This is an optimization exercise on Yosys and OpenROAD, whose aim is a short achievable clock period and few clock cycles per item, not a production implementation. Function was checked by simulation only, so behaviour that the tests miss may differ from the original. The series may have gaps, and a smaller design here may also do less where the tests do not look.

### Zoomed window, run 1

Region (35, 135) to (65, 165) µm. Cells in gray, sequential cells in the stronger gray; small squares are vias.
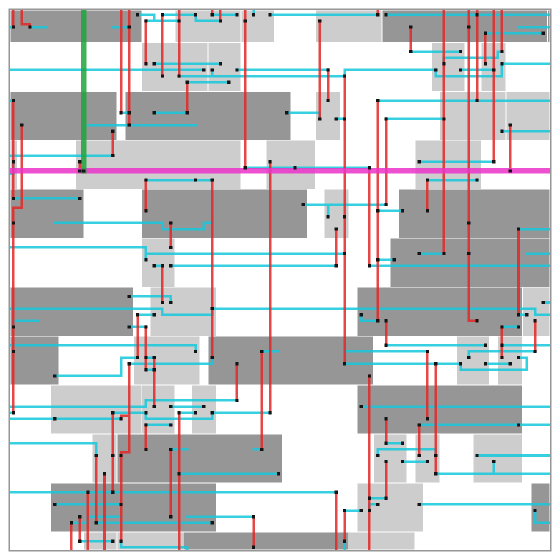
### Signal metal coverage by tile, run 1

Scale bar: 50 µm. 40 x 40 tiles, from dark blue (low) to red (high), scaled to the fullest tile. Values are wire area over tile area, all layers added.
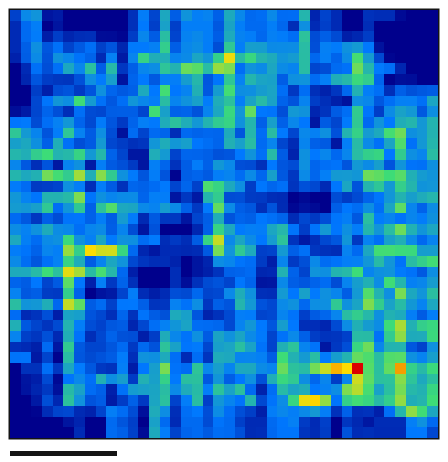
### The routed nets, run 1

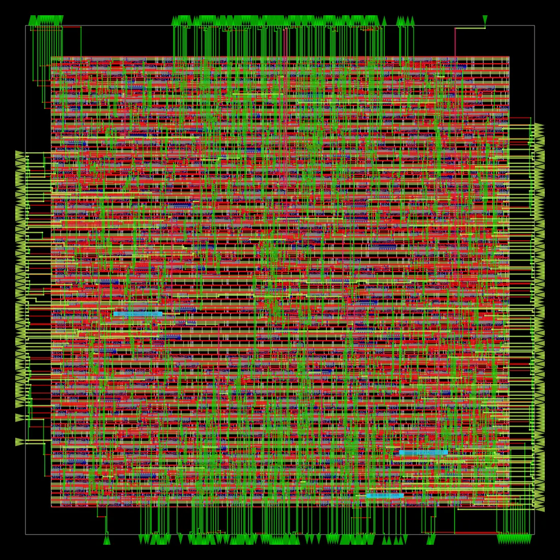
**flow/config.mk**
```make
export PLATFORM = sky130hd
export DESIGN_NAME = cross_bar
export DESIGN_NICKNAME = cross_bar
export VERILOG_FILES = /design/flow/design.v
export SDC_FILE = /design/flow/constraint.sdc
export NUM_CORES = 8
export LEC_CHECK = 0
export CAP_MARGIN = 20
export CORE_AREA = 10 10 190 190
export DIE_AREA = 0 0 200 200
export SLEW_MARGIN = 20
```
**flow/constraint.sdc**
```tcl
create_clock -name core_clock -period 4.0 [get_ports {clk}]
set_input_delay 0.8000 -clock core_clock [delete_from_list [all_inputs] [get_ports {clk}]]
set_output_delay 0.8000 -clock core_clock [all_outputs]
set_load 0.01 [all_outputs]
```
**flow/design.v**
```verilog
module arbiter
#(parameter NUM=1'b0) 
(
	input clk, 
	input reset,
	input req0, 
	input req1,
	input ack,
	output reg [1:0] from_num_master  
);
reg [1:0] state;
parameter Idle=0, Master0=2'b01, Master1=2'b10;
reg [1:0] last_num_master;  
always@(posedge clk, posedge reset)
begin
	if(reset) begin
		state<=Idle;
	end
	else
		case(state)
			Idle: begin case ({req0,req1})
				2'b00: state <= Idle;
				2'b01: state <= Master1;
				2'b10: state <= Master0; 
				2'b11: state <= (last_num_master) ? Master0 : Master1;    
				endcase
				end
			Master0: begin case ({req0,req1})
				2'b00: state <= Idle;
				2'b01: state <= Master1;
				2'b10: state <= Master0;
				2'b11: begin if (ack)
						state <= Master1;  
						else state <= Master0;  
						end
				endcase
				end
			Master1: begin case ({req0,req1})
				2'b00: state <= Idle;
				2'b01: state <= Master1;
				2'b10: state <= Master0;
				2'b11: begin if (ack)
						state <= Master0; 
						else state<=Master1; 
						end
				endcase
				end
		endcase
end
always@(state)
begin
	case(state)
		Idle: from_num_master = 2'b0;
		Master0: from_num_master = 2'b01;  
		Master1: from_num_master = 2'b10;  
		default: from_num_master = 2'b0;
	endcase
end
always@(posedge clk, posedge reset)
begin
if (reset)
	last_num_master <= 2'b0;
else last_num_master <= from_num_master;
end
endmodule
module cross_bar
#(parameter N=31) 
(
	input clk, 
	input reset,
	input req0, 
	input [N:0] addr0,
	input cmd0,
	input [N:0] wdata0,
	input req1,
	input [N:0] addr1,
	input cmd1,
	input [N:0] wdata1,
	input slv0_ack,
	input [N:0] slv0_rdata,
	input slv1_ack,
	input [N:0] slv1_rdata,
	output reg slv0_req,
	output reg [N:0] slv0_addr,
	output reg slv0_cmd,
	output reg [N:0] slv0_wdata,
	output reg slv1_req,
	output reg[N:0] slv1_addr,
	output reg slv1_cmd,
	output reg [N:0] slv1_wdata,
	output reg ack0,
	output reg [N:0] rdata0, 
	output reg ack1,
	output reg [N:0] rdata1
);
wire [1:0] arb_num_master0, arb_num_master1;
arbiter #(1'b0)
	a0(clk,(reset),(req0 & (~addr0[N])), (req1 & (~addr1[N])), slv0_ack, arb_num_master0);  
arbiter #(1'b1)
	a1(clk,(reset),(req0 & (addr0[N])), (req1 & (addr1[N])), slv1_ack, arb_num_master1);  
reg req0_tr;
reg [N:0] addr0_tr;
reg cmd0_tr;
reg [N:0] wdata0_tr;
reg req1_tr;
reg [N:0] addr1_tr;
reg cmd1_tr;
reg [N:0] wdata1_tr;
always@(posedge clk,posedge reset)
begin
if (reset) begin
	req0_tr<=1'b0;
	addr0_tr<={(N+1){1'b0}};
	cmd0_tr<=1'b0;
	wdata0_tr<={(N+1){1'b0}};
	req1_tr<=1'b0;
	addr1_tr<={(N+1){1'b0}};
	cmd1_tr<=1'b0;
	wdata1_tr<={(N+1){1'b0}};
end
else begin
	req0_tr<=req0;
	addr0_tr<=addr0;
	cmd0_tr<=cmd0;
	wdata0_tr<=wdata0;
	req1_tr<=req1;
	addr1_tr<=addr1;
	cmd1_tr<=cmd1;
	wdata1_tr<=wdata1;
end
end
always@(posedge clk, posedge reset)
begin
if (reset) begin
	slv0_req <= 1'b0;
	slv0_addr <= {(N+1){1'b0}};
	slv0_cmd <= 1'b0;
	slv0_wdata <= {(N+1){1'b0}};
	slv1_req<=1'b0;
	slv1_addr <= {(N+1){1'b0}};
	slv1_cmd <= 1'b0;
	slv1_wdata <= {(N+1){1'b0}};
	end
else begin
	slv0_req <= (arb_num_master0 == 2'b01) ? req0_tr : ((arb_num_master0 == 2'b10) ? req1_tr : 1'b0);  
	slv0_addr <= (arb_num_master0 == 2'b01) ? addr0_tr : ((arb_num_master0 == 2'b10) ? addr1_tr : slv0_addr);
	slv0_cmd <= (arb_num_master0 == 2'b01) ? cmd0_tr : ((arb_num_master0 == 2'b10) ? cmd1_tr : slv0_cmd);
	slv0_wdata <= (arb_num_master0 == 2'b01) ? wdata0_tr : ((arb_num_master0 == 2'b10) ? wdata1_tr : slv0_wdata);
	slv1_req <= (arb_num_master1 == 2'b01) ? req0_tr : ((arb_num_master1 == 2'b10) ? req1_tr : 1'b0);  
	slv1_addr <= (arb_num_master1 == 2'b01) ? addr0_tr : ((arb_num_master1 == 2'b10) ? addr1_tr : slv1_addr);
	slv1_cmd <= (arb_num_master1 == 2'b01) ? cmd0_tr : ((arb_num_master1 == 2'b10) ? cmd1_tr : slv1_cmd);
	slv1_wdata <= (arb_num_master1 == 2'b01) ? wdata0_tr : ((arb_num_master1 == 2'b10) ? wdata1_tr : slv1_wdata);
	end
end
reg [1:0] arb_num_master0_tr;	
reg [1:0] arb_num_master1_tr;
always@(posedge clk,posedge reset)
begin
if (reset) begin
	arb_num_master0_tr <= 2'b0;
	arb_num_master1_tr <= 2'b0;
	end
else begin
	arb_num_master0_tr<=arb_num_master0;	
	arb_num_master1_tr<=arb_num_master1;
end
end
reg [1:0] arb_num_master0_tr2;	
reg [1:0] arb_num_master1_tr2;
always@(posedge clk,posedge reset)
begin
if (reset) begin
	arb_num_master0_tr2 <= 2'b0;
	arb_num_master1_tr2 <= 2'b0;
	end
else begin
arb_num_master0_tr2<=arb_num_master0_tr;	
arb_num_master1_tr2<=arb_num_master1_tr;
end
end
reg [1:0] arb_num_master0_tr3;	
reg [1:0] arb_num_master1_tr3;
always@(posedge clk,posedge reset)
begin
if (reset) begin
	arb_num_master0_tr3 <= 2'b0;
	arb_num_master1_tr3 <= 2'b0;
	end
else begin
arb_num_master0_tr3<=arb_num_master0_tr2;	
arb_num_master1_tr3<=arb_num_master1_tr2;
end
end
always@(posedge clk,posedge reset)
begin
if (reset) begin
	ack0 <= 1'b0;
	ack1 <= 1'b0;
	end
else begin
	ack0 <= (arb_num_master0_tr2 == 2'b01) ? slv0_ack : ((arb_num_master1_tr2 == 2'b01) ? slv1_ack : 1'b0);
	ack1 <= (arb_num_master0_tr2 == 2'b10) ? slv0_ack : ((arb_num_master1_tr2 == 2'b10) ? slv1_ack : 1'b0);
end
end
always@(posedge clk,posedge reset)
begin
if (reset) begin
	rdata0 <= {(N+1){1'b0}};
	rdata1 <= {(N+1){1'b0}};
	end
else begin
	rdata0 <= (arb_num_master0_tr3  == 2'b01) ? slv0_rdata : ((arb_num_master1_tr3  == 2'b01) ? slv1_rdata : rdata0);
	rdata1 <= (arb_num_master0_tr3 == 2'b10) ? slv0_rdata : ((arb_num_master1_tr3 == 2'b10) ? slv1_rdata : rdata1);
end
end
endmodule
```
**flow/run.sh**
```bash
#!/bin/bash
# synth_recipe.tcl (not shown) runs the flow's synth.tcl, then flattens the netlist and writes it again
# the make line also repeats each setting of config.mk as NAME=value (left out here)
make -C /OpenROAD-flow-scripts/flow DESIGN_CONFIG=/design/flow/config.mk WORK_HOME=/design/flow/orfs CLKGATE_MAP_FILE= SYNTH_SCRIPT=/design/flow/synth_recipe.tcl finish
```
==> results.toml, run 1 <==
[layout]
finalNonFillerCells = 1910
most-common-layout-cells = "clkdlybuf4s50_1, dfrtp_1, nand2_1, mux2i_1, o21ai_0"
drive_above_1_share_pct = 6.11
fin_util_pct = 59.3
syn2layout_area_growth_pct = 44.4
mostFrequentLayoutCell = "clkdlybuf4s50_1"
fillers = 2635
nNetsFinal = 1652

[place]
placed_cells = 1838
hpwlAfterDp_mm = 27.7
dp_slack_ps = 1640
globalplace.congestion = 0.774
port-buffer-count = 397

[timing]
final_hold_viol_count = 0
skew_ps = 11.3
report.final.slew_viol_count = 0
max_clock_freq_mhz = 435
rsz0062_at_grt = "false"
relSlewSlack_pct = 38.4
worstMarginPinSlew_ps = 924
setup_violations = 0
worst_slack_ps = 1700
min_period_over_period_pct = 57.5

[critical_path]
worst_path_max_delay_cell = "clkdlybuf4s50_1"
r2r_slack_ps = 1730
rr_endpoint = "slv0_wdata[9]"
path_max_fanout = 2
worstSetupStartpointType = "flop"
arrival_ps = 1500
worstSetupEndpointType = "output port"
worst-path-stages = 1
path_class = "reg -> out"
crit_end = "rdata1[23]"
path_buf_inv = 1
reg2reg_from = "a0.state[1]"
crit_start = "rdata1[23]"
crit_required_ps = 3200
max_stage_delay_ps = 610
path_cells = "clkdlybuf4s50_1"
crit_family = "buffers and inverters"

[yosys]
syn_area_mm2 = 0.0131
yosysMostFrequentCell = "dfrtp_1"
synth_compound_area_share_pct = 8.43
synth_top_family_by_area = "multiplexers"
synthSimpleGateAreaFrac_pct = 6.86
synth_edf_count = 0
syn_area_per_cell_um2 = 12.3
yosysTopAreaCellShare_pct = 66.3
synth_nets = 1267
seq_area_frac_synth_pct = 66.3
postSynthCellCount = 1059
synth-xor-area-share_pct = 0
async_flop_share_pct = 100
ys_ff_latch = 346
ys_warn_count = 3
synthDistinctLibCells = 35
yosys.area_share.adder_pct = 0.766
synth_largest_area_cell = "dfrtp_1"
muxShareOfSynthArea_pct = 15.0

[cts]
cts_buffers = 38
clock-sinks = 346
holdBufCountCts = 0
cts_resized = 0
cts_setup_buffers = 0
cts_buffer_depth = 3
cts_tree = "done"
clk_pin_slew_ps = 60
cts-root-buf = "clkbuf_16"
clk_latency_ps = 510
htree_levels = 2

[global_route]
grt_max_degree = 188
grt_most_used_layer = "met2"
antenna_found_initial = 6
use_met1_pct = 22.2
globalRouteMet3Util_pct = 6.45
grt_pass1_wl_mm = 58.2
met2_usage_pct = 32.1
grt_pass1_vias = 9707
grt_overflow = 0

[floorplan]
initial_core_util_pct = 41.1
die_x_um = 200
num_rows = 65
core_mm2 = 0.0318
die_area_mm2 = 0.0400
die_y_um = 200
ioPinCount = 398

[min_path]
hold_path_end = "arb_num_master1_tr2[1]"
hold_depth = 0
worstHoldPathType = "reg -> reg"
hp-start = "a1.last_num_master[1]"

[drt]
drt_iter0_markers = 502
routed.top_layer = "met5"
wl_per_cell_um = 20.3
via_count = 9141
ant_nets = 0
viasPerCell = 4.79
route.met2.wl_mm = 19.3
drc_errors = 0
drtPass1Iterations = 4

[status]
outcome = "finished clean"

[flow_run]
max_cap_viol_count = 0

[pwr]
Testbench counts for the RTL of run 1, summed over its fixed seeds: cycles 60,007, items 24,000.
-- 'Zoomed window' (at the start) --
magenta -> met3
red -> met2
cyan -> met1
green -> met4
most frequent = dfrtp_1 (13), o21ai_0 (7), nand2_1 (7)
cells with their middle in the window = 39
netlist names of flops here include = slv1_wdata (5), wdata0_tr (2), wdata1_tr (2)
sequential cells in the window = 13

-- 'Signal metal coverage by tile' (at the start) --
fullest tile = 0.64
densest ninth of the die = lower right
tiles over half the peak = 5.1%
mean over tiles = 0.16

-- 'The routed nets' (at the start) --
Total GRT Usage: 18.8%
Met1 Routed Length: 15.3 mm
met3 wire length: 3.34 mm
DRT Wirelength: 38.7 mm

==> run 1: flip-flops by register name, indices dropped and copies added, names as in the netlist, 32 cells and up <==
signal / cells
addr0_tr: 32
addr1_tr: 32
rdata0: 32
rdata1: 32
slv0_addr: 32
slv0_wdata: 32
slv1_addr: 32
slv1_wdata: 32
wdata0_tr: 32
wdata1_tr: 32
==> run 1: final cells by class <==
class,count,area [µm²],share of cell area (%)
multi-input cells,640,4140,21.9
clock inverters,5,104,0.551
inverters,6,26.3,0.139
well taps,435,544,2.89
flip-flops and latches,346,8660,45.9
repair buffers,412,4130,21.9
diodes,2,5.00,0.0265
clock buffers,64,1250,6.64
==> run 1: stage by stage <==
stage               setup TNS (ps)  hold WS [ps]
detailed placement               0           364
global placement                 0           358
CTS                              0           377
finish                           0           377
floorplan                  -494940           354
global route                     0           382
--- run 2 (diff from run 1) ---
==> flow/design.v (replaced) <==
module arbiter
#(parameter N = 31, parameter HOME_HI = 1'b0)
(
	input clk,
	input reset,
	input hreq, input [N:0] haddr, input hcmd, input [N:0] hwdata,
	input oreq, input [N:0] oaddr, input ocmd, input [N:0] owdata,
	output slv_req,
	output [N:0] slv_addr,
	output slv_cmd,
	output [N:0] slv_wdata,
	output grant_h,    
	output grant_o     
);
reg ovr;  
wire h_want = hreq & (haddr[N] == HOME_HI);
wire o_want = oreq & (oaddr[N] == HOME_HI);
wire sel_o  = ~h_want | ovr;
assign grant_h = h_want & ~ovr;
assign grant_o = o_want & sel_o;
assign slv_req   = grant_h | grant_o;
assign slv_addr  = sel_o ? oaddr  : haddr;
assign slv_cmd   = sel_o ? ocmd   : hcmd;
assign slv_wdata = sel_o ? owdata : hwdata;
always @(posedge clk, posedge reset)
	if (reset) ovr <= 1'b0;
	else       ovr <= o_want & ~sel_o;
endmodule
module cross_bar
#(parameter N=31) 
(
	input clk,
	input reset,
	input req0,
	input [N:0] addr0,
	input cmd0,
	input [N:0] wdata0,
	input req1,
	input [N:0] addr1,
	input cmd1,
	input [N:0] wdata1,
	input slv0_ack,
	input [N:0] slv0_rdata,
	input slv1_ack,
	input [N:0] slv1_rdata,
	output slv0_req,
	output [N:0] slv0_addr,
	output slv0_cmd,
	output [N:0] slv0_wdata,
	output slv1_req,
	output [N:0] slv1_addr,
	output slv1_cmd,
	output [N:0] slv1_wdata,
	output ack0,
	output [N:0] rdata0,
	output ack1,
	output [N:0] rdata1
);
wire g00, g10, g01, g11;
arbiter #(.N(N), .HOME_HI(1'b0)) a0 (
	.clk(clk), .reset(reset),
	.hreq(req0), .haddr(addr0), .hcmd(cmd0), .hwdata(wdata0),
	.oreq(req1), .oaddr(addr1), .ocmd(cmd1), .owdata(wdata1),
	.slv_req(slv0_req), .slv_addr(slv0_addr), .slv_cmd(slv0_cmd), .slv_wdata(slv0_wdata),
	.grant_h(g00), .grant_o(g10));
arbiter #(.N(N), .HOME_HI(1'b1)) a1 (
	.clk(clk), .reset(reset),
	.hreq(req1), .haddr(addr1), .hcmd(cmd1), .hwdata(wdata1),
	.oreq(req0), .oaddr(addr0), .ocmd(cmd0), .owdata(wdata0),
	.slv_req(slv1_req), .slv_addr(slv1_addr), .slv_cmd(slv1_cmd), .slv_wdata(slv1_wdata),
	.grant_h(g11), .grant_o(g01));
reg t00, t10, t01, t11;
reg rs0, rs1;
always @(posedge clk, posedge reset)
begin
if (reset) begin
	t00 <= 1'b0; t10 <= 1'b0; t01 <= 1'b0; t11 <= 1'b0;
	rs0 <= 1'b0; rs1 <= 1'b0;
end
else begin
	t00 <= g00; t10 <= g10; t01 <= g01; t11 <= g11;
	rs0 <= t01; rs1 <= t11;
end
end
assign ack0 = (slv0_ack & t00) | (slv1_ack & t01);
assign ack1 = (slv0_ack & t10) | (slv1_ack & t11);
assign rdata0 = rs0 ? slv1_rdata : slv0_rdata;
assign rdata1 = rs1 ? slv1_rdata : slv0_rdata;
endmodule
--- a/flow/config.mk
+++ b/flow/config.mk
@@ -6,6 +6,7 @@
 export NUM_CORES = 8
 export LEC_CHECK = 0
 export CAP_MARGIN = 20
-export CORE_AREA = 10 10 190 190
-export DIE_AREA = 0 0 200 200
+export CORE_AREA = 5 5 85 85
+export DIE_AREA = 0 0 90 90
+export SETUP_SLACK_MARGIN = 2.5
 export SLEW_MARGIN = 20
==> results.toml, run 2 <==
[status]
lastStage = "3_2_place_iop"
error_line = "[ERROR PPL-0024] Number of IO pins (398) exceeds maximum number of available positions (316). Increase the die perimeter from 360.00um to 541.28um."
outcome = "aborted with a tool error"

[floorplan]
die_x_um = 90
die_y_um = 90
num_rows = 29
initial_core_util_pct = 41.6

[yosys]
synth_common_cells = "mux2_2, buf_2, mux2_1"
yosys-top-cells-area = "mux2_2, dfrtp_1, mux2_1"
synth_top_family_by_area = "multiplexers"
syn_area_mm2 = 0.00261
yosysTopAreaCellShare_pct = 78.9
synth_largest_area_cell = "mux2_2"
postSynthCellCount = 237
synth_nets = 437
synthDistinctLibCells = 17
synth_compound_area_share_pct = 0.670
synthSimpleGateAreaFrac_pct = 2.92
synth_edf_count = 0
seq_area_frac_synth_pct = 7.66
yosys.area_share.adder_pct = 0
ys.flop_type = "dfrtp_1"
synth-xor-area-share_pct = 0
ys_warn_count = 3
ys_ff_latch = 8
async_flop_share_pct = 100
muxShareOfSynthArea_pct = 82.8
yosysMostFrequentCell = "mux2_2"
syn_area_per_cell_um2 = 11.0
Testbench counts for the RTL of run 2, summed over its fixed seeds: cycles 24,007, items 24,000.
-- run 2: kinds of logic after synthesis --
group,count (synthesis)
muxes,192
buffers and inverters,23
and+or+nand+nor,12
DFF,8
AOI/OAI and AO/OA,2
--- run 3 (diff from run 2) ---
--- a/flow/config.mk
+++ b/flow/config.mk
@@ -6,7 +6,7 @@
 export NUM_CORES = 8
 export LEC_CHECK = 0
 export CAP_MARGIN = 20
-export CORE_AREA = 5 5 85 85
-export DIE_AREA = 0 0 90 90
+export CORE_AREA = 10 10 190 190
+export DIE_AREA = 0 0 200 200
 export SETUP_SLACK_MARGIN = 2.5
 export SLEW_MARGIN = 20
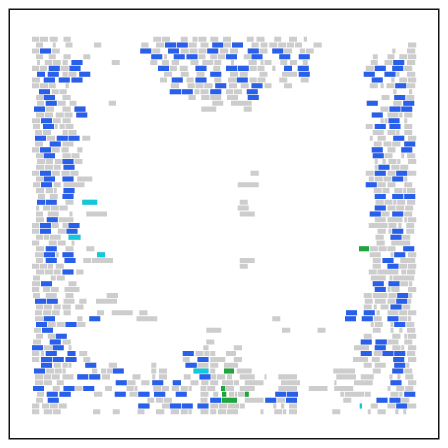
*Gate families picked out, run 3*
cyan -> inverters  # cells 5
blue -> multiplexers  # cells 192, where spread over the die
green -> NAND gates  # cells 6, where bottom center
final non-filler cell total: 1224
most common cell after layout, fill and taps aside: buf_6
multi-input combinational area share: 30.2%

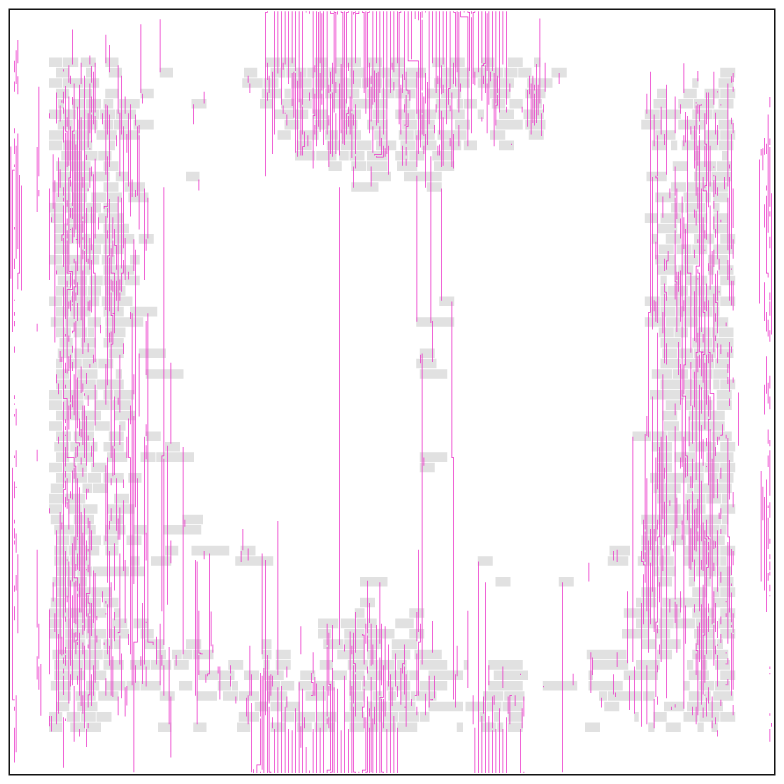
*Signal wires on met2, run 3*
Cells faint in the background.
longest straight run = 120 µm
main direction = vertical
wire length on this layer = 12700 µm
share of all routed wire = 53%

==> results.toml, run 3 <==
[yosys]
ys_warn_count = 3
synth_largest_area_cell = "mux2_2"
synth_nets = 437
yosysTopAreaCellShare_pct = 78.9
ys.flop_type = "dfrtp_1"
async_flop_share_pct = 100
synth_edf_count = 0
yosys-top-cells-area = "mux2_2, dfrtp_1, mux2_1"
ys_ff_latch = 8
seq_area_frac_synth_pct = 7.66
synthDistinctLibCells = 17

[drt]
route.met2.wl_mm = 12.7
wl_met1_mm = 7.87
ant_nets = 0

[cts]
cts_resized = 1338
cts-root-buf = "clkbuf_16"
holdBufCountCts = 0
htree_levels = 1
cts_buffers = 3
cts_buffer_depth = 2

[timing]
relSlewSlack_pct = 76.4
skew_ps = 0.299
worst_slack_ps = 962
worstMarginPinSlew_ps = 354
min_period_over_period_pct = 76.0
final_hold_viol_count = 0

[global_route]
grt_usage_pct = 10.6
grt_overflow = 0
grt_max_degree = 15
grt_pass1_wl_mm = 31.8

[critical_path]
arrival_ps = 2240
worstSetupStartpointType = "input port"
crit_required_ps = 3200

[floorplan]
die_x_um = 200
initial_core_util_pct = 8.22
die_area_mm2 = 0.0400
nWellTaps = 435
die_y_um = 200

[layout]
fin_util_pct = 31.4
nNetsFinal = 990
fillers = 3168
ff_latch_area_um2 = 205
design.seq.count = 8
clockBufferCount = 4
drive_above_1_share_pct = 82.0
buf_share_pct = 60.8

[status]
outcome = "finished clean"

[min_path]
worstHoldPathType = "reg -> reg"

[place]
hpwlAfterDp_mm = 16.9
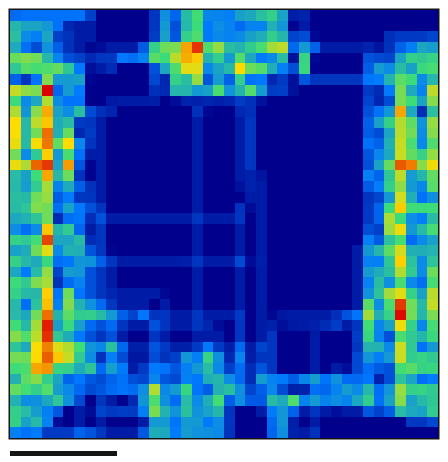
*Signal metal coverage by tile, run 3*
Scale bar: 50 µm. 40 x 40 tiles, from dark blue (low) to red (high), scaled to the fullest tile. Values are wire area over tile area, all layers added.
densest ninth of the die = lower left
fullest tile = 0.50
emptiest ninth of the die = center
mean over tiles = 0.10

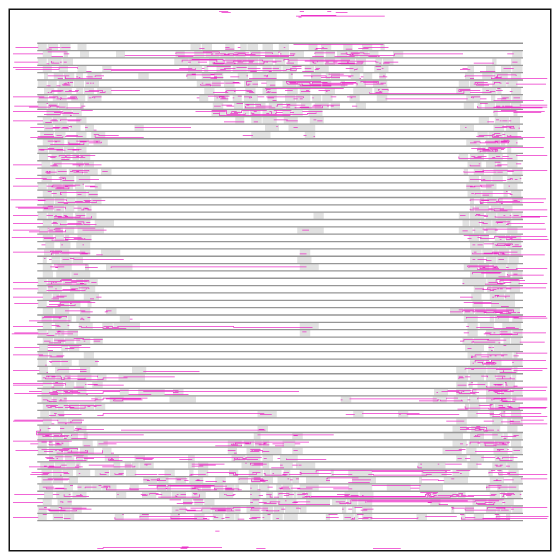
*The metal 1 layer, run 3*
Supply wires on this layer in gray. Cells faint in the background.
main direction = horizontal
wire length on this layer = 7870 µm
longest straight run = 75.9 µm
nets with wire on the layer = 861
met1 Use GR: 9.89%
via count: 4330
DRT Wirelength: 24.2 mm

[run 3: cell counts after synthesis]
Identical to the previous run, type by type.
[run 3: critical path, cell delays in order]
cell	delay [ps]
buf_8	100
nand3b_4	90
buf_12	130
inv_16	50
buf_6	100
buf_6	100
buf_8	120
buf_6	110
buf_6	110
buf_6	100
mux2_4	290
buf_6	120
[run 3: cells by family after synthesis]
kind of cell / count (synthesis) / share of synthesized area, %
compound gates: 2 / 0.671
buf+inv: 23 / 5.99
flops: 8 / 7.66
mux: 192 / 82.8
simple gates: 12 / 2.92
[run 3: worst paths after layout]
kind,startpoint,to,slack [ps],cells after the start
min in group asynchronous,reset,t10,840,2
setup / recovery,req1,slv1_addr[14],960,12
max in group asynchronous,reset,rs1,2890,2
setup reg to reg,a0.ovr,a0.ovr,2420,8
hold reg to reg,t11,rs1,420,0
hold / removal,t11,rs1,420,0
### The routed nets, run 3

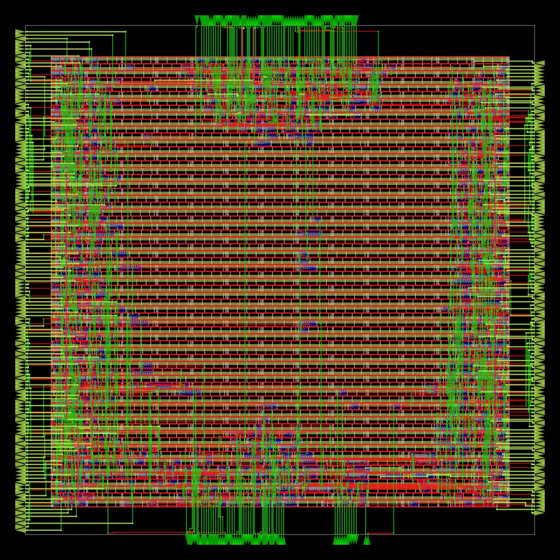

--- run 4 (diff from run 3) ---
--- a/flow/config.mk
+++ b/flow/config.mk
@@ -8,5 +8,4 @@
 export CAP_MARGIN = 20
 export CORE_AREA = 10 10 190 190
 export DIE_AREA = 0 0 200 200
-export SETUP_SLACK_MARGIN = 2.5
 export SLEW_MARGIN = 20
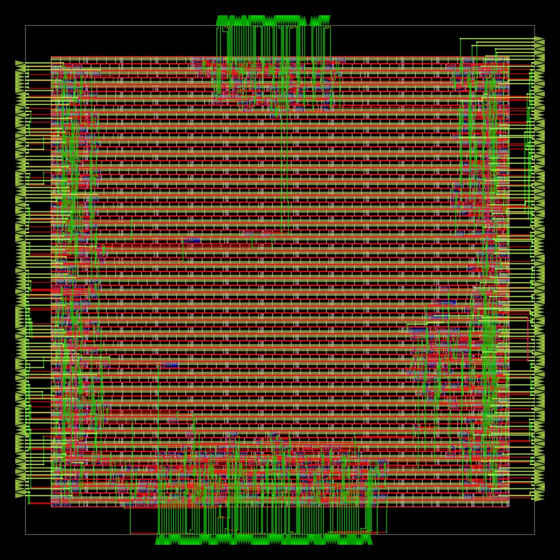
*The routed nets, run 4*
Met1 Routed Length: 6.69 mm
Total GRT Usage: 8.13%
top layer reached by signal wires: met4
DRT Wirelength: 18.5 mm

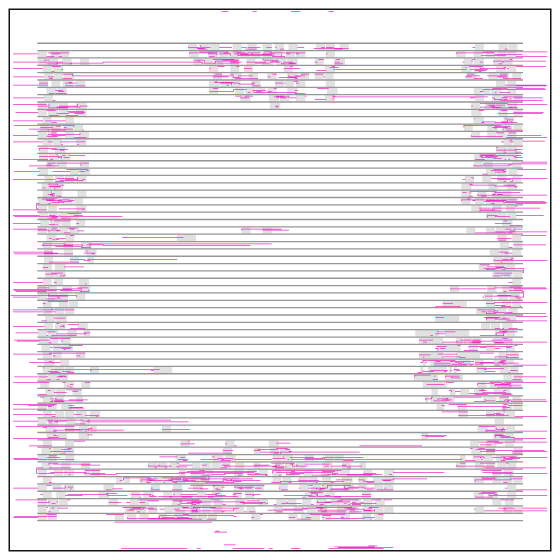
*The metal 1 layer, run 4*
Supply wires on this layer in gray. Cells faint in the background.
wire length on this layer = 6690 µm
nets with wire on the layer = 734
main direction = horizontal
longest straight run = 67.6 µm

==> results.toml, run 4 <==
[status]
outcome = "finished clean"

[timing]
setup_violations = 0
worst_slack_ps = 324
report.final.slew_viol_count = 0
relSlewSlack_pct = 46.2
whs_ps = 372
max_clock_freq_mhz = 272
rsz0062_at_grt = "false"
skew_ps = 2.42
min_period_over_period_pct = 91.9
worstMarginPinSlew_ps = 808
finalSetupTns_ps = 0
final_hold_viol_count = 0

[global_route]
grt_pass1_wl_mm = 25.3
grt_pass1_vias = 4131
antenna_found_initial = 0
grt_max_degree = 33
grt_overflow = 0

[critical_path]
path_max_fanout = 31
worstSetupEndpointType = "output port"
crit_start = "addr0[31]"
reg2regPathDepth = 4
path_class = "in -> out"
rr_endpoint = "a0.ovr"
arrival_ps = 2880
crit_required_ps = 3200
crit_end = "slv0_wdata[25]"
worstSetupStartpointType = "input port"
r2r_slack_ps = 2830
reg2reg_from = "a0.ovr"

[layout]
nNetsFinal = 839
fillers = 3414
multi_input_area_mm2 = 0.00226
most-common-layout-cells = "clkdlybuf4s50_1, mux2_2, buf_4, mux2_1, dfrtp_1"
diodes = 0
mostFrequentLayoutCell = "clkdlybuf4s50_1"
ff_latch_area_um2 = 200
drive_above_1_share_pct = 33.0
syn2layout_area_growth_pct = 178

[yosys]
async_flop_share_pct = 100
synth_top_family_by_area = "multiplexers"
yosysMostFrequentCell = "mux2_2"
synth_edf_count = 0
synth_common_cells = "mux2_2, buf_2, mux2_1"
yosysTopAreaCellShare_pct = 78.9
synth_largest_area_cell = "mux2_2"
ys_warn_count = 3
seq_area_frac_synth_pct = 7.66
syn_area_mm2 = 0.00261
synthDistinctLibCells = 17
synth-xor-area-share_pct = 0
ys.flop_type = "dfrtp_1"
yosys.area_share.adder_pct = 0
yosys-top-cells-area = "mux2_2, dfrtp_1, mux2_1"
ys_ff_latch = 8
muxShareOfSynthArea_pct = 82.8
synthSimpleGateAreaFrac_pct = 2.92
postSynthCellCount = 237
synth_nets = 437

[drt]
viasPerCell = 3.41
ant_nets = 0
drc_errors = 0
wl_per_cell_um = 17.2
via_count = 3656
drtPass1Iterations = 3
drt_iter0_markers = 25

[floorplan]
die_x_um = 200
initial_core_util_pct = 8.22
die_y_um = 200
num_rows = 65
ioPinCount = 398
die_area_mm2 = 0.0400
core_mm2 = 0.0318

[cts]
clk_latency_ps = 230
clk_pin_slew_ps = 40
cts_setup_buffers = 0
cts_buffer_depth = 2
htree_levels = 1
cts-root-buf = "clkbuf_16"
cts_resized = 0
holdBufCountCts = 0
clock-sinks = 8
cts_buffers = 3

[place]
hpwlAfterDp_mm = 16.4
port-buffer-count = 397
dp_slack_ps = 293
globalplace.congestion = 0.750

[flow_run]
max_cap_viol_count = 0

[min_path]
worstHoldPathType = "reg -> reg"
hold_depth = 0
hp-start = "t01"
hold_path_end = "rs0"
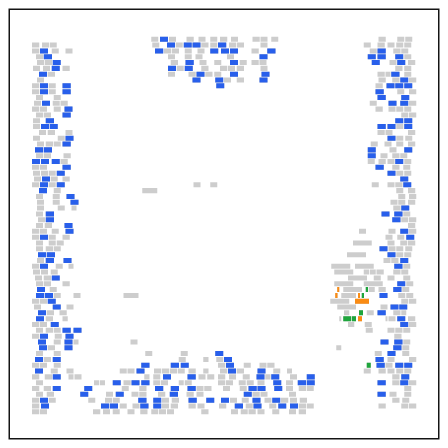
*Gate families picked out, run 4*
green -> NAND gates  # cells 6
orange -> NOR gates  # cells 5
blue -> multiplexers  # cells 192, where spread over the die

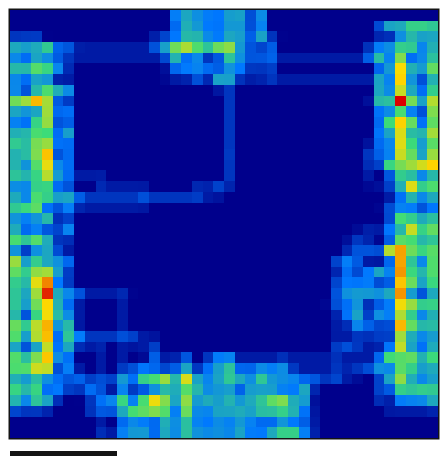
*Signal metal coverage by tile, run 4*
Scale bar: 50 µm. 40 x 40 tiles, from dark blue (low) to red (high), scaled to the fullest tile. Values are wire area over tile area, all layers added.
densest ninth of the die = lower left
fullest tile = 0.51
nearly empty tiles = 48%
emptiest ninth of the die = center
tiles over half the peak = 7.4%

## run 4: cell counts after synthesis
No cell type changed its count.
## run 4: layout make-up
cell class / count / share of cell area [%]
Multi-Input combinational cell: 206 / 31.2
Timing Repair Buffer: 418 / 57.4
Tap cell: 435 / 7.50
Inverter: 2 / 0.103
Clock buffer: 3 / 1.03
Sequential cell: 8 / 2.76
## run 4: kinds of logic (layout without fill, tap and decap cells)
group	after synthesis	in the layout
flip-flops	8	8
AND/OR/NAND/NOR	12	12
buffers and inverters	23	423
AO/OA/AOI/OAI	2	2
multiplexers	192	192
## run 4: stage by stage
step	std cells	util [%]
finish	1072	22.8
global route	1072	22.8
CTS	1072	22.8
detailed placement	1069	22.6
global placement	1069	22.6
floorplan	237	-
## run 4: critical path, stage by stage
cell             delay (ps)
clkdlybuf4s50_1         490
nor3b_4                 260
buf_12                  180
buf_12                  210
mux2_2                  400
clkdlybuf4s50_1         490
## run 4: layer usage
metal	GRT usage (%)	wire, µm	part of all wire (%)
met5	0	0	0
met4	1.18	203	1.1
met3	4.22	2650	14
met2	15.2	8920	48
met1	7.97	6690	36
### Signal wires on met2, run 4

Cells faint in the background.
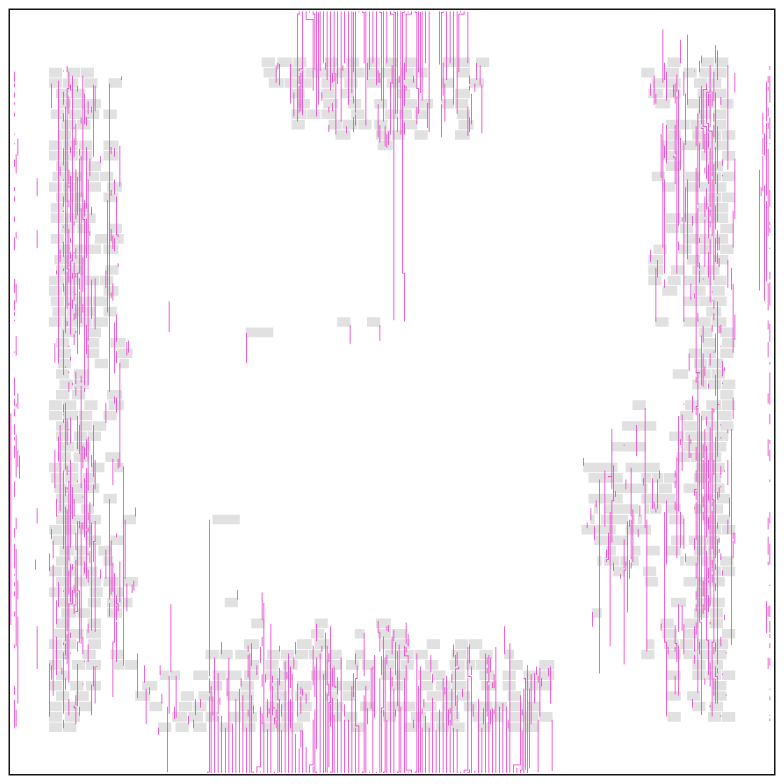

--- run 5 (diff from run 4) ---
--- a/flow/config.mk
+++ b/flow/config.mk
@@ -5,7 +5,9 @@
 export SDC_FILE = /design/flow/constraint.sdc
 export NUM_CORES = 8
 export LEC_CHECK = 0
+export ABC_CLOCK_PERIOD_IN_PS = 500
 export CAP_MARGIN = 20
-export CORE_AREA = 10 10 190 190
-export DIE_AREA = 0 0 200 200
+export CORE_AREA = 4 4 136 136
+export DIE_AREA = 0 0 140 140
+export SETUP_SLACK_MARGIN = 2.5
 export SLEW_MARGIN = 20
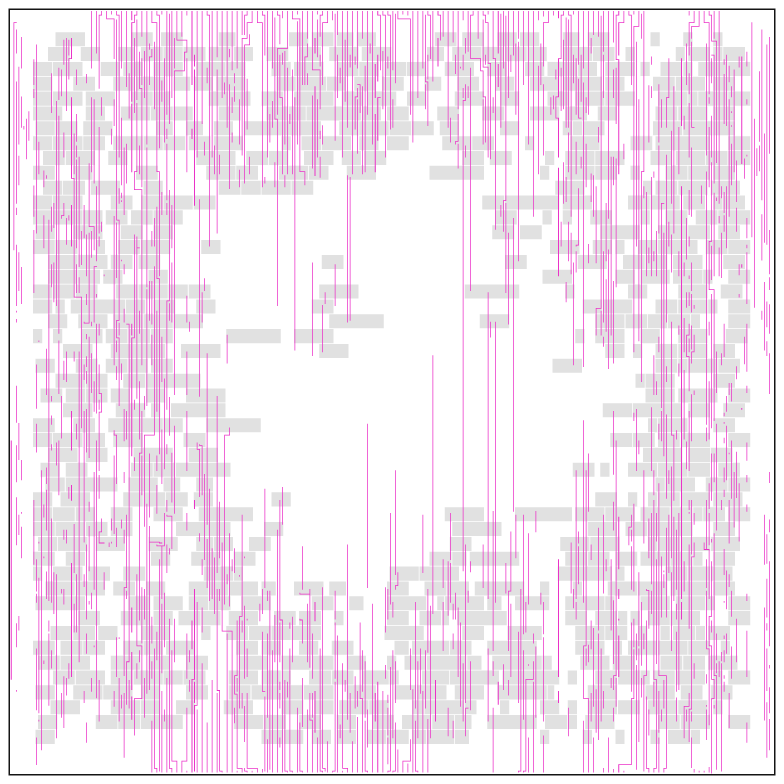
*Signal wires on met2, run 5*
Cells faint in the background.
wire length on this layer = 11800 µm
nets with wire on the layer = 888
longest straight run = 86.2 µm
met2 usage in global routing: 38.5%
DRT Wirelength: 21.1 mm
via count: 4113

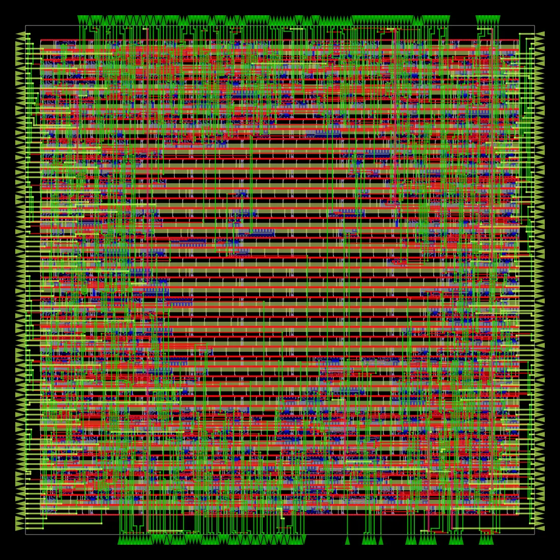
*The routed nets, run 5*
Met1 Routed Length: 7.17 mm
Total GRT Usage: 19.3%

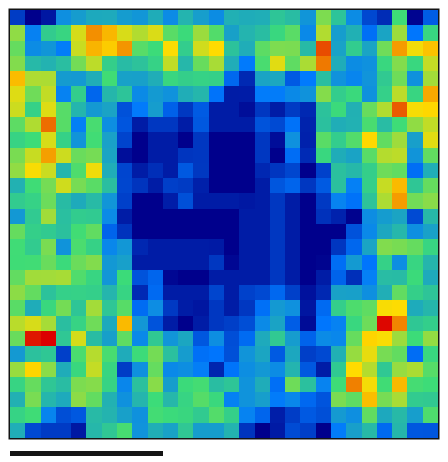
*Signal metal coverage by tile, run 5*
Scale bar: 50 µm. 28 x 28 tiles, from dark blue (low) to red (high), scaled to the fullest tile. Values are wire area over tile area, all layers added.
nearly empty tiles = 6.9%
emptiest ninth of the die = center
tiles over half the peak = 26%
fullest tile = 0.49

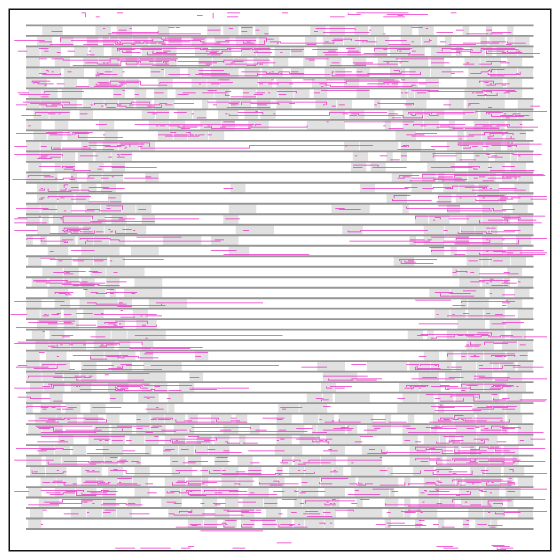
*The metal 1 layer, run 5*
Supply wires on this layer in gray. Cells faint in the background.
nets with wire on the layer = 829
share of all routed wire = 34%
main direction = horizontal
wire length on this layer = 7170 µm

==> results.toml, run 5 <==
[layout]
mostFrequentLayoutCell = "buf_6"
nNetsFinal = 933

[yosys]
ys.flop_type = "dfrtp_1"
postSynthCellCount = 237
ys_ff_latch = 8
yosysTopAreaCellShare_pct = 78.9
yosys-top-cells-area = "mux2_2, dfrtp_1, mux2_1"
seq_area_frac_synth_pct = 7.66
synthDistinctLibCells = 17
syn_area_per_cell_um2 = 11.0
yosysMostFrequentCell = "mux2_2"

[timing]
worst_slack_ps = 1080
finalSetupTns_ps = 0
worstMarginPinSlew_ps = 313
final_hold_viol_count = 0
relSlewSlack_pct = 79.1

[min_path]
worstHoldPathType = "reg -> reg"

[critical_path]
max_stage_delay_ps = 310
path_buf_inv = 7
worst_path_most_repeated_cell = "buf_6"
path_class = "in -> out"
path_cells = "buf_8 -> nor3b_4 -> buf_6 -> buf_12 -> buf_6 -> buf_12 -> buf_16 -> mux2_4 -> buf_6"

[global_route]
use_met1_pct = 19.8
grt_pass1_wl_mm = 29.1
grt_overflow = 0
grt_most_used_layer = "met2"
globalRouteMet3Util_pct = 5.39

[status]
outcome = "finished clean"

[drt]
drc_errors = 0
drt_iter0_markers = 69
wl_met3_mm = 1.80
route.met2.wl_mm = 11.8

[cts]
clk_pin_slew_ps = 40
cts_buffer_depth = 2
cts_buffers = 3
cts_tree = "done"
holdBufCountCts = 0

[floorplan]
ioPinCount = 398
num_rows = 48
core_mm2 = 0.0172
die_area_mm2 = 0.0196

[place]
globalplace.congestion = 0.863
port-buffer-count = 397
-- run 5: path summary, 6_finish.rpt --
kind,startpoint,end,slack [ps],cells after the start
max in group asynchronous,reset,rs1,2910,2
min in group asynchronous,reset,t01,820,2
max reg2reg,a0.ovr,a0.ovr,2490,8
min reg2reg,t01,rs0,410,0
max,addr0[31],slv0_wdata[12],1080,9
min,t01,rs0,410,0
-- run 5: through the flow --
step	cells	hold slack, ps	utilization (%)
global route	962	425	53.0
floorplan	237	355	-
detailed placement	845	374	42.9
CTS	927	388	48.7
global placement	845	363	42.9
finish	962	413	53.0
-- run 5: repair_timing --
action | CTS | global route
gates cloned | 15 | 1
buffers inserted | 64 | 28
hold endpoints to repair | 0 | 0
gates resized for setup | 1274 | 142
pin swaps | 4 | 1
endpoints found under the setup margin | 204 | 201
-- run 5: area by class of cell --
cell class                 count  area (µm²)
tap                          225         282
antenna                        6        15.0
inverter                       2        15.0
fill                        1499        8080
timing repair buffer         512        5540
clock buffer                   3        75.1
sequential                     8         208
multi-input combinational    206        2970
--- run 6 (diff from run 5) ---
--- a/flow/config.mk
+++ b/flow/config.mk
@@ -5,7 +5,6 @@
 export SDC_FILE = /design/flow/constraint.sdc
 export NUM_CORES = 8
 export LEC_CHECK = 0
-export ABC_CLOCK_PERIOD_IN_PS = 500
 export CAP_MARGIN = 20
 export CORE_AREA = 4 4 136 136
 export DIE_AREA = 0 0 140 140
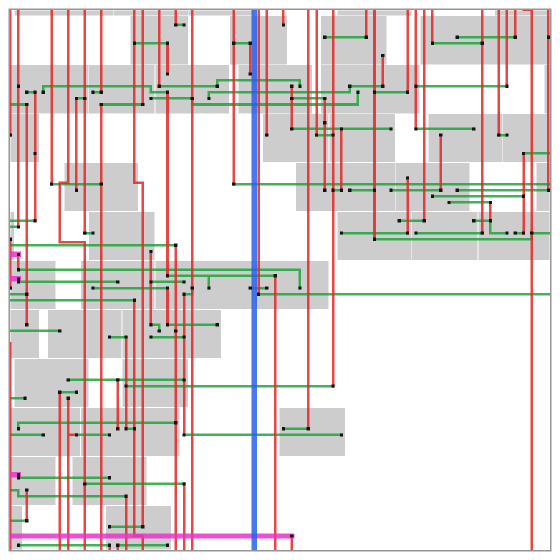
*Zoomed window, run 6*
Region (20, 90) to (50, 120) µm. Cells in gray, sequential cells in the stronger gray; small squares are vias.
blue -> met4
red -> met2
green -> met1
magenta -> met3
cells with their middle in the window = 34
sequential cells in the window = 0
most frequent = clkdlybuf4s50_1 (10), buf_6 (9), mux2_4 (7)

==> results.toml, run 6 <==
[drt]
drc_errors = 0
wl_met3_mm = 1.80
ant_nets = 0
viasPerCell = 4.28
routed.top_layer = "met4"
drtPass1Iterations = 4
drt_iter0_markers = 69

[yosys]
async_flop_share_pct = 100
yosys.area_share.adder_pct = 0
synthDistinctLibCells = 17
synth_largest_area_cell = "mux2_2"
yosys-top-cells-area = "mux2_2, dfrtp_1, mux2_1"
syn_area_per_cell_um2 = 11.0
postSynthCellCount = 237
synth_compound_area_share_pct = 0.670
ys.flop_type = "dfrtp_1"
ys_ff_latch = 8
synthSimpleGateAreaFrac_pct = 2.92
synth_top_family_by_area = "multiplexers"
synth-xor-area-share_pct = 0
syn_area_mm2 = 0.00261
seq_area_frac_synth_pct = 7.66
yosysMostFrequentCell = "mux2_2"
synth_edf_count = 0

[global_route]
grt_pass1_vias = 4507
use_met1_pct = 19.8
antenna_found_initial = 6
met2_usage_pct = 38.5
grt_pass1_wl_mm = 29.1
grt_max_degree = 14
grt_most_used_layer = "met2"
grt_usage_pct = 19.3

[critical_path]
path_class = "in -> out"
worstSetupStartpointType = "input port"
path_cells = "buf_8 -> nor3b_4 -> buf_6 -> buf_12 -> buf_6 -> buf_12 -> buf_16 -> mux2_4 -> buf_6"
rr_endpoint = "a0.ovr"
crit_end = "slv0_wdata[12]"
worst_path_most_repeated_cell = "buf_6"
path_max_fanout = 6
crit_required_ps = 3200

[place]
port-buffer-count = 397
globalplace.congestion = 0.863
hpwlAfterDp_mm = 15.3

[floorplan]
die_area_mm2 = 0.0196
die_y_um = 140
ioPinCount = 398
die_x_um = 140
initial_core_util_pct = 15.2
core_mm2 = 0.0172
num_rows = 48

[cts]
cts_tree = "done"
clk_pin_slew_ps = 40
cts_setup_buffers = 64
cts_buffers = 3

[timing]
report.final.slew_viol_count = 0
relSlewSlack_pct = 79.1
min_period_over_period_pct = 73.1
skew_ps = 1.08
rsz0062_at_grt = "true"

[min_path]
hp-start = "t01"
worstHoldPathType = "reg -> reg"
hold_path_end = "rs0"
hold_depth = 0

[layout]
mostFrequentLayoutCell = "buf_6"
multi_input_area_mm2 = 0.00297
fin_util_pct = 53.0
fillers = 1499
most-common-layout-cells = "buf_6, mux2_4, clkdlybuf4s50_1, buf_2, mux2_2"

[status]
outcome = "finished clean"

[flow_run]
max_cap_viol_count = 0
## run 6: cell counts after synthesis
Identical to the previous run, type by type.
## run 6: per-stage QoR
stage / setup WS, ps / hold WS (ps) / cells
after floorplan: 1540 / 355 / 237
after global placement: 369 / 363 / 845
after detailed placement: 336 / 374 / 845
after CTS: 1090 / 388 / 927
after global routing: 1020 / 425 / 962
final: 1080 / 413 / 962
## run 6: area by class of cell
class                      instances  share of cell area [%]
antenna                            6                   0.165
clock buffer                       3                   0.825
inverter                           2                   0.165
multi-input combinational        206                    32.6
sequential                         8                    2.28
tap                              225                    3.09
timing repair buffer             512                    60.9
## run 6: critical path: cells and delay by family
family | cells | cell delay [ps]
buffers and inverters | 7 | 800
muxes | 1 | 310
and+or+nand+nor | 1 | 190
--- run 7 (diff from run 6) ---
--- a/flow/design.v
+++ b/flow/design.v
@@ -13,18 +13,17 @@
 	output grant_o     
 );
 reg ovr;  
-wire h_want = hreq & (haddr[N] == HOME_HI);
+wire home   = (haddr[N] == HOME_HI) & ~ovr;
 wire o_want = oreq & (oaddr[N] == HOME_HI);
-wire sel_o  = ~h_want | ovr;
-assign grant_h = h_want & ~ovr;
-assign grant_o = o_want & sel_o;
-assign slv_req   = grant_h | grant_o;
-assign slv_addr  = sel_o ? oaddr  : haddr;
-assign slv_cmd   = sel_o ? ocmd   : hcmd;
-assign slv_wdata = sel_o ? owdata : hwdata;
+assign grant_h   = hreq & home;
+assign grant_o   = o_want & ~home;
+assign slv_req   = home ? hreq   : o_want;
+assign slv_addr  = home ? haddr  : oaddr;
+assign slv_cmd   = home ? hcmd   : ocmd;
+assign slv_wdata = home ? hwdata : owdata;
 always @(posedge clk, posedge reset)
 	if (reset) ovr <= 1'b0;
-	else       ovr <= o_want & ~sel_o;
+	else       ovr <= o_want & home;
 endmodule
 module cross_bar
 #(parameter N=31) 
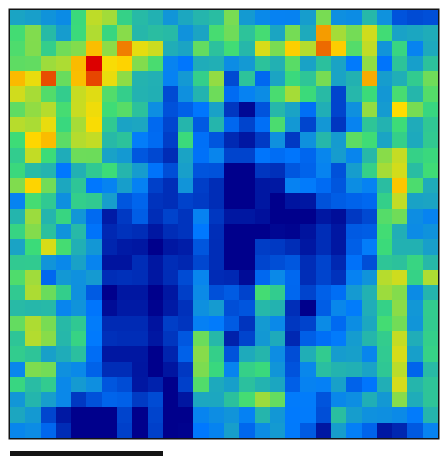
*Signal metal coverage by tile, run 7*
Scale bar: 50 µm. 28 x 28 tiles, from dark blue (low) to red (high), scaled to the fullest tile. Values are wire area over tile area, all layers added.
fullest tile = 0.59
mean over tiles = 0.19
emptiest ninth of the die = center
densest ninth of the die = upper left
nearly empty tiles = 5.2%

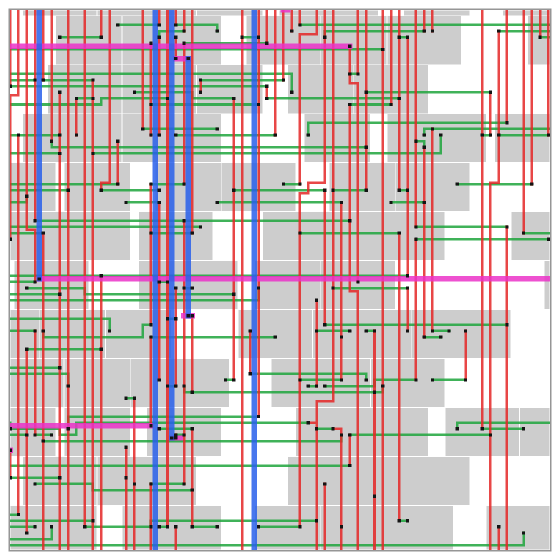
*Zoomed window, run 7*
Region (20, 90) to (50, 120) µm. Cells in gray, sequential cells in the stronger gray; small squares are vias.
red -> met2
magenta -> met3
green -> met1
blue -> met4
cells with their middle in the window = 51
sequential cells in the window = 0
most frequent = buf_6 (18), clkdlybuf4s50_1 (16), mux2_4 (12)

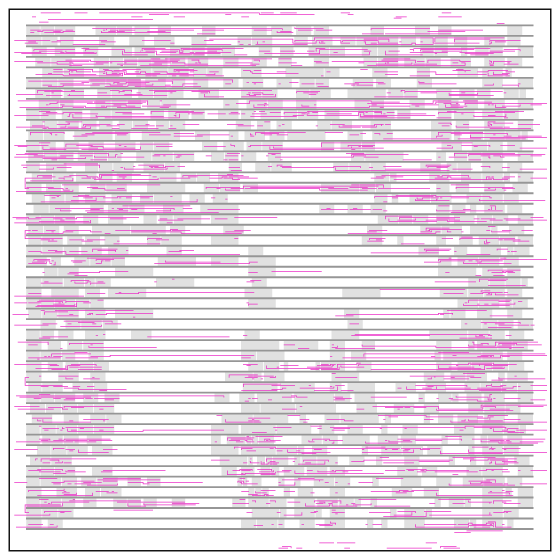
*The metal 1 layer, run 7*
Supply wires on this layer in gray. Cells faint in the background.
share of all routed wire = 36%
nets with wire on the layer = 839
longest straight run = 53.8 µm
DRT Wirelength: 23.8 mm
via count: 4275

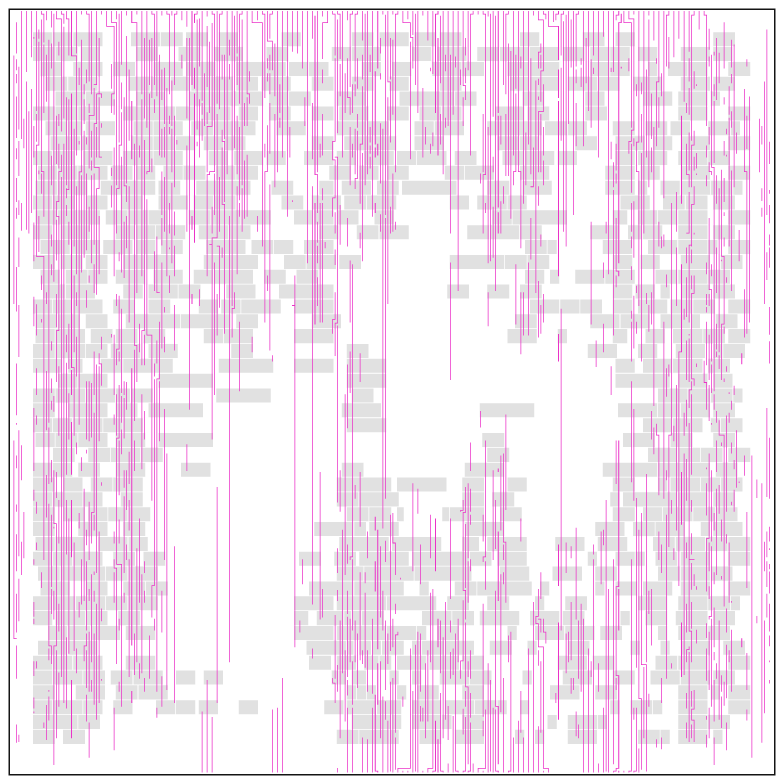
*Signal wires on met2, run 7*
Cells faint in the background.
share of all routed wire = 54%
nets with wire on the layer = 898
met2 usage in global routing: 42.8%

==> results.toml, run 7 <==
[yosys]
async_flop_share_pct = 100
synth_edf_count = 0
synth_nets = 442
seq_area_frac_synth_pct = 7.56
ys_warn_count = 3
yosys-top-cells-area = "mux2_2, mux2_1, dfrtp_1"
yosysTopAreaCellShare_pct = 66.3
ys.flop_type = "dfrtp_1"
syn_area_per_cell_um2 = 10.9

[critical_path]
reg2regPathDepth = 9
path_class = "in -> out"
crit_required_ps = 3200
worstSetupEndpointType = "output port"
r2r_slack_ps = 2410
path_cells = "buf_8 -> nor2_4 -> buf_12 -> buf_12 -> buf_12 -> buf_16 -> mux2_4 -> buf_6"
rr_endpoint = "t01"
path_max_fanout = 7
reg2reg_from = "a1.ovr"
worst-path-stages = 8
arrival_ps = 1940
max_stage_delay_ps = 310
path_buf_inv = 6

[min_path]
worstHoldPathType = "reg -> reg"
hold_path_end = "rs1"

[layout]
most-common-layout-cells = "buf_6, mux2_4, clkdlybuf4s50_1, buf_2, buf_12"
mostFrequentLayoutCell = "buf_6"
nNetsFinal = 946
fin_util_pct = 55.6
finalNonFillerCells = 973

[cts]
clk_pin_slew_ps = 40
cts_buffers = 3
cts-root-buf = "clkbuf_16"
cts_tree = "done"

[drt]
wl_met3_mm = 1.64
drc_errors = 0
drt_iter0_markers = 65
routed.top_layer = "met4"
wl_per_cell_um = 24.4
wl_met1_mm = 8.50
drtPass1Iterations = 4
viasPerCell = 4.39

[timing]
final_hold_viol_count = 0
report.final.slew_viol_count = 0
relSlewSlack_pct = 80.7
setup_violations = 0
min_period_over_period_pct = 68.5
max_clock_freq_mhz = 365
worst_slack_ps = 1260
worstMarginPinSlew_ps = 289
rsz0062_at_grt = "true"
skew_ps = 5.08

[global_route]
antenna_found_initial = 3
globalRouteMet3Util_pct = 4.13
grt_most_used_layer = "met2"
use_met1_pct = 22.5

[place]
hpwlAfterDp_mm = 16.0
placed_cells = 845
port-buffer-count = 397
globalplace.congestion = 0.935
dp_slack_ps = 421

[status]
outcome = "finished clean"

[floorplan]
num_rows = 48
die_area_mm2 = 0.0196
initial_core_util_pct = 15.4
die_x_um = 140
die_y_um = 140
Testbench counts for the RTL of run 7, summed over its fixed seeds: cycles 24,007, items 24,000.
==> run 7: repair_timing <==
| action | in CTS | in global routing |
|---|---|---|
| buffers inserted | 73 | 28 |
| endpoints found under the setup margin | 203 | 202 |
| gates cloned | 19 | 1 |
| gates resized for setup | 1331 | 180 |
| pin swaps | 3 | 2 |
==> run 7: cell type report <==
class	instances	area, µm²
Fill cell	1408	7630
Timing Repair Buffer	522	5920
Multi-Input combinational cell	208	3040
Tap cell	225	282
Sequential cell	8	208
Clock buffer	4	78.8
Inverter	3	11.3
Antenna cell	3	7.51
==> run 7: kinds of logic after synthesis <==
| group | Yosys count | share of synthesized area (%) |
|---|---|---|
| flip-flops | 8 | 7.56 |
| buffers and inverters | 26 | 6.33 |
| multiplexers | 194 | 83.1 |
| AND/OR/NAND/NOR | 12 | 2.36 |
| AO/OA/AOI/OAI | 2 | 0.661 |
### The routed nets, run 7

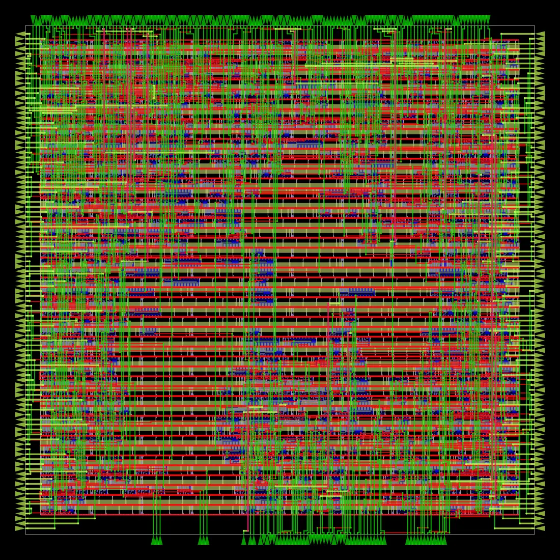

==> run 8: a larger rewrite; changed files in full <==
removed: flow/run.sh
==> flow/flow/run.sh <==
#!/bin/bash
set -euo pipefail
W=$(pwd)
FL=$W/flow
R=$W/orfs/results/$FLOW_PLATFORM/cross_bar/base

bash standard.sh synth > $W/log_synth_standard.log 2>&1
cp $R/1_2_yosys.v $W/netlist_standard.v

python3 $FL/gen3.py $W/netlist_hand.v $(cat $FL/gen_params.txt) > $W/log_gen.log 2>&1
python3 $FL/check_regs.py $W/netlist_standard.v $W/netlist_hand.v > $W/log_check_regs.log 2>&1

cp $W/netlist_hand.v $R/1_2_yosys.v
rm -f $R/1_synth.odb $R/1_synth.sdc
# the hand netlist already buffers every port
export DONT_BUFFER_PORTS=1
bash standard.sh finish > $W/log_layout.log 2>&1
==> flow/flow/check_regs.py <==
#!/usr/bin/env python3
"""check_regs.py STD.v HAND.v: the hand netlist must hold the standard synthesis's registers,
same names, same cell types up to drive strength."""
import re, sys

def regs(path):
    out = {}
    for m in re.finditer(r'sky130_fd_sc_hd__(\w+)\s+(\\\S+\s|\S+)\s*\(', open(path).read()):
        typ, name = m.group(1), m.group(2).strip()
        if typ.startswith(('df', 'sdf', 'dl', 'edf')):
            out[name] = re.sub(r'_\d+$', '', typ)
    return out

a, b = regs(sys.argv[1]), regs(sys.argv[2])
print('standard:', sorted(a.items()))
print('hand:    ', sorted(b.items()))
if a != b:
    print('MISMATCH')
    sys.exit(1)
print('registers match:', len(a))
==> flow/flow/gen3.py <==
#!/usr/bin/env python3
"""Gate-level netlist of cross_bar (sky130_fd_sc_hd), equivalent to the RTL in rtl/.
Register instance names and cell types follow the standard synthesis.
usage: gen3.py OUT.v [key=value ...]   (cell choices)"""
import sys

P = dict(ibuf='buf_2', ibuf_sel='buf_16', ibuf_ctl='buf_4', obuf='buf_4',
         inv='inv_2', mux='mux2i_1', K=4, t0='nor2_4', t1='nand2_4',
         ff='dfrtp_1', ff_rs='dfrtp_4', ff_ovr='dfrtp_1', rs_buf='buf_8', KR=2,
         tr0='nor2_2', tr1='nand2_2', m0='inv', m1='gate', tinv='inv_4', muxo='mux2i_1', ovrinv='inv_8', KO=4, obuf_ovr='buf_8')
for a in sys.argv[2:]:
    k, v = a.split('=')
    P[k] = int(v) if v.isdigit() else v

L = []
cnt = [0]
def cell(typ, pins, name=None):
    if name is None:
        cnt[0] += 1
        name = 'u%d' % cnt[0]
    pl = ', '.join('.%s(%s)' % (p, n) for p, n in pins.items())
    L.append('  sky130_fd_sc_hd__%s %s (%s);' % (typ, name, pl))
wires = set()
def w(n):
    wires.add(n)
    return n

N = 32
def ib(port, i=None, typ=None):
    src = port if i is None else '%s[%d]' % (port, i)
    dst = w('i_%s' % port if i is None else 'i_%s_%d' % (port, i))
    cell(typ or P['ibuf'], {'A': src, 'X': dst})
    return dst
def ob(port, src, i=None):
    dst = port if i is None else '%s[%d]' % (port, i)
    cell(P['obuf'], {'A': src, 'X': dst})
def ff(name, q, d, typ=None):
    cell(typ or P['ff'], {'CLK': 'clk', 'D': d, 'Q': w(q), 'RESET_B': 'rstn'},
         name='\\%s$_DFF_PP0_ ' % name)

rst = ib('reset', typ=P['ibuf_ctl'])
cell('inv_4', {'A': rst, 'Y': w('rstn')})
r0 = ib('req0', typ=P['ibuf_ctl']); r1 = ib('req1', typ=P['ibuf_ctl'])
a0 = ib('addr0', 31, typ=P['ibuf_sel']); a1 = ib('addr1', 31, typ=P['ibuf_sel'])
ovr0 = w('\\a0.ovr '); ovr1 = w('\\a1.ovr ')
ovr1n = w('ovr1n'); cell(P['ovrinv'], {'A': ovr1, 'Y': ovr1n})

# slave 0 listens to master 0 when home0 = ~a0 & ~ovr0, else to master 1
# slave 1 listens to master 1 when home1 = a1 & ~ovr1, else to master 0 (T1 = ~home1)
K = P['K']
T0 = [w('T0_%d' % b) for b in range(K)]
T1 = [w('T1_%d' % b) for b in range(K)]
# slave 0 select: 'gate': T0 = home0 = nor2(a0, ovr0); 'inv': T0 = ~a0 and the override
# is applied to the data (x0 = ovr0 ? m1 : m0) before the select
for b in range(K):
    if P['m0'] == 'gate':
        cell(P['t0'], {'A': a0, 'B': ovr0, 'Y': T0[b]})
    else:
        cell(P['tinv'], {'A': a0, 'Y': T0[b]})
    if P['m1'] == 'gate':
        cell(P['t1'], {'A': a1, 'B': ovr1n, 'Y': T1[b]})   # ~home1
    else:
        cell(P['tinv'], {'A': a1, 'Y': T1[b]})             # ~a1
NI = 2 * N + 1
KO = P['KO']
OV0 = [w('ov0_%d' % b) for b in range(KO)]
OV1 = [w('ov1_%d' % b) for b in range(KO)]
if P['m0'] != 'gate':
    for b in range(KO): cell(P['obuf_ovr'], {'A': ovr0, 'X': OV0[b]})
if P['m1'] != 'gate':
    for b in range(KO): cell(P['obuf_ovr'], {'A': ovr1, 'X': OV1[b]})
oblk = lambda j: j * KO // NI
blk = lambda j: j * K // NI

# ---- control
w10n = w('w10n'); cell('nand2b_2', {'A_N': a1, 'B': r1, 'Y': w10n})   # ~(r1 & ~a1)
w10 = w('w10'); cell('nor2b_1', {'A': a1, 'B_N': r1, 'Y': w10})       # r1 & ~a1
w01n = w('w01n'); cell('nand2_2', {'A': r0, 'B': a0, 'Y': w01n})      # ~(r0 & a0)
w01 = w('w01'); cell('and2_1', {'A': r0, 'B': a0, 'X': w01})
h0 = w('h0'); cell('nor2_1', {'A': a0, 'B': ovr0, 'Y': h0})           # home0
h1n = w('h1n'); cell('nand2_1', {'A': a1, 'B': ovr1n, 'Y': h1n})      # ~home1
g00 = w('g00'); cell('and2_1', {'A': r0, 'B': h0, 'X': g00})
g10 = w('g10'); cell('nor2b_1', {'A': h0, 'B_N': w10, 'Y': g10})      # w10 & ~home0
v0 = w('ovr0_next'); cell('and2_1', {'A': w10, 'B': h0, 'X': v0})
g11 = w('g11'); cell('nor2b_1', {'A': h1n, 'B_N': r1, 'Y': g11})      # r1 & home1
g01 = w('g01'); cell('and2_1', {'A': w01, 'B': h1n, 'X': g01})
v1 = w('ovr1_next'); cell('nor2b_1', {'A': h1n, 'B_N': w01, 'Y': v1})
ff('a0.ovr', ovr0, v0, P['ff_ovr'])
ff('a1.ovr', ovr1, v1, P['ff_ovr'])
ff('t00', 't00', g00); ff('t10', 't10', g10); ff('t01', 't01', g01); ff('t11', 't11', g11)
ff('rs0', 'rs0', 't01', P['ff_rs']); ff('rs1', 'rs1', 't11', P['ff_rs'])

# ---- request data
items = [('addr0', 'addr1', 'slv0_addr', 'slv1_addr', i) for i in range(N)]
items += [('wdata0', 'wdata1', 'slv0_wdata', 'slv1_wdata', i) for i in range(N)]
items += [('cmd0', 'cmd1', 'slv0_cmd', 'slv1_cmd', None)]
for j, (m0p, m1p, s0p, s1p, i) in enumerate(items):
    tag = m0p if i is None else '%s_%d' % (m0p[:-1], i)
    if m0p == 'addr0' and i == 31:
        p0, p1 = a0, a1
    else:
        p0 = ib(m0p, i); p1 = ib(m1p, i)
    n0 = w('n0_' + tag); cell(P['inv'], {'A': p0, 'Y': n0})
    n1 = w('n1_' + tag); cell(P['inv'], {'A': p1, 'Y': n1})
    if P['m0'] == 'gate':   # home0 ? m0 : m1
        y0 = w('y0_' + tag); cell(P['mux'], {'A0': n1, 'A1': n0, 'S': T0[blk(j)], 'Y': y0})
    else:                   # a0 ? m1 : (ovr0 ? m1 : m0);  T0 = ~a0
        x0 = w('x0n_' + tag); cell(P['muxo'], {'A0': p0, 'A1': p1, 'S': OV0[oblk(j)], 'Y': x0})
        y0 = w('y0_' + tag); cell(P['mux'], {'A0': n1, 'A1': x0, 'S': T0[blk(j)], 'Y': y0})
    if P['m1'] == 'gate':   # T1 = ~home1: T1 ? m0 : m1
        y1 = w('y1_' + tag); cell(P['mux'], {'A0': n1, 'A1': n0, 'S': T1[blk(j)], 'Y': y1})
    else:                   # a1 ? (ovr1 ? m0 : m1) : m0;  T1 = ~a1
        x1 = w('x1n_' + tag); cell(P['muxo'], {'A0': p1, 'A1': p0, 'S': OV1[oblk(j)], 'Y': x1})
        y1 = w('y1_' + tag); cell(P['mux'], {'A0': x1, 'A1': n0, 'S': T1[blk(j)], 'Y': y1})
    ob(s0p, y0, i); ob(s1p, y1, i)
# req: slave 0 = home0 ? r0 : w10 ; slave 1 = home1 ? r1 : w01
r0n = w('r0n'); cell('inv_1', {'A': r0, 'Y': r0n})
r1n = w('r1n'); cell('inv_1', {'A': r1, 'Y': r1n})
T0r = w('T0r'); cell(P['tr0'], {'A': a0, 'B': ovr0, 'Y': T0r})
T1r = w('T1r'); cell(P['tr1'], {'A': a1, 'B': ovr1n, 'Y': T1r})
y0 = w('y0_req'); cell(P['mux'], {'A0': w10n, 'A1': r0n, 'S': T0r, 'Y': y0})
y1 = w('y1_req'); cell(P['mux'], {'A0': r1n, 'A1': w01n, 'S': T1r, 'Y': y1})
ob('slv0_req', y0); ob('slv1_req', y1)

# ---- acks
s0a = ib('slv0_ack', typ=P['ibuf_ctl']); s1a = ib('slv1_ack', typ=P['ibuf_ctl'])
for m in (0, 1):
    na = w('ka%d' % m); cell('nand2_1', {'A': s0a, 'B': 't%d0' % m, 'Y': na})
    nb = w('kb%d' % m); cell('nand2_1', {'A': s1a, 'B': 't%d1' % m, 'Y': nb})
    ak = w('ack%d_i' % m); cell('nand2_2', {'A': na, 'B': nb, 'Y': ak})
    ob('ack%d' % m, ak)

# ---- read data: rdata_m = rs_m ? slv1_rdata : slv0_rdata
KR = P['KR']
RS = {}
for m in (0, 1):
    RS[m] = [w('rs%d_b%d' % (m, b)) for b in range(KR)]
    for b in range(KR):
        cell(P['rs_buf'], {'A': 'rs%d' % m, 'X': RS[m][b]})
for i in range(N):
    q0 = ib('slv0_rdata', i); q1 = ib('slv1_rdata', i)
    q0n = w('q0n_%d' % i); cell(P['inv'], {'A': q0, 'Y': q0n})
    q1n = w('q1n_%d' % i); cell(P['inv'], {'A': q1, 'Y': q1n})
    for m in (0, 1):
        y = w('rd%d_%d' % (m, i))
        cell(P['mux'], {'A0': q0n, 'A1': q1n, 'S': RS[m][i * KR // N], 'Y': y})
        ob('rdata%d' % m, y, i)

hdr = '''module cross_bar (clk, reset, req0, addr0, cmd0, wdata0, req1, addr1, cmd1, wdata1,
  slv0_ack, slv0_rdata, slv1_ack, slv1_rdata, slv0_req, slv0_addr, slv0_cmd, slv0_wdata,
  slv1_req, slv1_addr, slv1_cmd, slv1_wdata, ack0, rdata0, ack1, rdata1);
  input clk; input reset;
  input req0; input [31:0] addr0; input cmd0; input [31:0] wdata0;
  input req1; input [31:0] addr1; input cmd1; input [31:0] wdata1;
  input slv0_ack; input [31:0] slv0_rdata; input slv1_ack; input [31:0] slv1_rdata;
  output slv0_req; output [31:0] slv0_addr; output slv0_cmd; output [31:0] slv0_wdata;
  output slv1_req; output [31:0] slv1_addr; output slv1_cmd; output [31:0] slv1_wdata;
  output ack0; output [31:0] rdata0; output ack1; output [31:0] rdata1;
'''
with open(sys.argv[1], 'w') as f:
    f.write(hdr)
    for n in sorted(wires):
        f.write('  wire %s;\n' % n)
    f.write('\n'.join(L) + '\nendmodule\n')
print('cells', len(L))
==> flow/flow/gen_params.txt <==
K=8 tinv=inv_8 t1=nand2_8 ff_ovr=dfrtp_2
==> flow/standard.sh <==
#!/bin/bash
# synth_recipe.tcl (not shown) runs the flow's synth.tcl, then flattens the netlist and writes it again
# the make line also repeats each setting of config.mk as NAME=value (left out here)
make -C /OpenROAD-flow-scripts/flow DESIGN_CONFIG=/design/flow/config.mk WORK_HOME=/design/flow/orfs CLKGATE_MAP_FILE= SYNTH_SCRIPT=/design/flow/synth_recipe.tcl "${@:-finish}"
==> flow/config.mk <==
export PLATFORM = sky130hd
export DESIGN_NAME = cross_bar
export DESIGN_NICKNAME = cross_bar
export VERILOG_FILES = /design/flow/design.v
export SDC_FILE = /design/flow/constraint.sdc
export NUM_CORES = 8
export LEC_CHECK = 0
export CAP_MARGIN = 20
export CORE_AREA = 4 4 136 136
export DIE_AREA = 0 0 140 140
export GPL_TIMING_DRIVEN = 0
export SLEW_MARGIN = 20
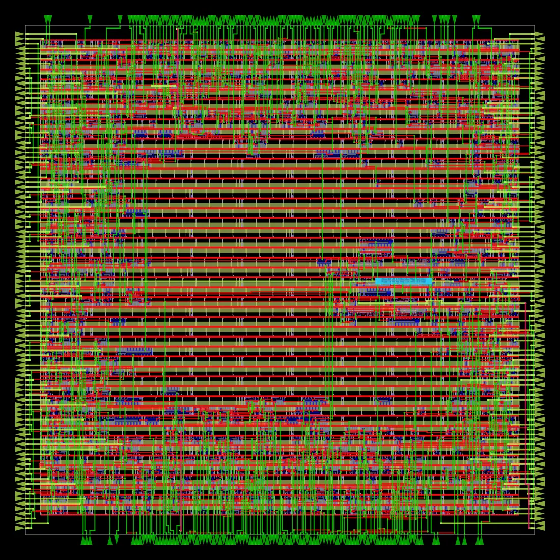
*The routed nets, run 8*
Met1 Routed Length: 5.99 mm
met3 wire length: 1.61 mm
met2 WL: 8.70 mm
via count: 4711

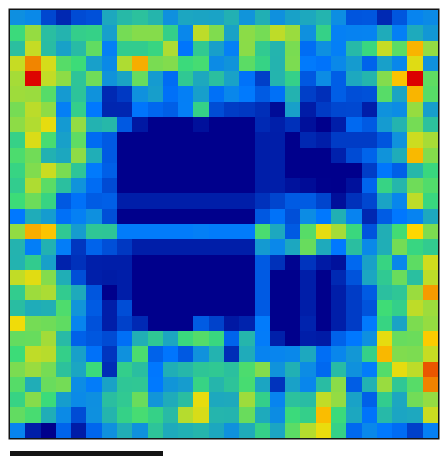
*Signal metal coverage by tile, run 8*
Scale bar: 50 µm. 28 x 28 tiles, from dark blue (low) to red (high), scaled to the fullest tile. Values are wire area over tile area, all layers added.
nearly empty tiles = 14%
emptiest ninth of the die = center
tiles over half the peak = 21%
fullest tile = 0.45
mean over tiles = 0.14

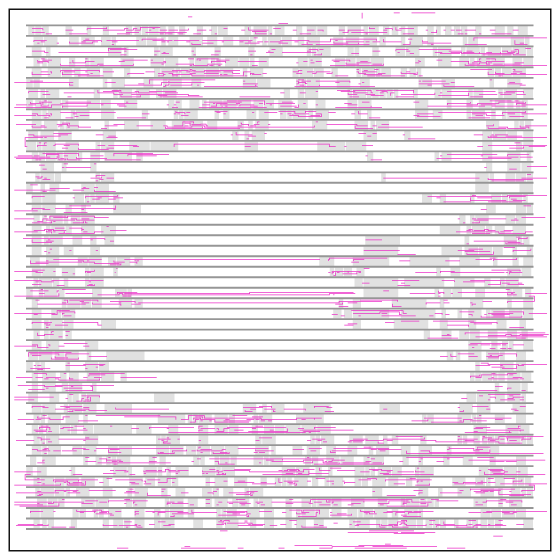
*The metal 1 layer, run 8*
Supply wires on this layer in gray. Cells faint in the background.
wire length on this layer = 5990 µm
share of all routed wire = 36%
longest straight run = 53.6 µm
met1 Use GR: 16.8%
DRT Wirelength: 16.4 mm

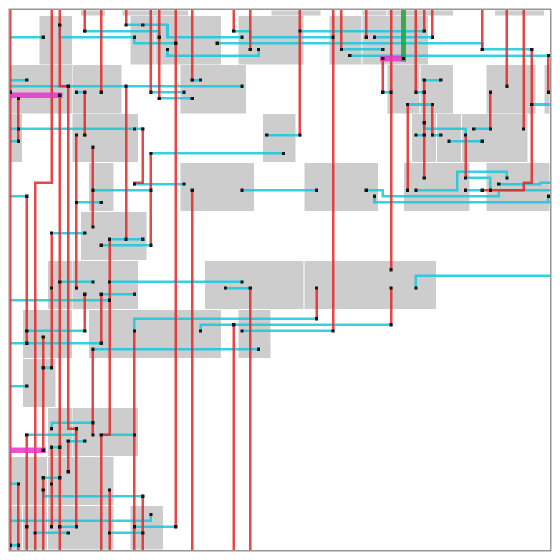
*Zoomed window, run 8*
Region (20, 90) to (50, 120) µm. Cells in gray, sequential cells in the stronger gray; small squares are vias.
cyan -> met1
magenta -> met3
green -> met4
red -> met2
most frequent = mux2i_1 (15), buf_2 (8), inv_2 (8)
sequential cells in the window = 0
cells with their middle in the window = 39

==> results.toml, run 8 <==
[layout]
nNetsFinal = 1113
fin_util_pct = 40.5
ff_latch_area_um2 = 210
syn2layout_area_growth_pct = 5.44
fillers = 1843
most-common-layout-cells = "mux2i_1, buf_4, inv_2, buf_2, inv_8"

[cts]
cts_setup_buffers = 0
clock-sinks = 8
cts-root-buf = "clkbuf_16"
clk_pin_slew_ps = 40
holdBufCountCts = 0

[timing]
rsz0062_at_grt = "false"
worst_slack_ps = 1630
relSlewSlack_pct = 82.3
setup_violations = 0
report.final.slew_viol_count = 0
worstMarginPinSlew_ps = 258
max_clock_freq_mhz = 421

[drt]
viasPerCell = 4.14
drc_errors = 0
drt_iter0_markers = 73
drtPass1Iterations = 4

[yosys]
syn_area_mm2 = 0.00660
synth_nets = 1108
ys_warn_count = 3
syn_area_per_cell_um2 = 7.27

[critical_path]
worstSetupEndpointType = "output port"
reg2regPathDepth = 3
max_stage_delay_ps = 290
r2r_slack_ps = 2930
reg2reg_from = "a1.ovr"
rr_endpoint = "t01"
worstSetupStartpointType = "input port"

[floorplan]
ioPinCount = 398
num_rows = 48
die_y_um = 140
initial_core_util_pct = 38.4
die_x_um = 140
die_area_mm2 = 0.0196

[global_route]
grt_pass1_vias = 4818
grt_overflow = 0
grt_pass1_wl_mm = 24.9
antenna_found_initial = 2
grt_usage_pct = 15.5
globalRouteMet3Util_pct = 5.12

[place]
placed_cells = 1133
globalplace.congestion = 0.830
hpwlAfterDp_mm = 14.5

[min_path]
hold_depth = 0
hp-start = "t11"

[status]
outcome = "finished clean"
run 8: worst max-delay path, delay by kind of cell:
kind,cells,cell delay [ps]
multiplexers,1,290
buffers and inverters,2,350
AND/OR/NAND/NOR,1,120
run 8: routing by layer:
layer  routed length (µm)  part of all wire [%]
met4                  111                  0.68
met5                   13                 0.079
met2                 8700                    53
met1                 5990                    36
met3                 1610                   9.8
run 8: how the worst max path moves through the flow:
stage	startpoint	to	slack, ps	depth (start not counted)
after floorplan	addr0[31]	slv0_req	1800	4
after global placement	addr1[31]	slv1_wdata[2]	1620	4
after detailed placement	addr1[31]	slv1_wdata[2]	1620	4
after CTS	addr1[31]	slv1_wdata[2]	1610	4
after global routing	addr1[31]	slv1_wdata[2]	1590	4
final	addr1[31]	slv1_wdata[2]	1630	4
run 8: cell type report:
type                            count  share of cell area (%)
Inverter                          206                    12.1
Sequential cell                     8                    3.02
Antenna cell                        1                  0.0360
Clock buffer                        3                    1.08
Multi-Input combinational cell    289                    41.5
Tap cell                          225                    4.05
Buffer                            405                    38.2
### Signal wires on met2, run 8

Cells faint in the background.
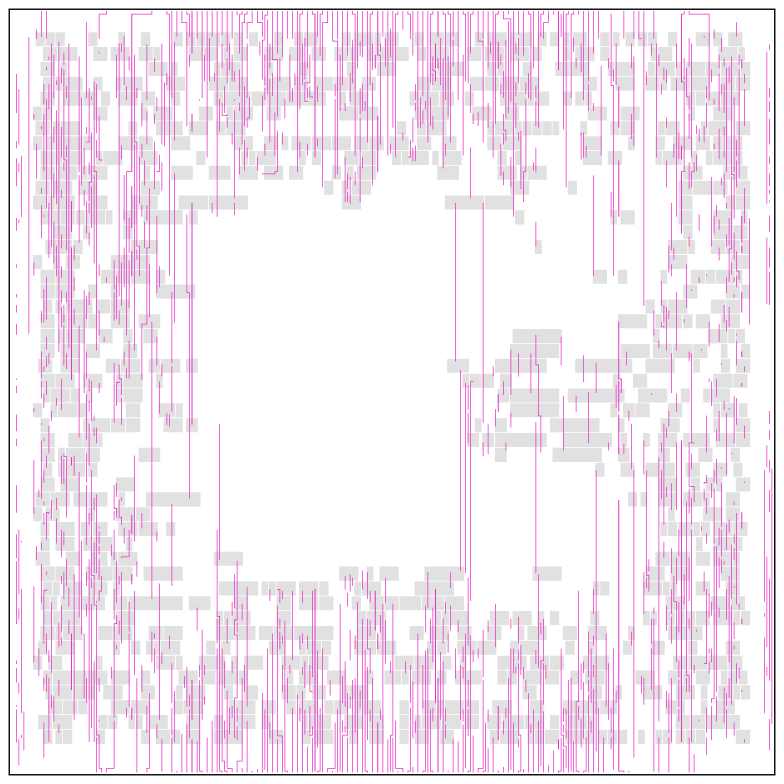

## Run 9: files that changed since run 8, shown whole
removed: flow/flow/gen3.py
==> flow/flow/run.sh <==
#!/bin/bash
set -euo pipefail
W=$(pwd)
FL=$W/flow
R=$W/orfs/results/$FLOW_PLATFORM/cross_bar/base

bash standard.sh synth > $W/log_synth_standard.log 2>&1
cp $R/1_2_yosys.v $W/netlist_standard.v

python3 $FL/gen4.py $W/netlist_hand.v $(cat $FL/gen_params.txt) > $W/log_gen.log 2>&1
python3 $FL/check_regs.py $W/netlist_standard.v $W/netlist_hand.v > $W/log_check_regs.log 2>&1

cp $W/netlist_hand.v $R/1_2_yosys.v
rm -f $R/1_synth.odb $R/1_synth.sdc
# the hand netlist already buffers every port; pins.tcl places every port at floorplan
export DONT_BUFFER_PORTS=1
export FOOTPRINT_TCL=$FL/pins.tcl
bash standard.sh finish > $W/log_layout.log 2>&1
==> flow/flow/gen4.py <==
#!/usr/bin/env python3
"""Gate-level netlist of cross_bar (sky130_fd_sc_hd), equivalent to the RTL in rtl/.
NAND-NAND data selection. Register instance names and cell types follow the standard synthesis.
usage: gen4.py OUT.v [key=value ...]   (cell choices)"""
import sys

P = dict(ibuf='buf_2', ibuf_sel='buf_16', ibuf_ctl='buf_4', obuf='buf_4',
         nx='nand3_1', ny='nand2_1', nz='nand2_1', nf='nand3_1',
         K=8, tinv='inv_4', tdir=1, tbuf='buf_4',
         KO=4, obuf_ovr='buf_6', oinv='inv_4',
         ff='dfrtp_1', ff_ovr='dfrtp_2', ff_rs='dfrtp_2', KR=4, rbuf='buf_6', rinv='inv_4',
         rn='nand2_1', rf='nand2_1')
for a in sys.argv[2:]:
    k, v = a.split('=')
    P[k] = int(v) if v.isdigit() else v

L = []
cnt = [0]
def cell(typ, pins, name=None):
    if name is None:
        cnt[0] += 1
        name = 'u%d' % cnt[0]
    pl = ', '.join('.%s(%s)' % (p, n) for p, n in pins.items())
    L.append('  sky130_fd_sc_hd__%s %s (%s);' % (typ, name, pl))
wires = set()
def w(n):
    wires.add(n)
    return n

N = 32
def ib(port, i=None, typ=None):
    src = port if i is None else '%s[%d]' % (port, i)
    dst = w('i_%s' % port if i is None else 'i_%s_%d' % (port, i))
    cell(typ or P['ibuf'], {'A': src, 'X': dst})
    return dst
def ob(port, src, i=None):
    dst = port if i is None else '%s[%d]' % (port, i)
    cell(P['obuf'], {'A': src, 'X': dst})
def ff(name, q, d, typ=None):
    cell(typ or P['ff'], {'CLK': 'clk', 'D': d, 'Q': w(q), 'RESET_B': 'rstn'},
         name='\\%s$_DFF_PP0_ ' % name)
def nand(typ, ins, out):
    pins = dict(zip('ABC', ins)); pins['Y'] = w(out)
    cell(typ, pins)
    return out
def fan(src, typ, tag, n, pin='X'):
    outs = [w('%s_%d' % (tag, b)) for b in range(n)]
    for o in outs:
        cell(typ, {'A': src, pin: o})
    return outs

rst = ib('reset', typ=P['ibuf_ctl'])
cell('inv_4', {'A': rst, 'Y': w('rstn')})
r0 = ib('req0', typ=P['ibuf_ctl']); r1 = ib('req1', typ=P['ibuf_ctl'])
a0 = ib('addr0', 31, typ=P['ibuf_sel']); a1 = ib('addr1', 31, typ=P['ibuf_sel'])
ovr0 = w('\\a0.ovr '); ovr1 = w('\\a1.ovr ')

K = P['K']; KO = P['KO']
NI = 2 * N + 1 + 1          # addr, wdata, cmd, req
blk = lambda j: j * K // NI
oblk = lambda j: j * KO // NI
# address bit trees: inverted copies through K inverters; true polarity from the root
# (tdir=1) or through K buffers
A0N = fan(a0, P['tinv'], 'a0n', K, 'Y'); A1N = fan(a1, P['tinv'], 'a1n', K, 'Y')
A0T = [a0] * K if P['tdir'] else fan(a0, P['tbuf'], 'a0t', K)
A1T = [a1] * K if P['tdir'] else fan(a1, P['tbuf'], 'a1t', K)
# override registers: both polarities through KO buffers / inverters
OV0 = fan(ovr0, P['obuf_ovr'], 'ov0', KO); OV0N = fan(ovr0, P['oinv'], 'ov0n', KO, 'Y')
OV1 = fan(ovr1, P['obuf_ovr'], 'ov1', KO); OV1N = fan(ovr1, P['oinv'], 'ov1n', KO, 'Y')

# ---- control (registers' next state)
a0n_c = A0N[0]; a1n_c = A1N[0]
h0 = w('h0'); cell('nor2_1', {'A': a0, 'B': ovr0, 'Y': h0})              # home0 = ~a0 & ~ovr0
h1n = w('h1n'); cell('nand2b_1', {'A_N': ovr1, 'B': a1, 'Y': h1n})       # ~home1 = ~a1 | ovr1
w10 = w('w10'); cell('nor2b_1', {'A': a1, 'B_N': r1, 'Y': w10})          # r1 & ~a1
w01 = w('w01'); cell('and2_1', {'A': r0, 'B': a0, 'X': w01})             # r0 & a0
g00 = w('g00'); cell('and2_1', {'A': r0, 'B': h0, 'X': g00})
g10 = w('g10'); cell('nor2b_1', {'A': h0, 'B_N': w10, 'Y': g10})         # w10 & ~home0
v0 = w('ovr0_next'); cell('and2_1', {'A': w10, 'B': h0, 'X': v0})
g11 = w('g11'); cell('nor2b_1', {'A': h1n, 'B_N': r1, 'Y': g11})         # r1 & home1
g01 = w('g01'); cell('and2_1', {'A': w01, 'B': h1n, 'X': g01})
v1 = w('ovr1_next'); cell('nor2b_1', {'A': h1n, 'B_N': w01, 'Y': v1})
ff('a0.ovr', ovr0, v0, P['ff_ovr'])
ff('a1.ovr', ovr1, v1, P['ff_ovr'])
ff('t00', 't00', g00); ff('t10', 't10', g10); ff('t01', 't01', g01); ff('t11', 't11', g11)
ff('rs0', 'rs0', 't01', P['ff_rs']); ff('rs1', 'rs1', 't11', P['ff_rs'])

# ---- request data
# slave 0 = home0 ? m0 : m1 = (m0 & ~a0 & ~ovr0) | (m1 & a0) | (m1 & ovr0)
# slave 1 = home1 ? m1 : m0 = (m1 & a1 & ~ovr1) | (m0 & ~a1) | (m0 & ovr1)
items = [('addr0', 'addr1', 'slv0_addr', 'slv1_addr', i) for i in range(N)]
items += [('wdata0', 'wdata1', 'slv0_wdata', 'slv1_wdata', i) for i in range(N)]
items += [('cmd0', 'cmd1', 'slv0_cmd', 'slv1_cmd', None)]
for j, (m0p, m1p, s0p, s1p, i) in enumerate(items):
    tag = m0p if i is None else '%s_%d' % (m0p[:-1], i)
    if m0p == 'addr0' and i == 31:
        p0, p1 = a0, a1
    else:
        p0 = ib(m0p, i); p1 = ib(m1p, i)
    b, o = blk(j), oblk(j)
    x = nand(P['nx'], [p0, A0N[b], OV0N[o]], 'x0_' + tag)
    y = nand(P['ny'], [p1, A0T[b]], 'y0_' + tag)
    z = nand(P['nz'], [p1, OV0[o]], 'z0_' + tag)
    ob(s0p, nand(P['nf'], [x, y, z], 'o0_' + tag), i)
    x = nand(P['nx'], [p1, A1T[b], OV1N[o]], 'x1_' + tag)
    y = nand(P['ny'], [p0, A1N[b]], 'y1_' + tag)
    z = nand(P['nz'], [p0, OV1[o]], 'z1_' + tag)
    ob(s1p, nand(P['nf'], [x, y, z], 'o1_' + tag), i)
# req: slave 0 = home0 ? r0 : (r1 & ~a1) ; slave 1 = home1 ? r1 : (r0 & a0)
j = NI - 1; b, o = blk(j), oblk(j)
x = nand('nand3_1', [r0, A0N[b], OV0N[o]], 'x0_req')
y = nand('nand3_1', [r1, A1N[b], A0T[b]], 'y0_req')
z = nand('nand3_1', [r1, A1N[b], OV0[o]], 'z0_req')
ob('slv0_req', nand(P['nf'], [x, y, z], 'o0_req'))
x = nand('nand3_1', [r1, A1T[b], OV1N[o]], 'x1_req')
y = nand('nand3_1', [r0, A0T[b], A1N[b]], 'y1_req')
z = nand('nand3_1', [r0, A0T[b], OV1[o]], 'z1_req')
ob('slv1_req', nand(P['nf'], [x, y, z], 'o1_req'))

# ---- acks
s0a = ib('slv0_ack', typ=P['ibuf_ctl']); s1a = ib('slv1_ack', typ=P['ibuf_ctl'])
for m in (0, 1):
    na = nand('nand2_1', [s0a, 't%d0' % m], 'ka%d' % m)
    nb = nand('nand2_1', [s1a, 't%d1' % m], 'kb%d' % m)
    ob('ack%d' % m, nand('nand2_2', [na, nb], 'ack%d_i' % m))

# ---- read data: rdata_m = rs_m ? slv1_rdata : slv0_rdata
KR = P['KR']
RS = {m: fan('rs%d' % m, P['rbuf'], 'rs%d_b' % m, KR) for m in (0, 1)}
RSN = {m: fan('rs%d' % m, P['rinv'], 'rs%d_n' % m, KR, 'Y') for m in (0, 1)}
for i in range(N):
    q0 = ib('slv0_rdata', i); q1 = ib('slv1_rdata', i)
    for m in (0, 1):
        b = i * KR // N
        u = nand(P['rn'], [q1, RS[m][b]], 'ra%d_%d' % (m, i))
        v = nand(P['rn'], [q0, RSN[m][b]], 'rb%d_%d' % (m, i))
        ob('rdata%d' % m, nand(P['rf'], [u, v], 'rd%d_%d' % (m, i)), i)

hdr = '''module cross_bar (clk, reset, req0, addr0, cmd0, wdata0, req1, addr1, cmd1, wdata1,
  slv0_ack, slv0_rdata, slv1_ack, slv1_rdata, slv0_req, slv0_addr, slv0_cmd, slv0_wdata,
  slv1_req, slv1_addr, slv1_cmd, slv1_wdata, ack0, rdata0, ack1, rdata1);
  input clk; input reset;
  input req0; input [31:0] addr0; input cmd0; input [31:0] wdata0;
  input req1; input [31:0] addr1; input cmd1; input [31:0] wdata1;
  input slv0_ack; input [31:0] slv0_rdata; input slv1_ack; input [31:0] slv1_rdata;
  output slv0_req; output [31:0] slv0_addr; output slv0_cmd; output [31:0] slv0_wdata;
  output slv1_req; output [31:0] slv1_addr; output slv1_cmd; output [31:0] slv1_wdata;
  output ack0; output [31:0] rdata0; output ack1; output [31:0] rdata1;
'''
with open(sys.argv[1], 'w') as f:
    f.write(hdr)
    for n in sorted(wires):
        f.write('  wire %s;\n' % n)
    f.write('\n'.join(L) + '\nendmodule\n')
print('cells', len(L))
==> flow/flow/gen_params.txt <==
tdir=0 K=4 tbuf=buf_8
==> flow/flow/pins.tcl <==
# Places every port on the die edge, in an order that keeps each bit's pins together:
# for bit k: master 0 input, master 1 input, slave 0 output, slave 1 output (and likewise
# for the read data). Pins go clockwise around the die, spread evenly over the slots.
set block [ord::get_db_block]
set die [$block getDieArea]
set W [expr {[$die xMax] / 1000.0}]
set H [expr {[$die yMax] / 1000.0}]
set corner 3.0
set step2 [expr {0.46 * 2}]
set step3 [expr {0.68 * 2}]
# slots clockwise: top (met2) left->right, right (met3) top->bottom, bottom (met2) right->left,
# left (met3) bottom->top
set slots {}
for {set x [expr {0.23 + 0.46 * ceil(($corner - 0.23) / 0.46)}]} {$x < $W - $corner} {set x [expr {$x + $step2}]} {
  lappend slots [list met2 $x [expr {$H - 0.24}] 0.14 0.48]
}
set ys {}
for {set y [expr {0.34 + 0.68 * ceil(($corner - 0.34) / 0.68)}]} {$y < $H - $corner} {set y [expr {$y + $step3}]} { lappend ys $y }
foreach y [lreverse $ys] { lappend slots [list met3 [expr {$W - 0.4}] $y 0.8 0.3] }
set xs {}
for {set x [expr {0.23 + 0.46 * ceil(($corner - 0.23) / 0.46)}]} {$x < $W - $corner} {set x [expr {$x + $step2}]} { lappend xs $x }
foreach x [lreverse $xs] { lappend slots [list met2 $x 0.24 0.14 0.48] }
foreach y $ys { lappend slots [list met3 0.4 $y 0.8 0.3] }

set order {}
foreach {m0 m1 s0 s1} {addr0 addr1 slv0_addr slv1_addr} {
  for {set k 0} {$k < 32} {incr k} { lappend order "$m0\[$k\]" "$m1\[$k\]" "$s0\[$k\]" "$s1\[$k\]" }
}
for {set k 0} {$k < 32} {incr k} { lappend order "wdata0\[$k\]" "wdata1\[$k\]" "slv0_wdata\[$k\]" "slv1_wdata\[$k\]" }
lappend order cmd0 cmd1 slv0_cmd slv1_cmd req0 req1 slv0_req slv1_req
lappend order slv0_ack slv1_ack ack0 ack1
for {set k 0} {$k < 32} {incr k} { lappend order "slv0_rdata\[$k\]" "slv1_rdata\[$k\]" "rdata0\[$k\]" "rdata1\[$k\]" }
lappend order reset clk

set n [llength $order]
set S [llength $slots]
if {$S < $n} { error "pins.tcl: $n pins but only $S slots" }
# rotate so the middle of the request bits (addr bit 31) sits at the middle of the top edge
set ntop [llength $xs]
set shift [expr {int($ntop / 2) - int(31 * 4 * $S / double($n))}]
for {set i 0} {$i < $n} {incr i} {
  set s [expr {(int($i * $S / double($n)) + $shift + $S) % $S}]
  lassign [lindex $slots $s] layer x y w h
  place_pin -pin_name [lindex $order $i] -layer $layer -location [list $x $y] -pin_size [list $w $h]
}
puts "pins.tcl: placed $n pins on $S slots"
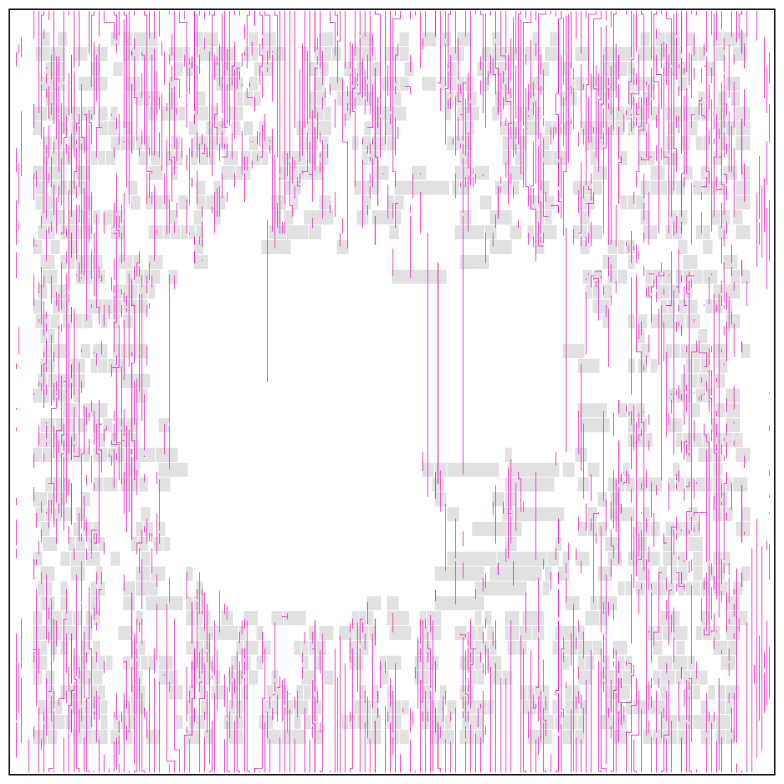
*Signal wires on met2, run 9*
Cells faint in the background.
wire length on this layer = 10500 µm
nets with wire on the layer = 1107
longest straight run = 59.2 µm
share of all routed wire = 50%
met2 usage in global routing: 34.4%
DRT Wirelength: 20.9 mm
via count: 6759

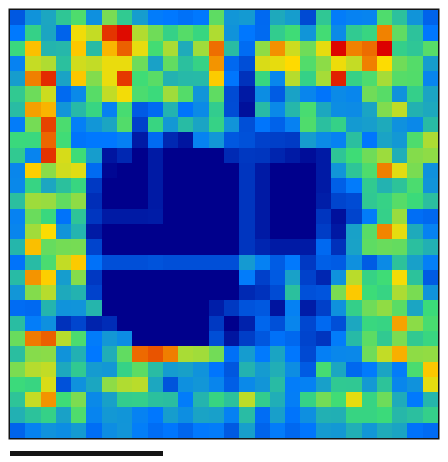
*Signal metal coverage by tile, run 9*
Scale bar: 50 µm. 28 x 28 tiles, from dark blue (low) to red (high), scaled to the fullest tile. Values are wire area over tile area, all layers added.
fullest tile = 0.51
emptiest ninth of the die = center
tiles over half the peak = 25%
WL per Instance: 14.7 µm
Total GRT Usage: 19.2%

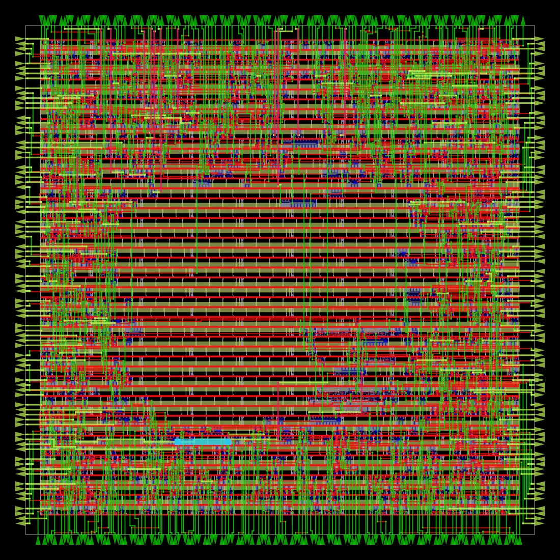
*The routed nets, run 9*
Met1 Routed Length: 8.39 mm
top layer reached by signal wires: met5
met3 wire length: 1.59 mm
met2 WL: 10.5 mm

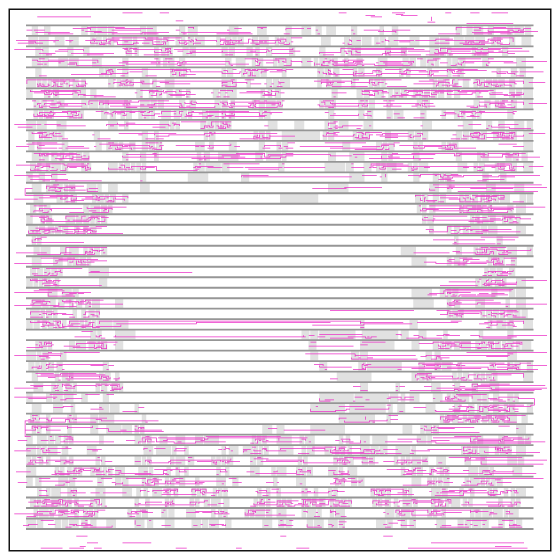
*The metal 1 layer, run 9*
Supply wires on this layer in gray. Cells faint in the background.
wire length on this layer = 8390 µm
main direction = horizontal
met1 Use GR: 23.8%

==> results.toml, run 9 <==
[timing]
skew_ps = 1.54
finalSetupTns_ps = 0
max_clock_freq_mhz = 442
rsz0062_at_grt = "false"
relSlewSlack_pct = 71.8
final_hold_viol_count = 0
min_period_over_period_pct = 56.6
worstMarginPinSlew_ps = 423
setup_violations = 0
whs_ps = 372

[floorplan]
core_mm2 = 0.0172
ioPinCount = 0
num_rows = 48
die_x_um = 140
die_y_um = 140
initial_core_util_pct = 36.8
die_area_mm2 = 0.0196

[global_route]
antenna_found_initial = 1
grt_pass1_wl_mm = 32.1
grt_max_degree = 19
globalRouteMet3Util_pct = 4.23
grt_most_used_layer = "met2"
grt_overflow = 0

[yosys]
syn_area_per_cell_um2 = 5.32
ys_warn_count = 3
postSynthCellCount = 1190
syn_area_mm2 = 0.00633
synth_nets = 1390

[layout]
ff_latch_area_um2 = 205
fillers = 1944
nNetsFinal = 1395
multi_input_area_mm2 = 0.00313
diodes = 0
drive_above_1_share_pct = 38.1
most-common-layout-cells = "nand2_1, nand3_1, buf_4, buf_2, inv_4"
finalNonFillerCells = 1418
mostFrequentLayoutCell = "nand2_1"
syn2layout_area_growth_pct = 5.64

[drt]
viasPerCell = 4.77
drc_errors = 0
ant_nets = 0
drt_iter0_markers = 323

[critical_path]
crit_required_ps = 3200
crit_family = "buffers and inverters"
path_max_fanout = 18
path_buf_inv = 3
worst_path_most_repeated_cell = "nand3_1"
arrival_ps = 1460
path_class = "in -> out"
worstSetupEndpointType = "output port"
worst_path_max_delay_cell = "inv_4"
worstSetupStartpointType = "input port"
path_cells = "buf_16 -> inv_4 -> nand3_1 -> nand3_1 -> buf_4"

[flow_run]
max_cap_viol_count = 0

[cts]
clk_pin_slew_ps = 30
cts-root-buf = "clkbuf_16"
htree_levels = 1
cts_buffers = 3
clock-sinks = 8
cts_buffer_depth = 2
holdBufCountCts = 0
cts_setup_buffers = 0
clk_latency_ps = 230
cts_resized = 0
cts_tree = "done"

[place]
hpwlAfterDp_mm = 16.3
port-buffer-count = 0
placed_cells = 1415
globalplace.congestion = 0.804

[status]
outcome = "finished clean"

[min_path]
worstHoldPathType = "reg -> reg"
## run 9: worst reg2reg max path, cell delays in order, from the launching register on
cell,delay [ps]
dfrtp_2,550
nand2b_1,240
and2_1,170
## run 9: final timing paths
path / endpoint / start / slack (ps) / cells past startpoint
max in group asynchronous: rs0 / reset / 3410 / 2
worst min register to register: rs1 / t11 / 370 / 0
worst max register to register: t01 / a1.ovr / 2930 / 2
worst max-delay path: slv1_req / addr1[31] / 1740 / 5
worst min-delay path: rs1 / t11 / 370 / 0
min in group asynchronous: t00 / reset / 450 / 2
## run 9: layout make-up
type / count / share of cell area (%)
clock buffer: 3 / 1.12
inverter: 25 / 2.34
multi-input combinational: 736 / 46.8
sequential: 8 / 3.07
tap: 225 / 4.21
buffer: 421 / 42.5
## run 9: per-stage QoR
step                util, %  setup WS [ps]
detailed placement     38.5           1740
global route           38.9           1660
global placement       38.5           1740
CTS                    38.9           1740
finish                 38.9           1740
floorplan                 -           1840
## run 9: routing by layer
layer	vias to the layer above	wire [µm]
li1	3413	-
met1	3026	8390
met2	286	10500
met4	2	398
met5	-	13
met3	32	1590
### Zoomed window, run 9

Region (20, 90) to (50, 120) µm. Cells in gray, sequential cells in the stronger gray; small squares are vias.
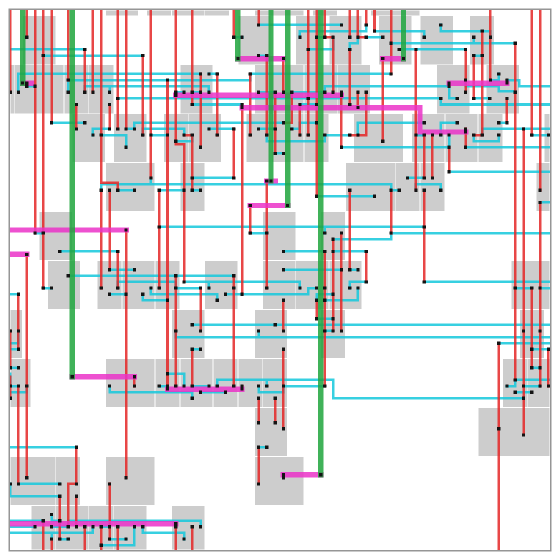

--- run 10: outline of the changes from run 9 ---
--- a/flow/flow/run.sh
+++ b/flow/flow/run.sh
@@ -8,5 +8,5 @@
 cp $R/1_2_yosys.v $W/netlist_standard.v
 
-python3 $FL/gen4.py $W/netlist_hand.v $(cat $FL/gen_params.txt) > $W/log_gen.log 2>&1
+python3 $FL/gen5.py $W/netlist_hand.v $(cat $FL/gen_params.txt) > $W/log_gen.log 2>&1
 python3 $FL/check_regs.py $W/netlist_standard.v $W/netlist_hand.v > $W/log_check_regs.log 2>&1
 
@@ -16,3 +16,4 @@
 export DONT_BUFFER_PORTS=1
 export FOOTPRINT_TCL=$FL/pins.tcl
+export PIN_TRACKS_MET2=1
 bash standard.sh finish > $W/log_layout.log 2>&1
==> flow/flow/gen5.py (new file) <==
#!/usr/bin/env python3
"""Gate-level netlist of cross_bar (sky130_fd_sc_hd), equivalent to the RTL in rtl/.
NAND-NAND data selection. Register instance names and cell types follow the standard synthesis.
usage: gen4.py OUT.v [key=value ...]   (cell choices)"""
import sys

P = dict(ibuf='buf_2', ibuf_sel='buf_16', ibuf_ctl='buf_4', obuf='buf_4',
         nx='nand2_1', ny='nand2_1', nz='nand2_1', nf='nand2_1',
         K=8, tinv='inv_4', tdir=1, tbuf='buf_4',
         KO=4, obuf_ovr='buf_6', oinv='inv_4',
         ff='dfrtp_1', ff_ovr='dfrtp_2', ff_rs='dfrtp_2', KR=4, rbuf='buf_6', rinv='inv_4',
         rn='nand2_1', rf='nand2_1', omode='pre', np='nand2_1', rq='nand3_1', rqf='nand3_1', rinvq='inv_2')
for a in sys.argv[2:]:
    k, v = a.split('=')
    P[k] = int(v) if v.isdigit() else v

L = []
cnt = [0]
def cell(typ, pins, name=None):
    if name is None:
        cnt[0] += 1
        name = 'u%d' % cnt[0]
    pl = ', '.join('.%s(%s)' % (p, n) for p, n in pins.items())
    L.append('  sky130_fd_sc_hd__%s %s (%s);' % (typ, name, pl))
wires = set()
def w(n):
    wires.add(n)
    return n

N = 32
def ib(port, i=None, typ=None):
    src = port if i is None else '%s[%d]' % (port, i)
    dst = w('i_%s' % port if i is None else 'i_%s_%d' % (port, i))
    cell(typ or P['ibuf'], {'A': src, 'X': dst})
    return dst
def ob(port, src, i=None):
    dst = port if i is None else '%s[%d]' % (port, i)
    cell(P['obuf'], {'A': src, 'X': dst})
def ff(name, q, d, typ=None):
    cell(typ or P['ff'], {'CLK': 'clk', 'D': d, 'Q': w(q), 'RESET_B': 'rstn'},
         name='\\%s$_DFF_PP0_ ' % name)
def nand(typ, ins, out):
    pins = dict(zip('ABC', ins)); pins['Y'] = w(out)
    cell(typ, pins)
    return out
def fan(src, typ, tag, n, pin='X'):
    outs = [w('%s_%d' % (tag, b)) for b in range(n)]
    for o in outs:
        cell(typ, {'A': src, pin: o})
    return outs

rst = ib('reset', typ=P['ibuf_ctl'])
cell('inv_4', {'A': rst, 'Y': w('rstn')})
r0 = ib('req0', typ=P['ibuf_ctl']); r1 = ib('req1', typ=P['ibuf_ctl'])
a0 = ib('addr0', 31, typ=P['ibuf_sel']); a1 = ib('addr1', 31, typ=P['ibuf_sel'])
ovr0 = w('\\a0.ovr '); ovr1 = w('\\a1.ovr ')

K = P['K']; KO = P['KO']
NI = 2 * N + 1 + 1          # addr, wdata, cmd, req
blk = lambda j: j * K // NI
oblk = lambda j: j * KO // NI
# address bit trees: inverted copies through K inverters; true polarity from the root
# (tdir=1) or through K buffers
A0N = fan(a0, P['tinv'], 'a0n', K, 'Y'); A1N = fan(a1, P['tinv'], 'a1n', K, 'Y')
A0T = [a0] * K if P['tdir'] else fan(a0, P['tbuf'], 'a0t', K)
A1T = [a1] * K if P['tdir'] else fan(a1, P['tbuf'], 'a1t', K)
# override registers: both polarities through KO buffers / inverters
OV0 = fan(ovr0, P['obuf_ovr'], 'ov0', KO); OV0N = fan(ovr0, P['oinv'], 'ov0n', KO, 'Y')
OV1 = fan(ovr1, P['obuf_ovr'], 'ov1', KO); OV1N = fan(ovr1, P['oinv'], 'ov1n', KO, 'Y')

# ---- control (registers' next state)
a0n_c = A0N[0]; a1n_c = A1N[0]
h0 = w('h0'); cell('nor2_1', {'A': a0, 'B': ovr0, 'Y': h0})              # home0 = ~a0 & ~ovr0
h1n = w('h1n'); cell('nand2b_1', {'A_N': ovr1, 'B': a1, 'Y': h1n})       # ~home1 = ~a1 | ovr1
w10 = w('w10'); cell('nor2b_1', {'A': a1, 'B_N': r1, 'Y': w10})          # r1 & ~a1
w01 = w('w01'); cell('and2_1', {'A': r0, 'B': a0, 'X': w01})             # r0 & a0
g00 = w('g00'); cell('and2_1', {'A': r0, 'B': h0, 'X': g00})
g10 = w('g10'); cell('nor2b_1', {'A': h0, 'B_N': w10, 'Y': g10})         # w10 & ~home0
v0 = w('ovr0_next'); cell('and2_1', {'A': w10, 'B': h0, 'X': v0})
g11 = w('g11'); cell('nor2b_1', {'A': h1n, 'B_N': r1, 'Y': g11})         # r1 & home1
g01 = w('g01'); cell('and2_1', {'A': w01, 'B': h1n, 'X': g01})
v1 = w('ovr1_next'); cell('nor2b_1', {'A': h1n, 'B_N': w01, 'Y': v1})
ff('a0.ovr', ovr0, v0, P['ff_ovr'])
ff('a1.ovr', ovr1, v1, P['ff_ovr'])
ff('t00', 't00', g00); ff('t10', 't10', g10); ff('t01', 't01', g01); ff('t11', 't11', g11)
ff('rs0', 'rs0', 't01', P['ff_rs']); ff('rs1', 'rs1', 't11', P['ff_rs'])

# ---- request data
# slave 0 = home0 ? m0 : m1 = (m0 & ~a0 & ~ovr0) | (m1 & a0) | (m1 & ovr0)
# slave 1 = home1 ? m1 : m0 = (m1 & a1 & ~ovr1) | (m0 & ~a1) | (m0 & ovr1)
items = [('addr0', 'addr1', 'slv0_addr', 'slv1_addr', i) for i in range(N)]
items += [('wdata0', 'wdata1', 'slv0_wdata', 'slv1_wdata', i) for i in range(N)]
items += [('cmd0', 'cmd1', 'slv0_cmd', 'slv1_cmd', None)]
for j, (m0p, m1p, s0p, s1p, i) in enumerate(items):
    tag = m0p if i is None else '%s_%d' % (m0p[:-1], i)
    if m0p == 'addr0' and i == 31:
        p0, p1 = a0, a1
    else:
        p0 = ib(m0p, i); p1 = ib(m1p, i)
    b, o = blk(j), oblk(j)
    if P['omode'] == 'term':
        x = nand(P['nx'], [p0, A0N[b], OV0N[o]], 'x0_' + tag)
        y = nand(P['ny'], [p1, A0T[b]], 'y0_' + tag)
        z = nand(P['nz'], [p1, OV0[o]], 'z0_' + tag)
        ob(s0p, nand(P['nf'], [x, y, z], 'o0_' + tag), i)
        x = nand(P['nx'], [p1, A1T[b], OV1N[o]], 'x1_' + tag)
        y = nand(P['ny'], [p0, A1N[b]], 'y1_' + tag)
        z = nand(P['nz'], [p0, OV1[o]], 'z1_' + tag)
        ob(s1p, nand(P['nf'], [x, y, z], 'o1_' + tag), i)
    else:
        # the override applied to the data first: q0 = ovr0 ? m1 : m0, q1 = ovr1 ? m0 : m1
        q0 = nand(P['np'], [nand(P['np'], [p0, OV0N[o]], 'e0_' + tag), nand(P['np'], [p1, OV0[o]], 'f0_' + tag)], 'q0_' + tag)
        q1 = nand(P['np'], [nand(P['np'], [p1, OV1N[o]], 'e1_' + tag), nand(P['np'], [p0, OV1[o]], 'f1_' + tag)], 'q1_' + tag)
        # slave 0 = a0 ? m1 : q0 ; slave 1 = a1 ? q1 : m0
        x = nand(P['nx'], [q0, A0N[b]], 'x0_' + tag)
        y = nand(P['ny'], [p1, A0T[b]], 'y0_' + tag)
        ob(s0p, nand(P['nf'], [x, y], 'o0_' + tag), i)
        x = nand(P['nx'], [q1, A1T[b]], 'x1_' + tag)
        y = nand(P['ny'], [p0, A1N[b]], 'y1_' + tag)
        ob(s1p, nand(P['nf'], [x, y], 'o1_' + tag), i)
# req: slave 0 = home0 ? r0 : (r1 & ~a1) ; slave 1 = home1 ? r1 : (r0 & a0)
j = NI - 1; b, o = blk(j), oblk(j)
# dedicated copies of the address bits for the request outputs
RA0N = w('ra0n'); cell(P['rinvq'], {'A': a0, 'Y': RA0N})
RA1N = w('ra1n'); cell(P['rinvq'], {'A': a1, 'Y': RA1N})
x = nand(P['rq'], [r0, RA0N, OV0N[o]], 'x0_req')
y = nand(P['rq'], [r1, RA1N, a0], 'y0_req')
z = nand(P['rq'], [r1, RA1N, OV0[o]], 'z0_req')
ob('slv0_req', nand(P['rqf'], [x, y, z], 'o0_req'))
x = nand(P['rq'], [r1, a1, OV1N[o]], 'x1_req')
y = nand(P['rq'], [r0, a0, RA1N], 'y1_req')
z = nand(P['rq'], [r0, a0, OV1[o]], 'z1_req')
ob('slv1_req', nand(P['rqf'], [x, y, z], 'o1_req'))

# ---- acks
s0a = ib('slv0_ack', typ=P['ibuf_ctl']); s1a = ib('slv1_ack', typ=P['ibuf_ctl'])
for m in (0, 1):
    na = nand('nand2_1', [s0a, 't%d0' % m], 'ka%d' % m)
    nb = nand('nand2_1', [s1a, 't%d1' % m], 'kb%d' % m)
    ob('ack%d' % m, nand('nand2_2', [na, nb], 'ack%d_i' % m))

# ---- read data: rdata_m = rs_m ? slv1_rdata : slv0_rdata
KR = P['KR']
RS = {m: fan('rs%d' % m, P['rbuf'], 'rs%d_b' % m, KR) for m in (0, 1)}
RSN = {m: fan('rs%d' % m, P['rinv'], 'rs%d_n' % m, KR, 'Y') for m in (0, 1)}
for i in range(N):
    q0 = ib('slv0_rdata', i); q1 = ib('slv1_rdata', i)
    for m in (0, 1):
        b = i * KR // N
        u = nand(P['rn'], [q1, RS[m][b]], 'ra%d_%d' % (m, i))
        v = nand(P['rn'], [q0, RSN[m][b]], 'rb%d_%d' % (m, i))
        ob('rdata%d' % m, nand(P['rf'], [u, v], 'rd%d_%d' % (m, i)), i)

hdr = '''module cross_bar (clk, reset, req0, addr0, cmd0, wdata0, req1, addr1, cmd1, wdata1,
  slv0_ack, slv0_rdata, slv1_ack, slv1_rdata, slv0_req, slv0_addr, slv0_cmd, slv0_wdata,
  slv1_req, slv1_addr, slv1_cmd, slv1_wdata, ack0, rdata0, ack1, rdata1);
  input clk; input reset;
  input req0; input [31:0] addr0; input cmd0; input [31:0] wdata0;
  input req1; input [31:0] addr1; input cmd1; input [31:0] wdata1;
  input slv0_ack; input [31:0] slv0_rdata; input slv1_ack; input [31:0] slv1_rdata;
  output slv0_req; output [31:0] slv0_addr; output slv0_cmd; output [31:0] slv0_wdata;
  output slv1_req; output [31:0] slv1_addr; output slv1_cmd; output [31:0] slv1_wdata;
  output ack0; output [31:0] rdata0; output ack1; output [31:0] rdata1;
'''
with open(sys.argv[1], 'w') as f:
    f.write(hdr)
    for n in sorted(wires):
        f.write('  wire %s;\n' % n)
    f.write('\n'.join(L) + '\nendmodule\n')
print('cells', len(L))
==> flow/flow/gen_params.txt (replaced) <==
tdir=0 K=4 tbuf=buf_8 rq=nand3_2 rqf=nand3_2 obuf=buf_6 ff_ovr=dfrtp_4
--- a/flow/flow/pins.tcl
+++ b/flow/flow/pins.tcl
@@ -7,5 +7,7 @@
 set H [expr {[$die yMax] / 1000.0}]
 set corner 3.0
-set step2 [expr {0.46 * 2}]
+set t2 2
+if {[info exists ::env(PIN_TRACKS_MET2)]} { set t2 $::env(PIN_TRACKS_MET2) }
+set step2 [expr {0.46 * $t2}]
 set step3 [expr {0.68 * 2}]
 # slots clockwise: top (met2) left->right, right (met3) top->bottom, bottom (met2) right->left,
--- a/flow/config.mk
+++ b/flow/config.mk
@@ -7,6 +7,7 @@
 export LEC_CHECK = 0
 export CAP_MARGIN = 20
-export CORE_AREA = 4 4 136 136
-export DIE_AREA = 0 0 140 140
+export CORE_AREA = 4 4 106 106
+export DIE_AREA = 0 0 110 110
 export GPL_TIMING_DRIVEN = 0
+export PLACE_DENSITY = 0.8
 export SLEW_MARGIN = 20
removed: flow/flow/gen4.py
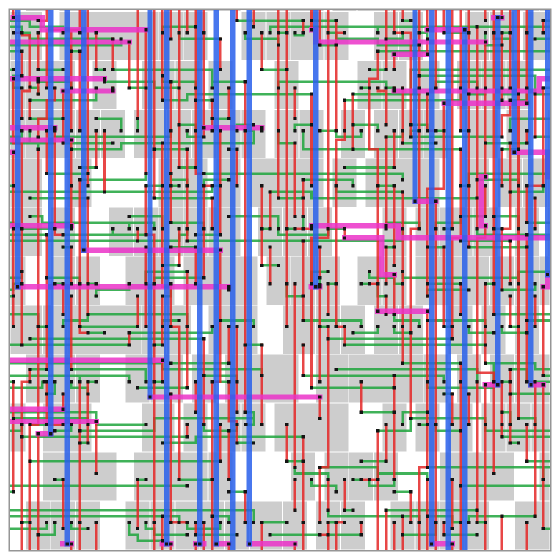
*Zoomed window, run 10*
Region (12, 68) to (42, 98) µm. Cells in gray, sequential cells in the stronger gray; small squares are vias.
magenta -> met3
green -> met1
red -> met2
blue -> met4
cells with their middle in the window = 151
sequential cells in the window = 0
most frequent = nand2_1 (124), buf_2 (15), buf_6 (12)

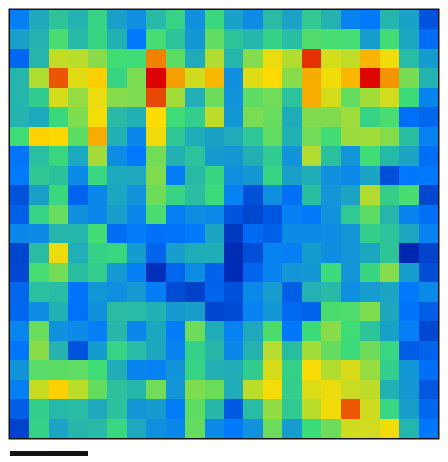
*Signal metal coverage by tile, run 10*
Scale bar: 20 µm. 22 x 22 tiles, from dark blue (low) to red (high), scaled to the fullest tile. Values are wire area over tile area, all layers added.
fullest tile = 0.80
tiles over half the peak = 29%
emptiest ninth of the die = center
mean over tiles = 0.34

==> results.toml, run 10 <==
[cts]
cts-root-buf = "clkbuf_8"
cts_resized = 0
cts_setup_buffers = 0
htree_levels = 1
cts_buffer_depth = 2
cts_tree = "done"
clk_latency_ps = 230
clk_pin_slew_ps = 40
cts_buffers = 3

[critical_path]
path_max_fanout = 16
arrival_ps = 1410
reg2reg_from = "a1.ovr"
worstSetupEndpointType = "output port"
rr_endpoint = "t01"
reg2regPathDepth = 2
worstSetupStartpointType = "input port"
crit_start = "addr1[31]"

[yosys]
syn_area_per_cell_um2 = 5.35
synth_nets = 1652
syn_area_mm2 = 0.00777
ys_warn_count = 3
postSynthCellCount = 1452

[place]
hpwlAfterDp_mm = 18.8
port-buffer-count = 0

[timing]
report.final.slew_viol_count = 0
rsz0062_at_grt = "false"
min_period_over_period_pct = 55.3
finalSetupTns_ps = 0
final_hold_viol_count = 0
max_clock_freq_mhz = 452
relSlewSlack_pct = 77.3
worstMarginPinSlew_ps = 341
skew_ps = 4.62

[floorplan]
die_x_um = 110
core_mm2 = 0.00995
num_rows = 36
ioPinCount = 0
die_y_um = 110

[drt]
via_count = 8029
ant_nets = 0
wl_mm = 23.3
wl_met3_mm = 1.83
viasPerCell = 5.02
drt_iter0_markers = 858
wl_per_cell_um = 14.6
drc_errors = 0

[min_path]
worstHoldPathType = "reg -> reg"
hold_depth = 0
hold_path_end = "rs1"

[layout]
drive_above_1_share_pct = 32.0
nNetsFinal = 1657
mostFrequentLayoutCell = "nand2_1"

[global_route]
grt_pass1_vias = 7213
grt_overflow = 0
met2_usage_pct = 62.2
use_met1_pct = 36.3
grt_usage_pct = 36.1
globalRouteMet3Util_pct = 9.96
grt_most_used_layer = "met2"
antenna_found_initial = 5

[flow_run]
max_cap_viol_count = 0

[status]
outcome = "finished clean"
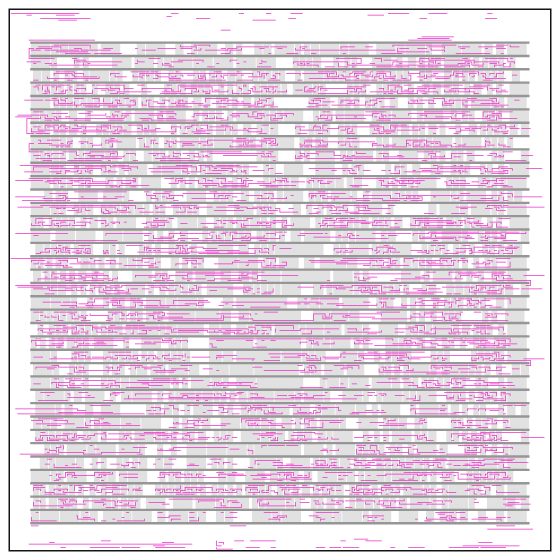
*The metal 1 layer, run 10*
Supply wires on this layer in gray. Cells faint in the background.
main direction = horizontal
nets with wire on the layer = 1402

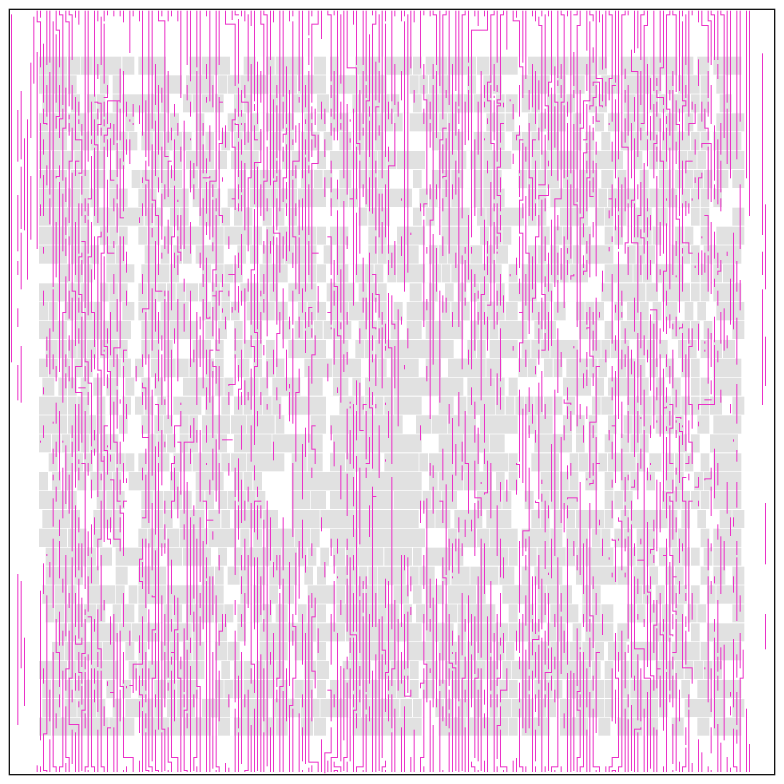
*Signal wires on met2, run 10*
Cells faint in the background.
nets with wire on the layer = 1250
main direction = vertical

==> run 10: metrics by stage <==
step / cells / worst slack, ps / cell area [µm²] / util (%)
6_report: 1598 / 1790 / 8010 / 80.4
3_3_place_gp: 1585 / 1810 / 7940 / 79.8
2_1_floorplan: 1452 / 1890 / 7770 / -
5_1_grt: 1593 / 1720 / 7990 / 80.3
4_1_cts: 1588 / 1790 / 7980 / 80.2
3_5_place_dp: 1585 / 1790 / 7940 / 79.8
==> run 10: worst max-delay path, stage by stage <==
cell	delay (ps)
buf_16	140
inv_4	170
nand2_1	90
nand2_1	90
buf_6	120
==> run 10: area by class of cell <==
| type | count | area, µm² | area share, % |
|---|---|---|---|
| Clock buffer | 3 | 41.3 | 0.516 |
| Antenna cell | 10 | 25.0 | 0.313 |
| Inverter | 27 | 164 | 2.05 |
| Sequential cell | 8 | 210 | 2.63 |
| Multi-Input combinational cell | 996 | 3820 | 47.7 |
| Buffer | 421 | 3580 | 44.8 |
| Tap cell | 133 | 166 | 2.08 |

port drivers added, routing unchanged:
The results above use ideal ports. As a check the final layouts listed here were re-extracted and re-timed, cells and wires unchanged.
Step 1 assumes that a clkbuf_16 drives the clock port and a buf_2 every other input.
Step 2 times the ports against the registers' clock, not the clock port: input delays grow and output delays shrink by t, the midpoint of the rising clock arrivals with the driver on.
Slacks: no drivers / after step 1 / after step 2; pairs: no drivers / after step 1.
| run | t, ns | setup slack, ns | worst hold slack (ns) |
|---|---|---|---|
| run 1 | 0.559 | 1.702 / 1.650 / 1.589 | 0.377 / 0.377 / 0.377 |
| run 3 | 0.260 | 0.962 / 0.919 / 0.919 | 0.419 / 0.419 / 0.419 |
| run 4 | 0.257 | 0.324 / 0.286 / 0.286 | 0.372 / 0.372 / 0.372 |
| run 5 | 0.262 | 1.075 / 1.030 / 1.030 | 0.413 / 0.413 / 0.413 |
| run 6 | 0.262 | 1.075 / 1.030 / 1.030 | 0.413 / 0.413 / 0.413 |
| run 7 | 0.258 | 1.260 / 1.219 / 1.219 | 0.378 / 0.378 / 0.378 |
| run 8 | 0.266 | 1.627 / 1.545 / 1.545 | 0.373 / 0.373 / 0.373 |
| run 9 | 0.267 | 1.737 / 1.643 / 1.643 | 0.372 / 0.372 / 0.372 |
| run 10 | 0.256 | 1.789 / 1.675 / 1.675 | 0.376 / 0.376 / 0.376 |
After both steps setup and hold are still met in every run listed. The setup slack of run 10, which loses most, moves by -0.114 ns with the drivers and by -0.114 ns with both steps.
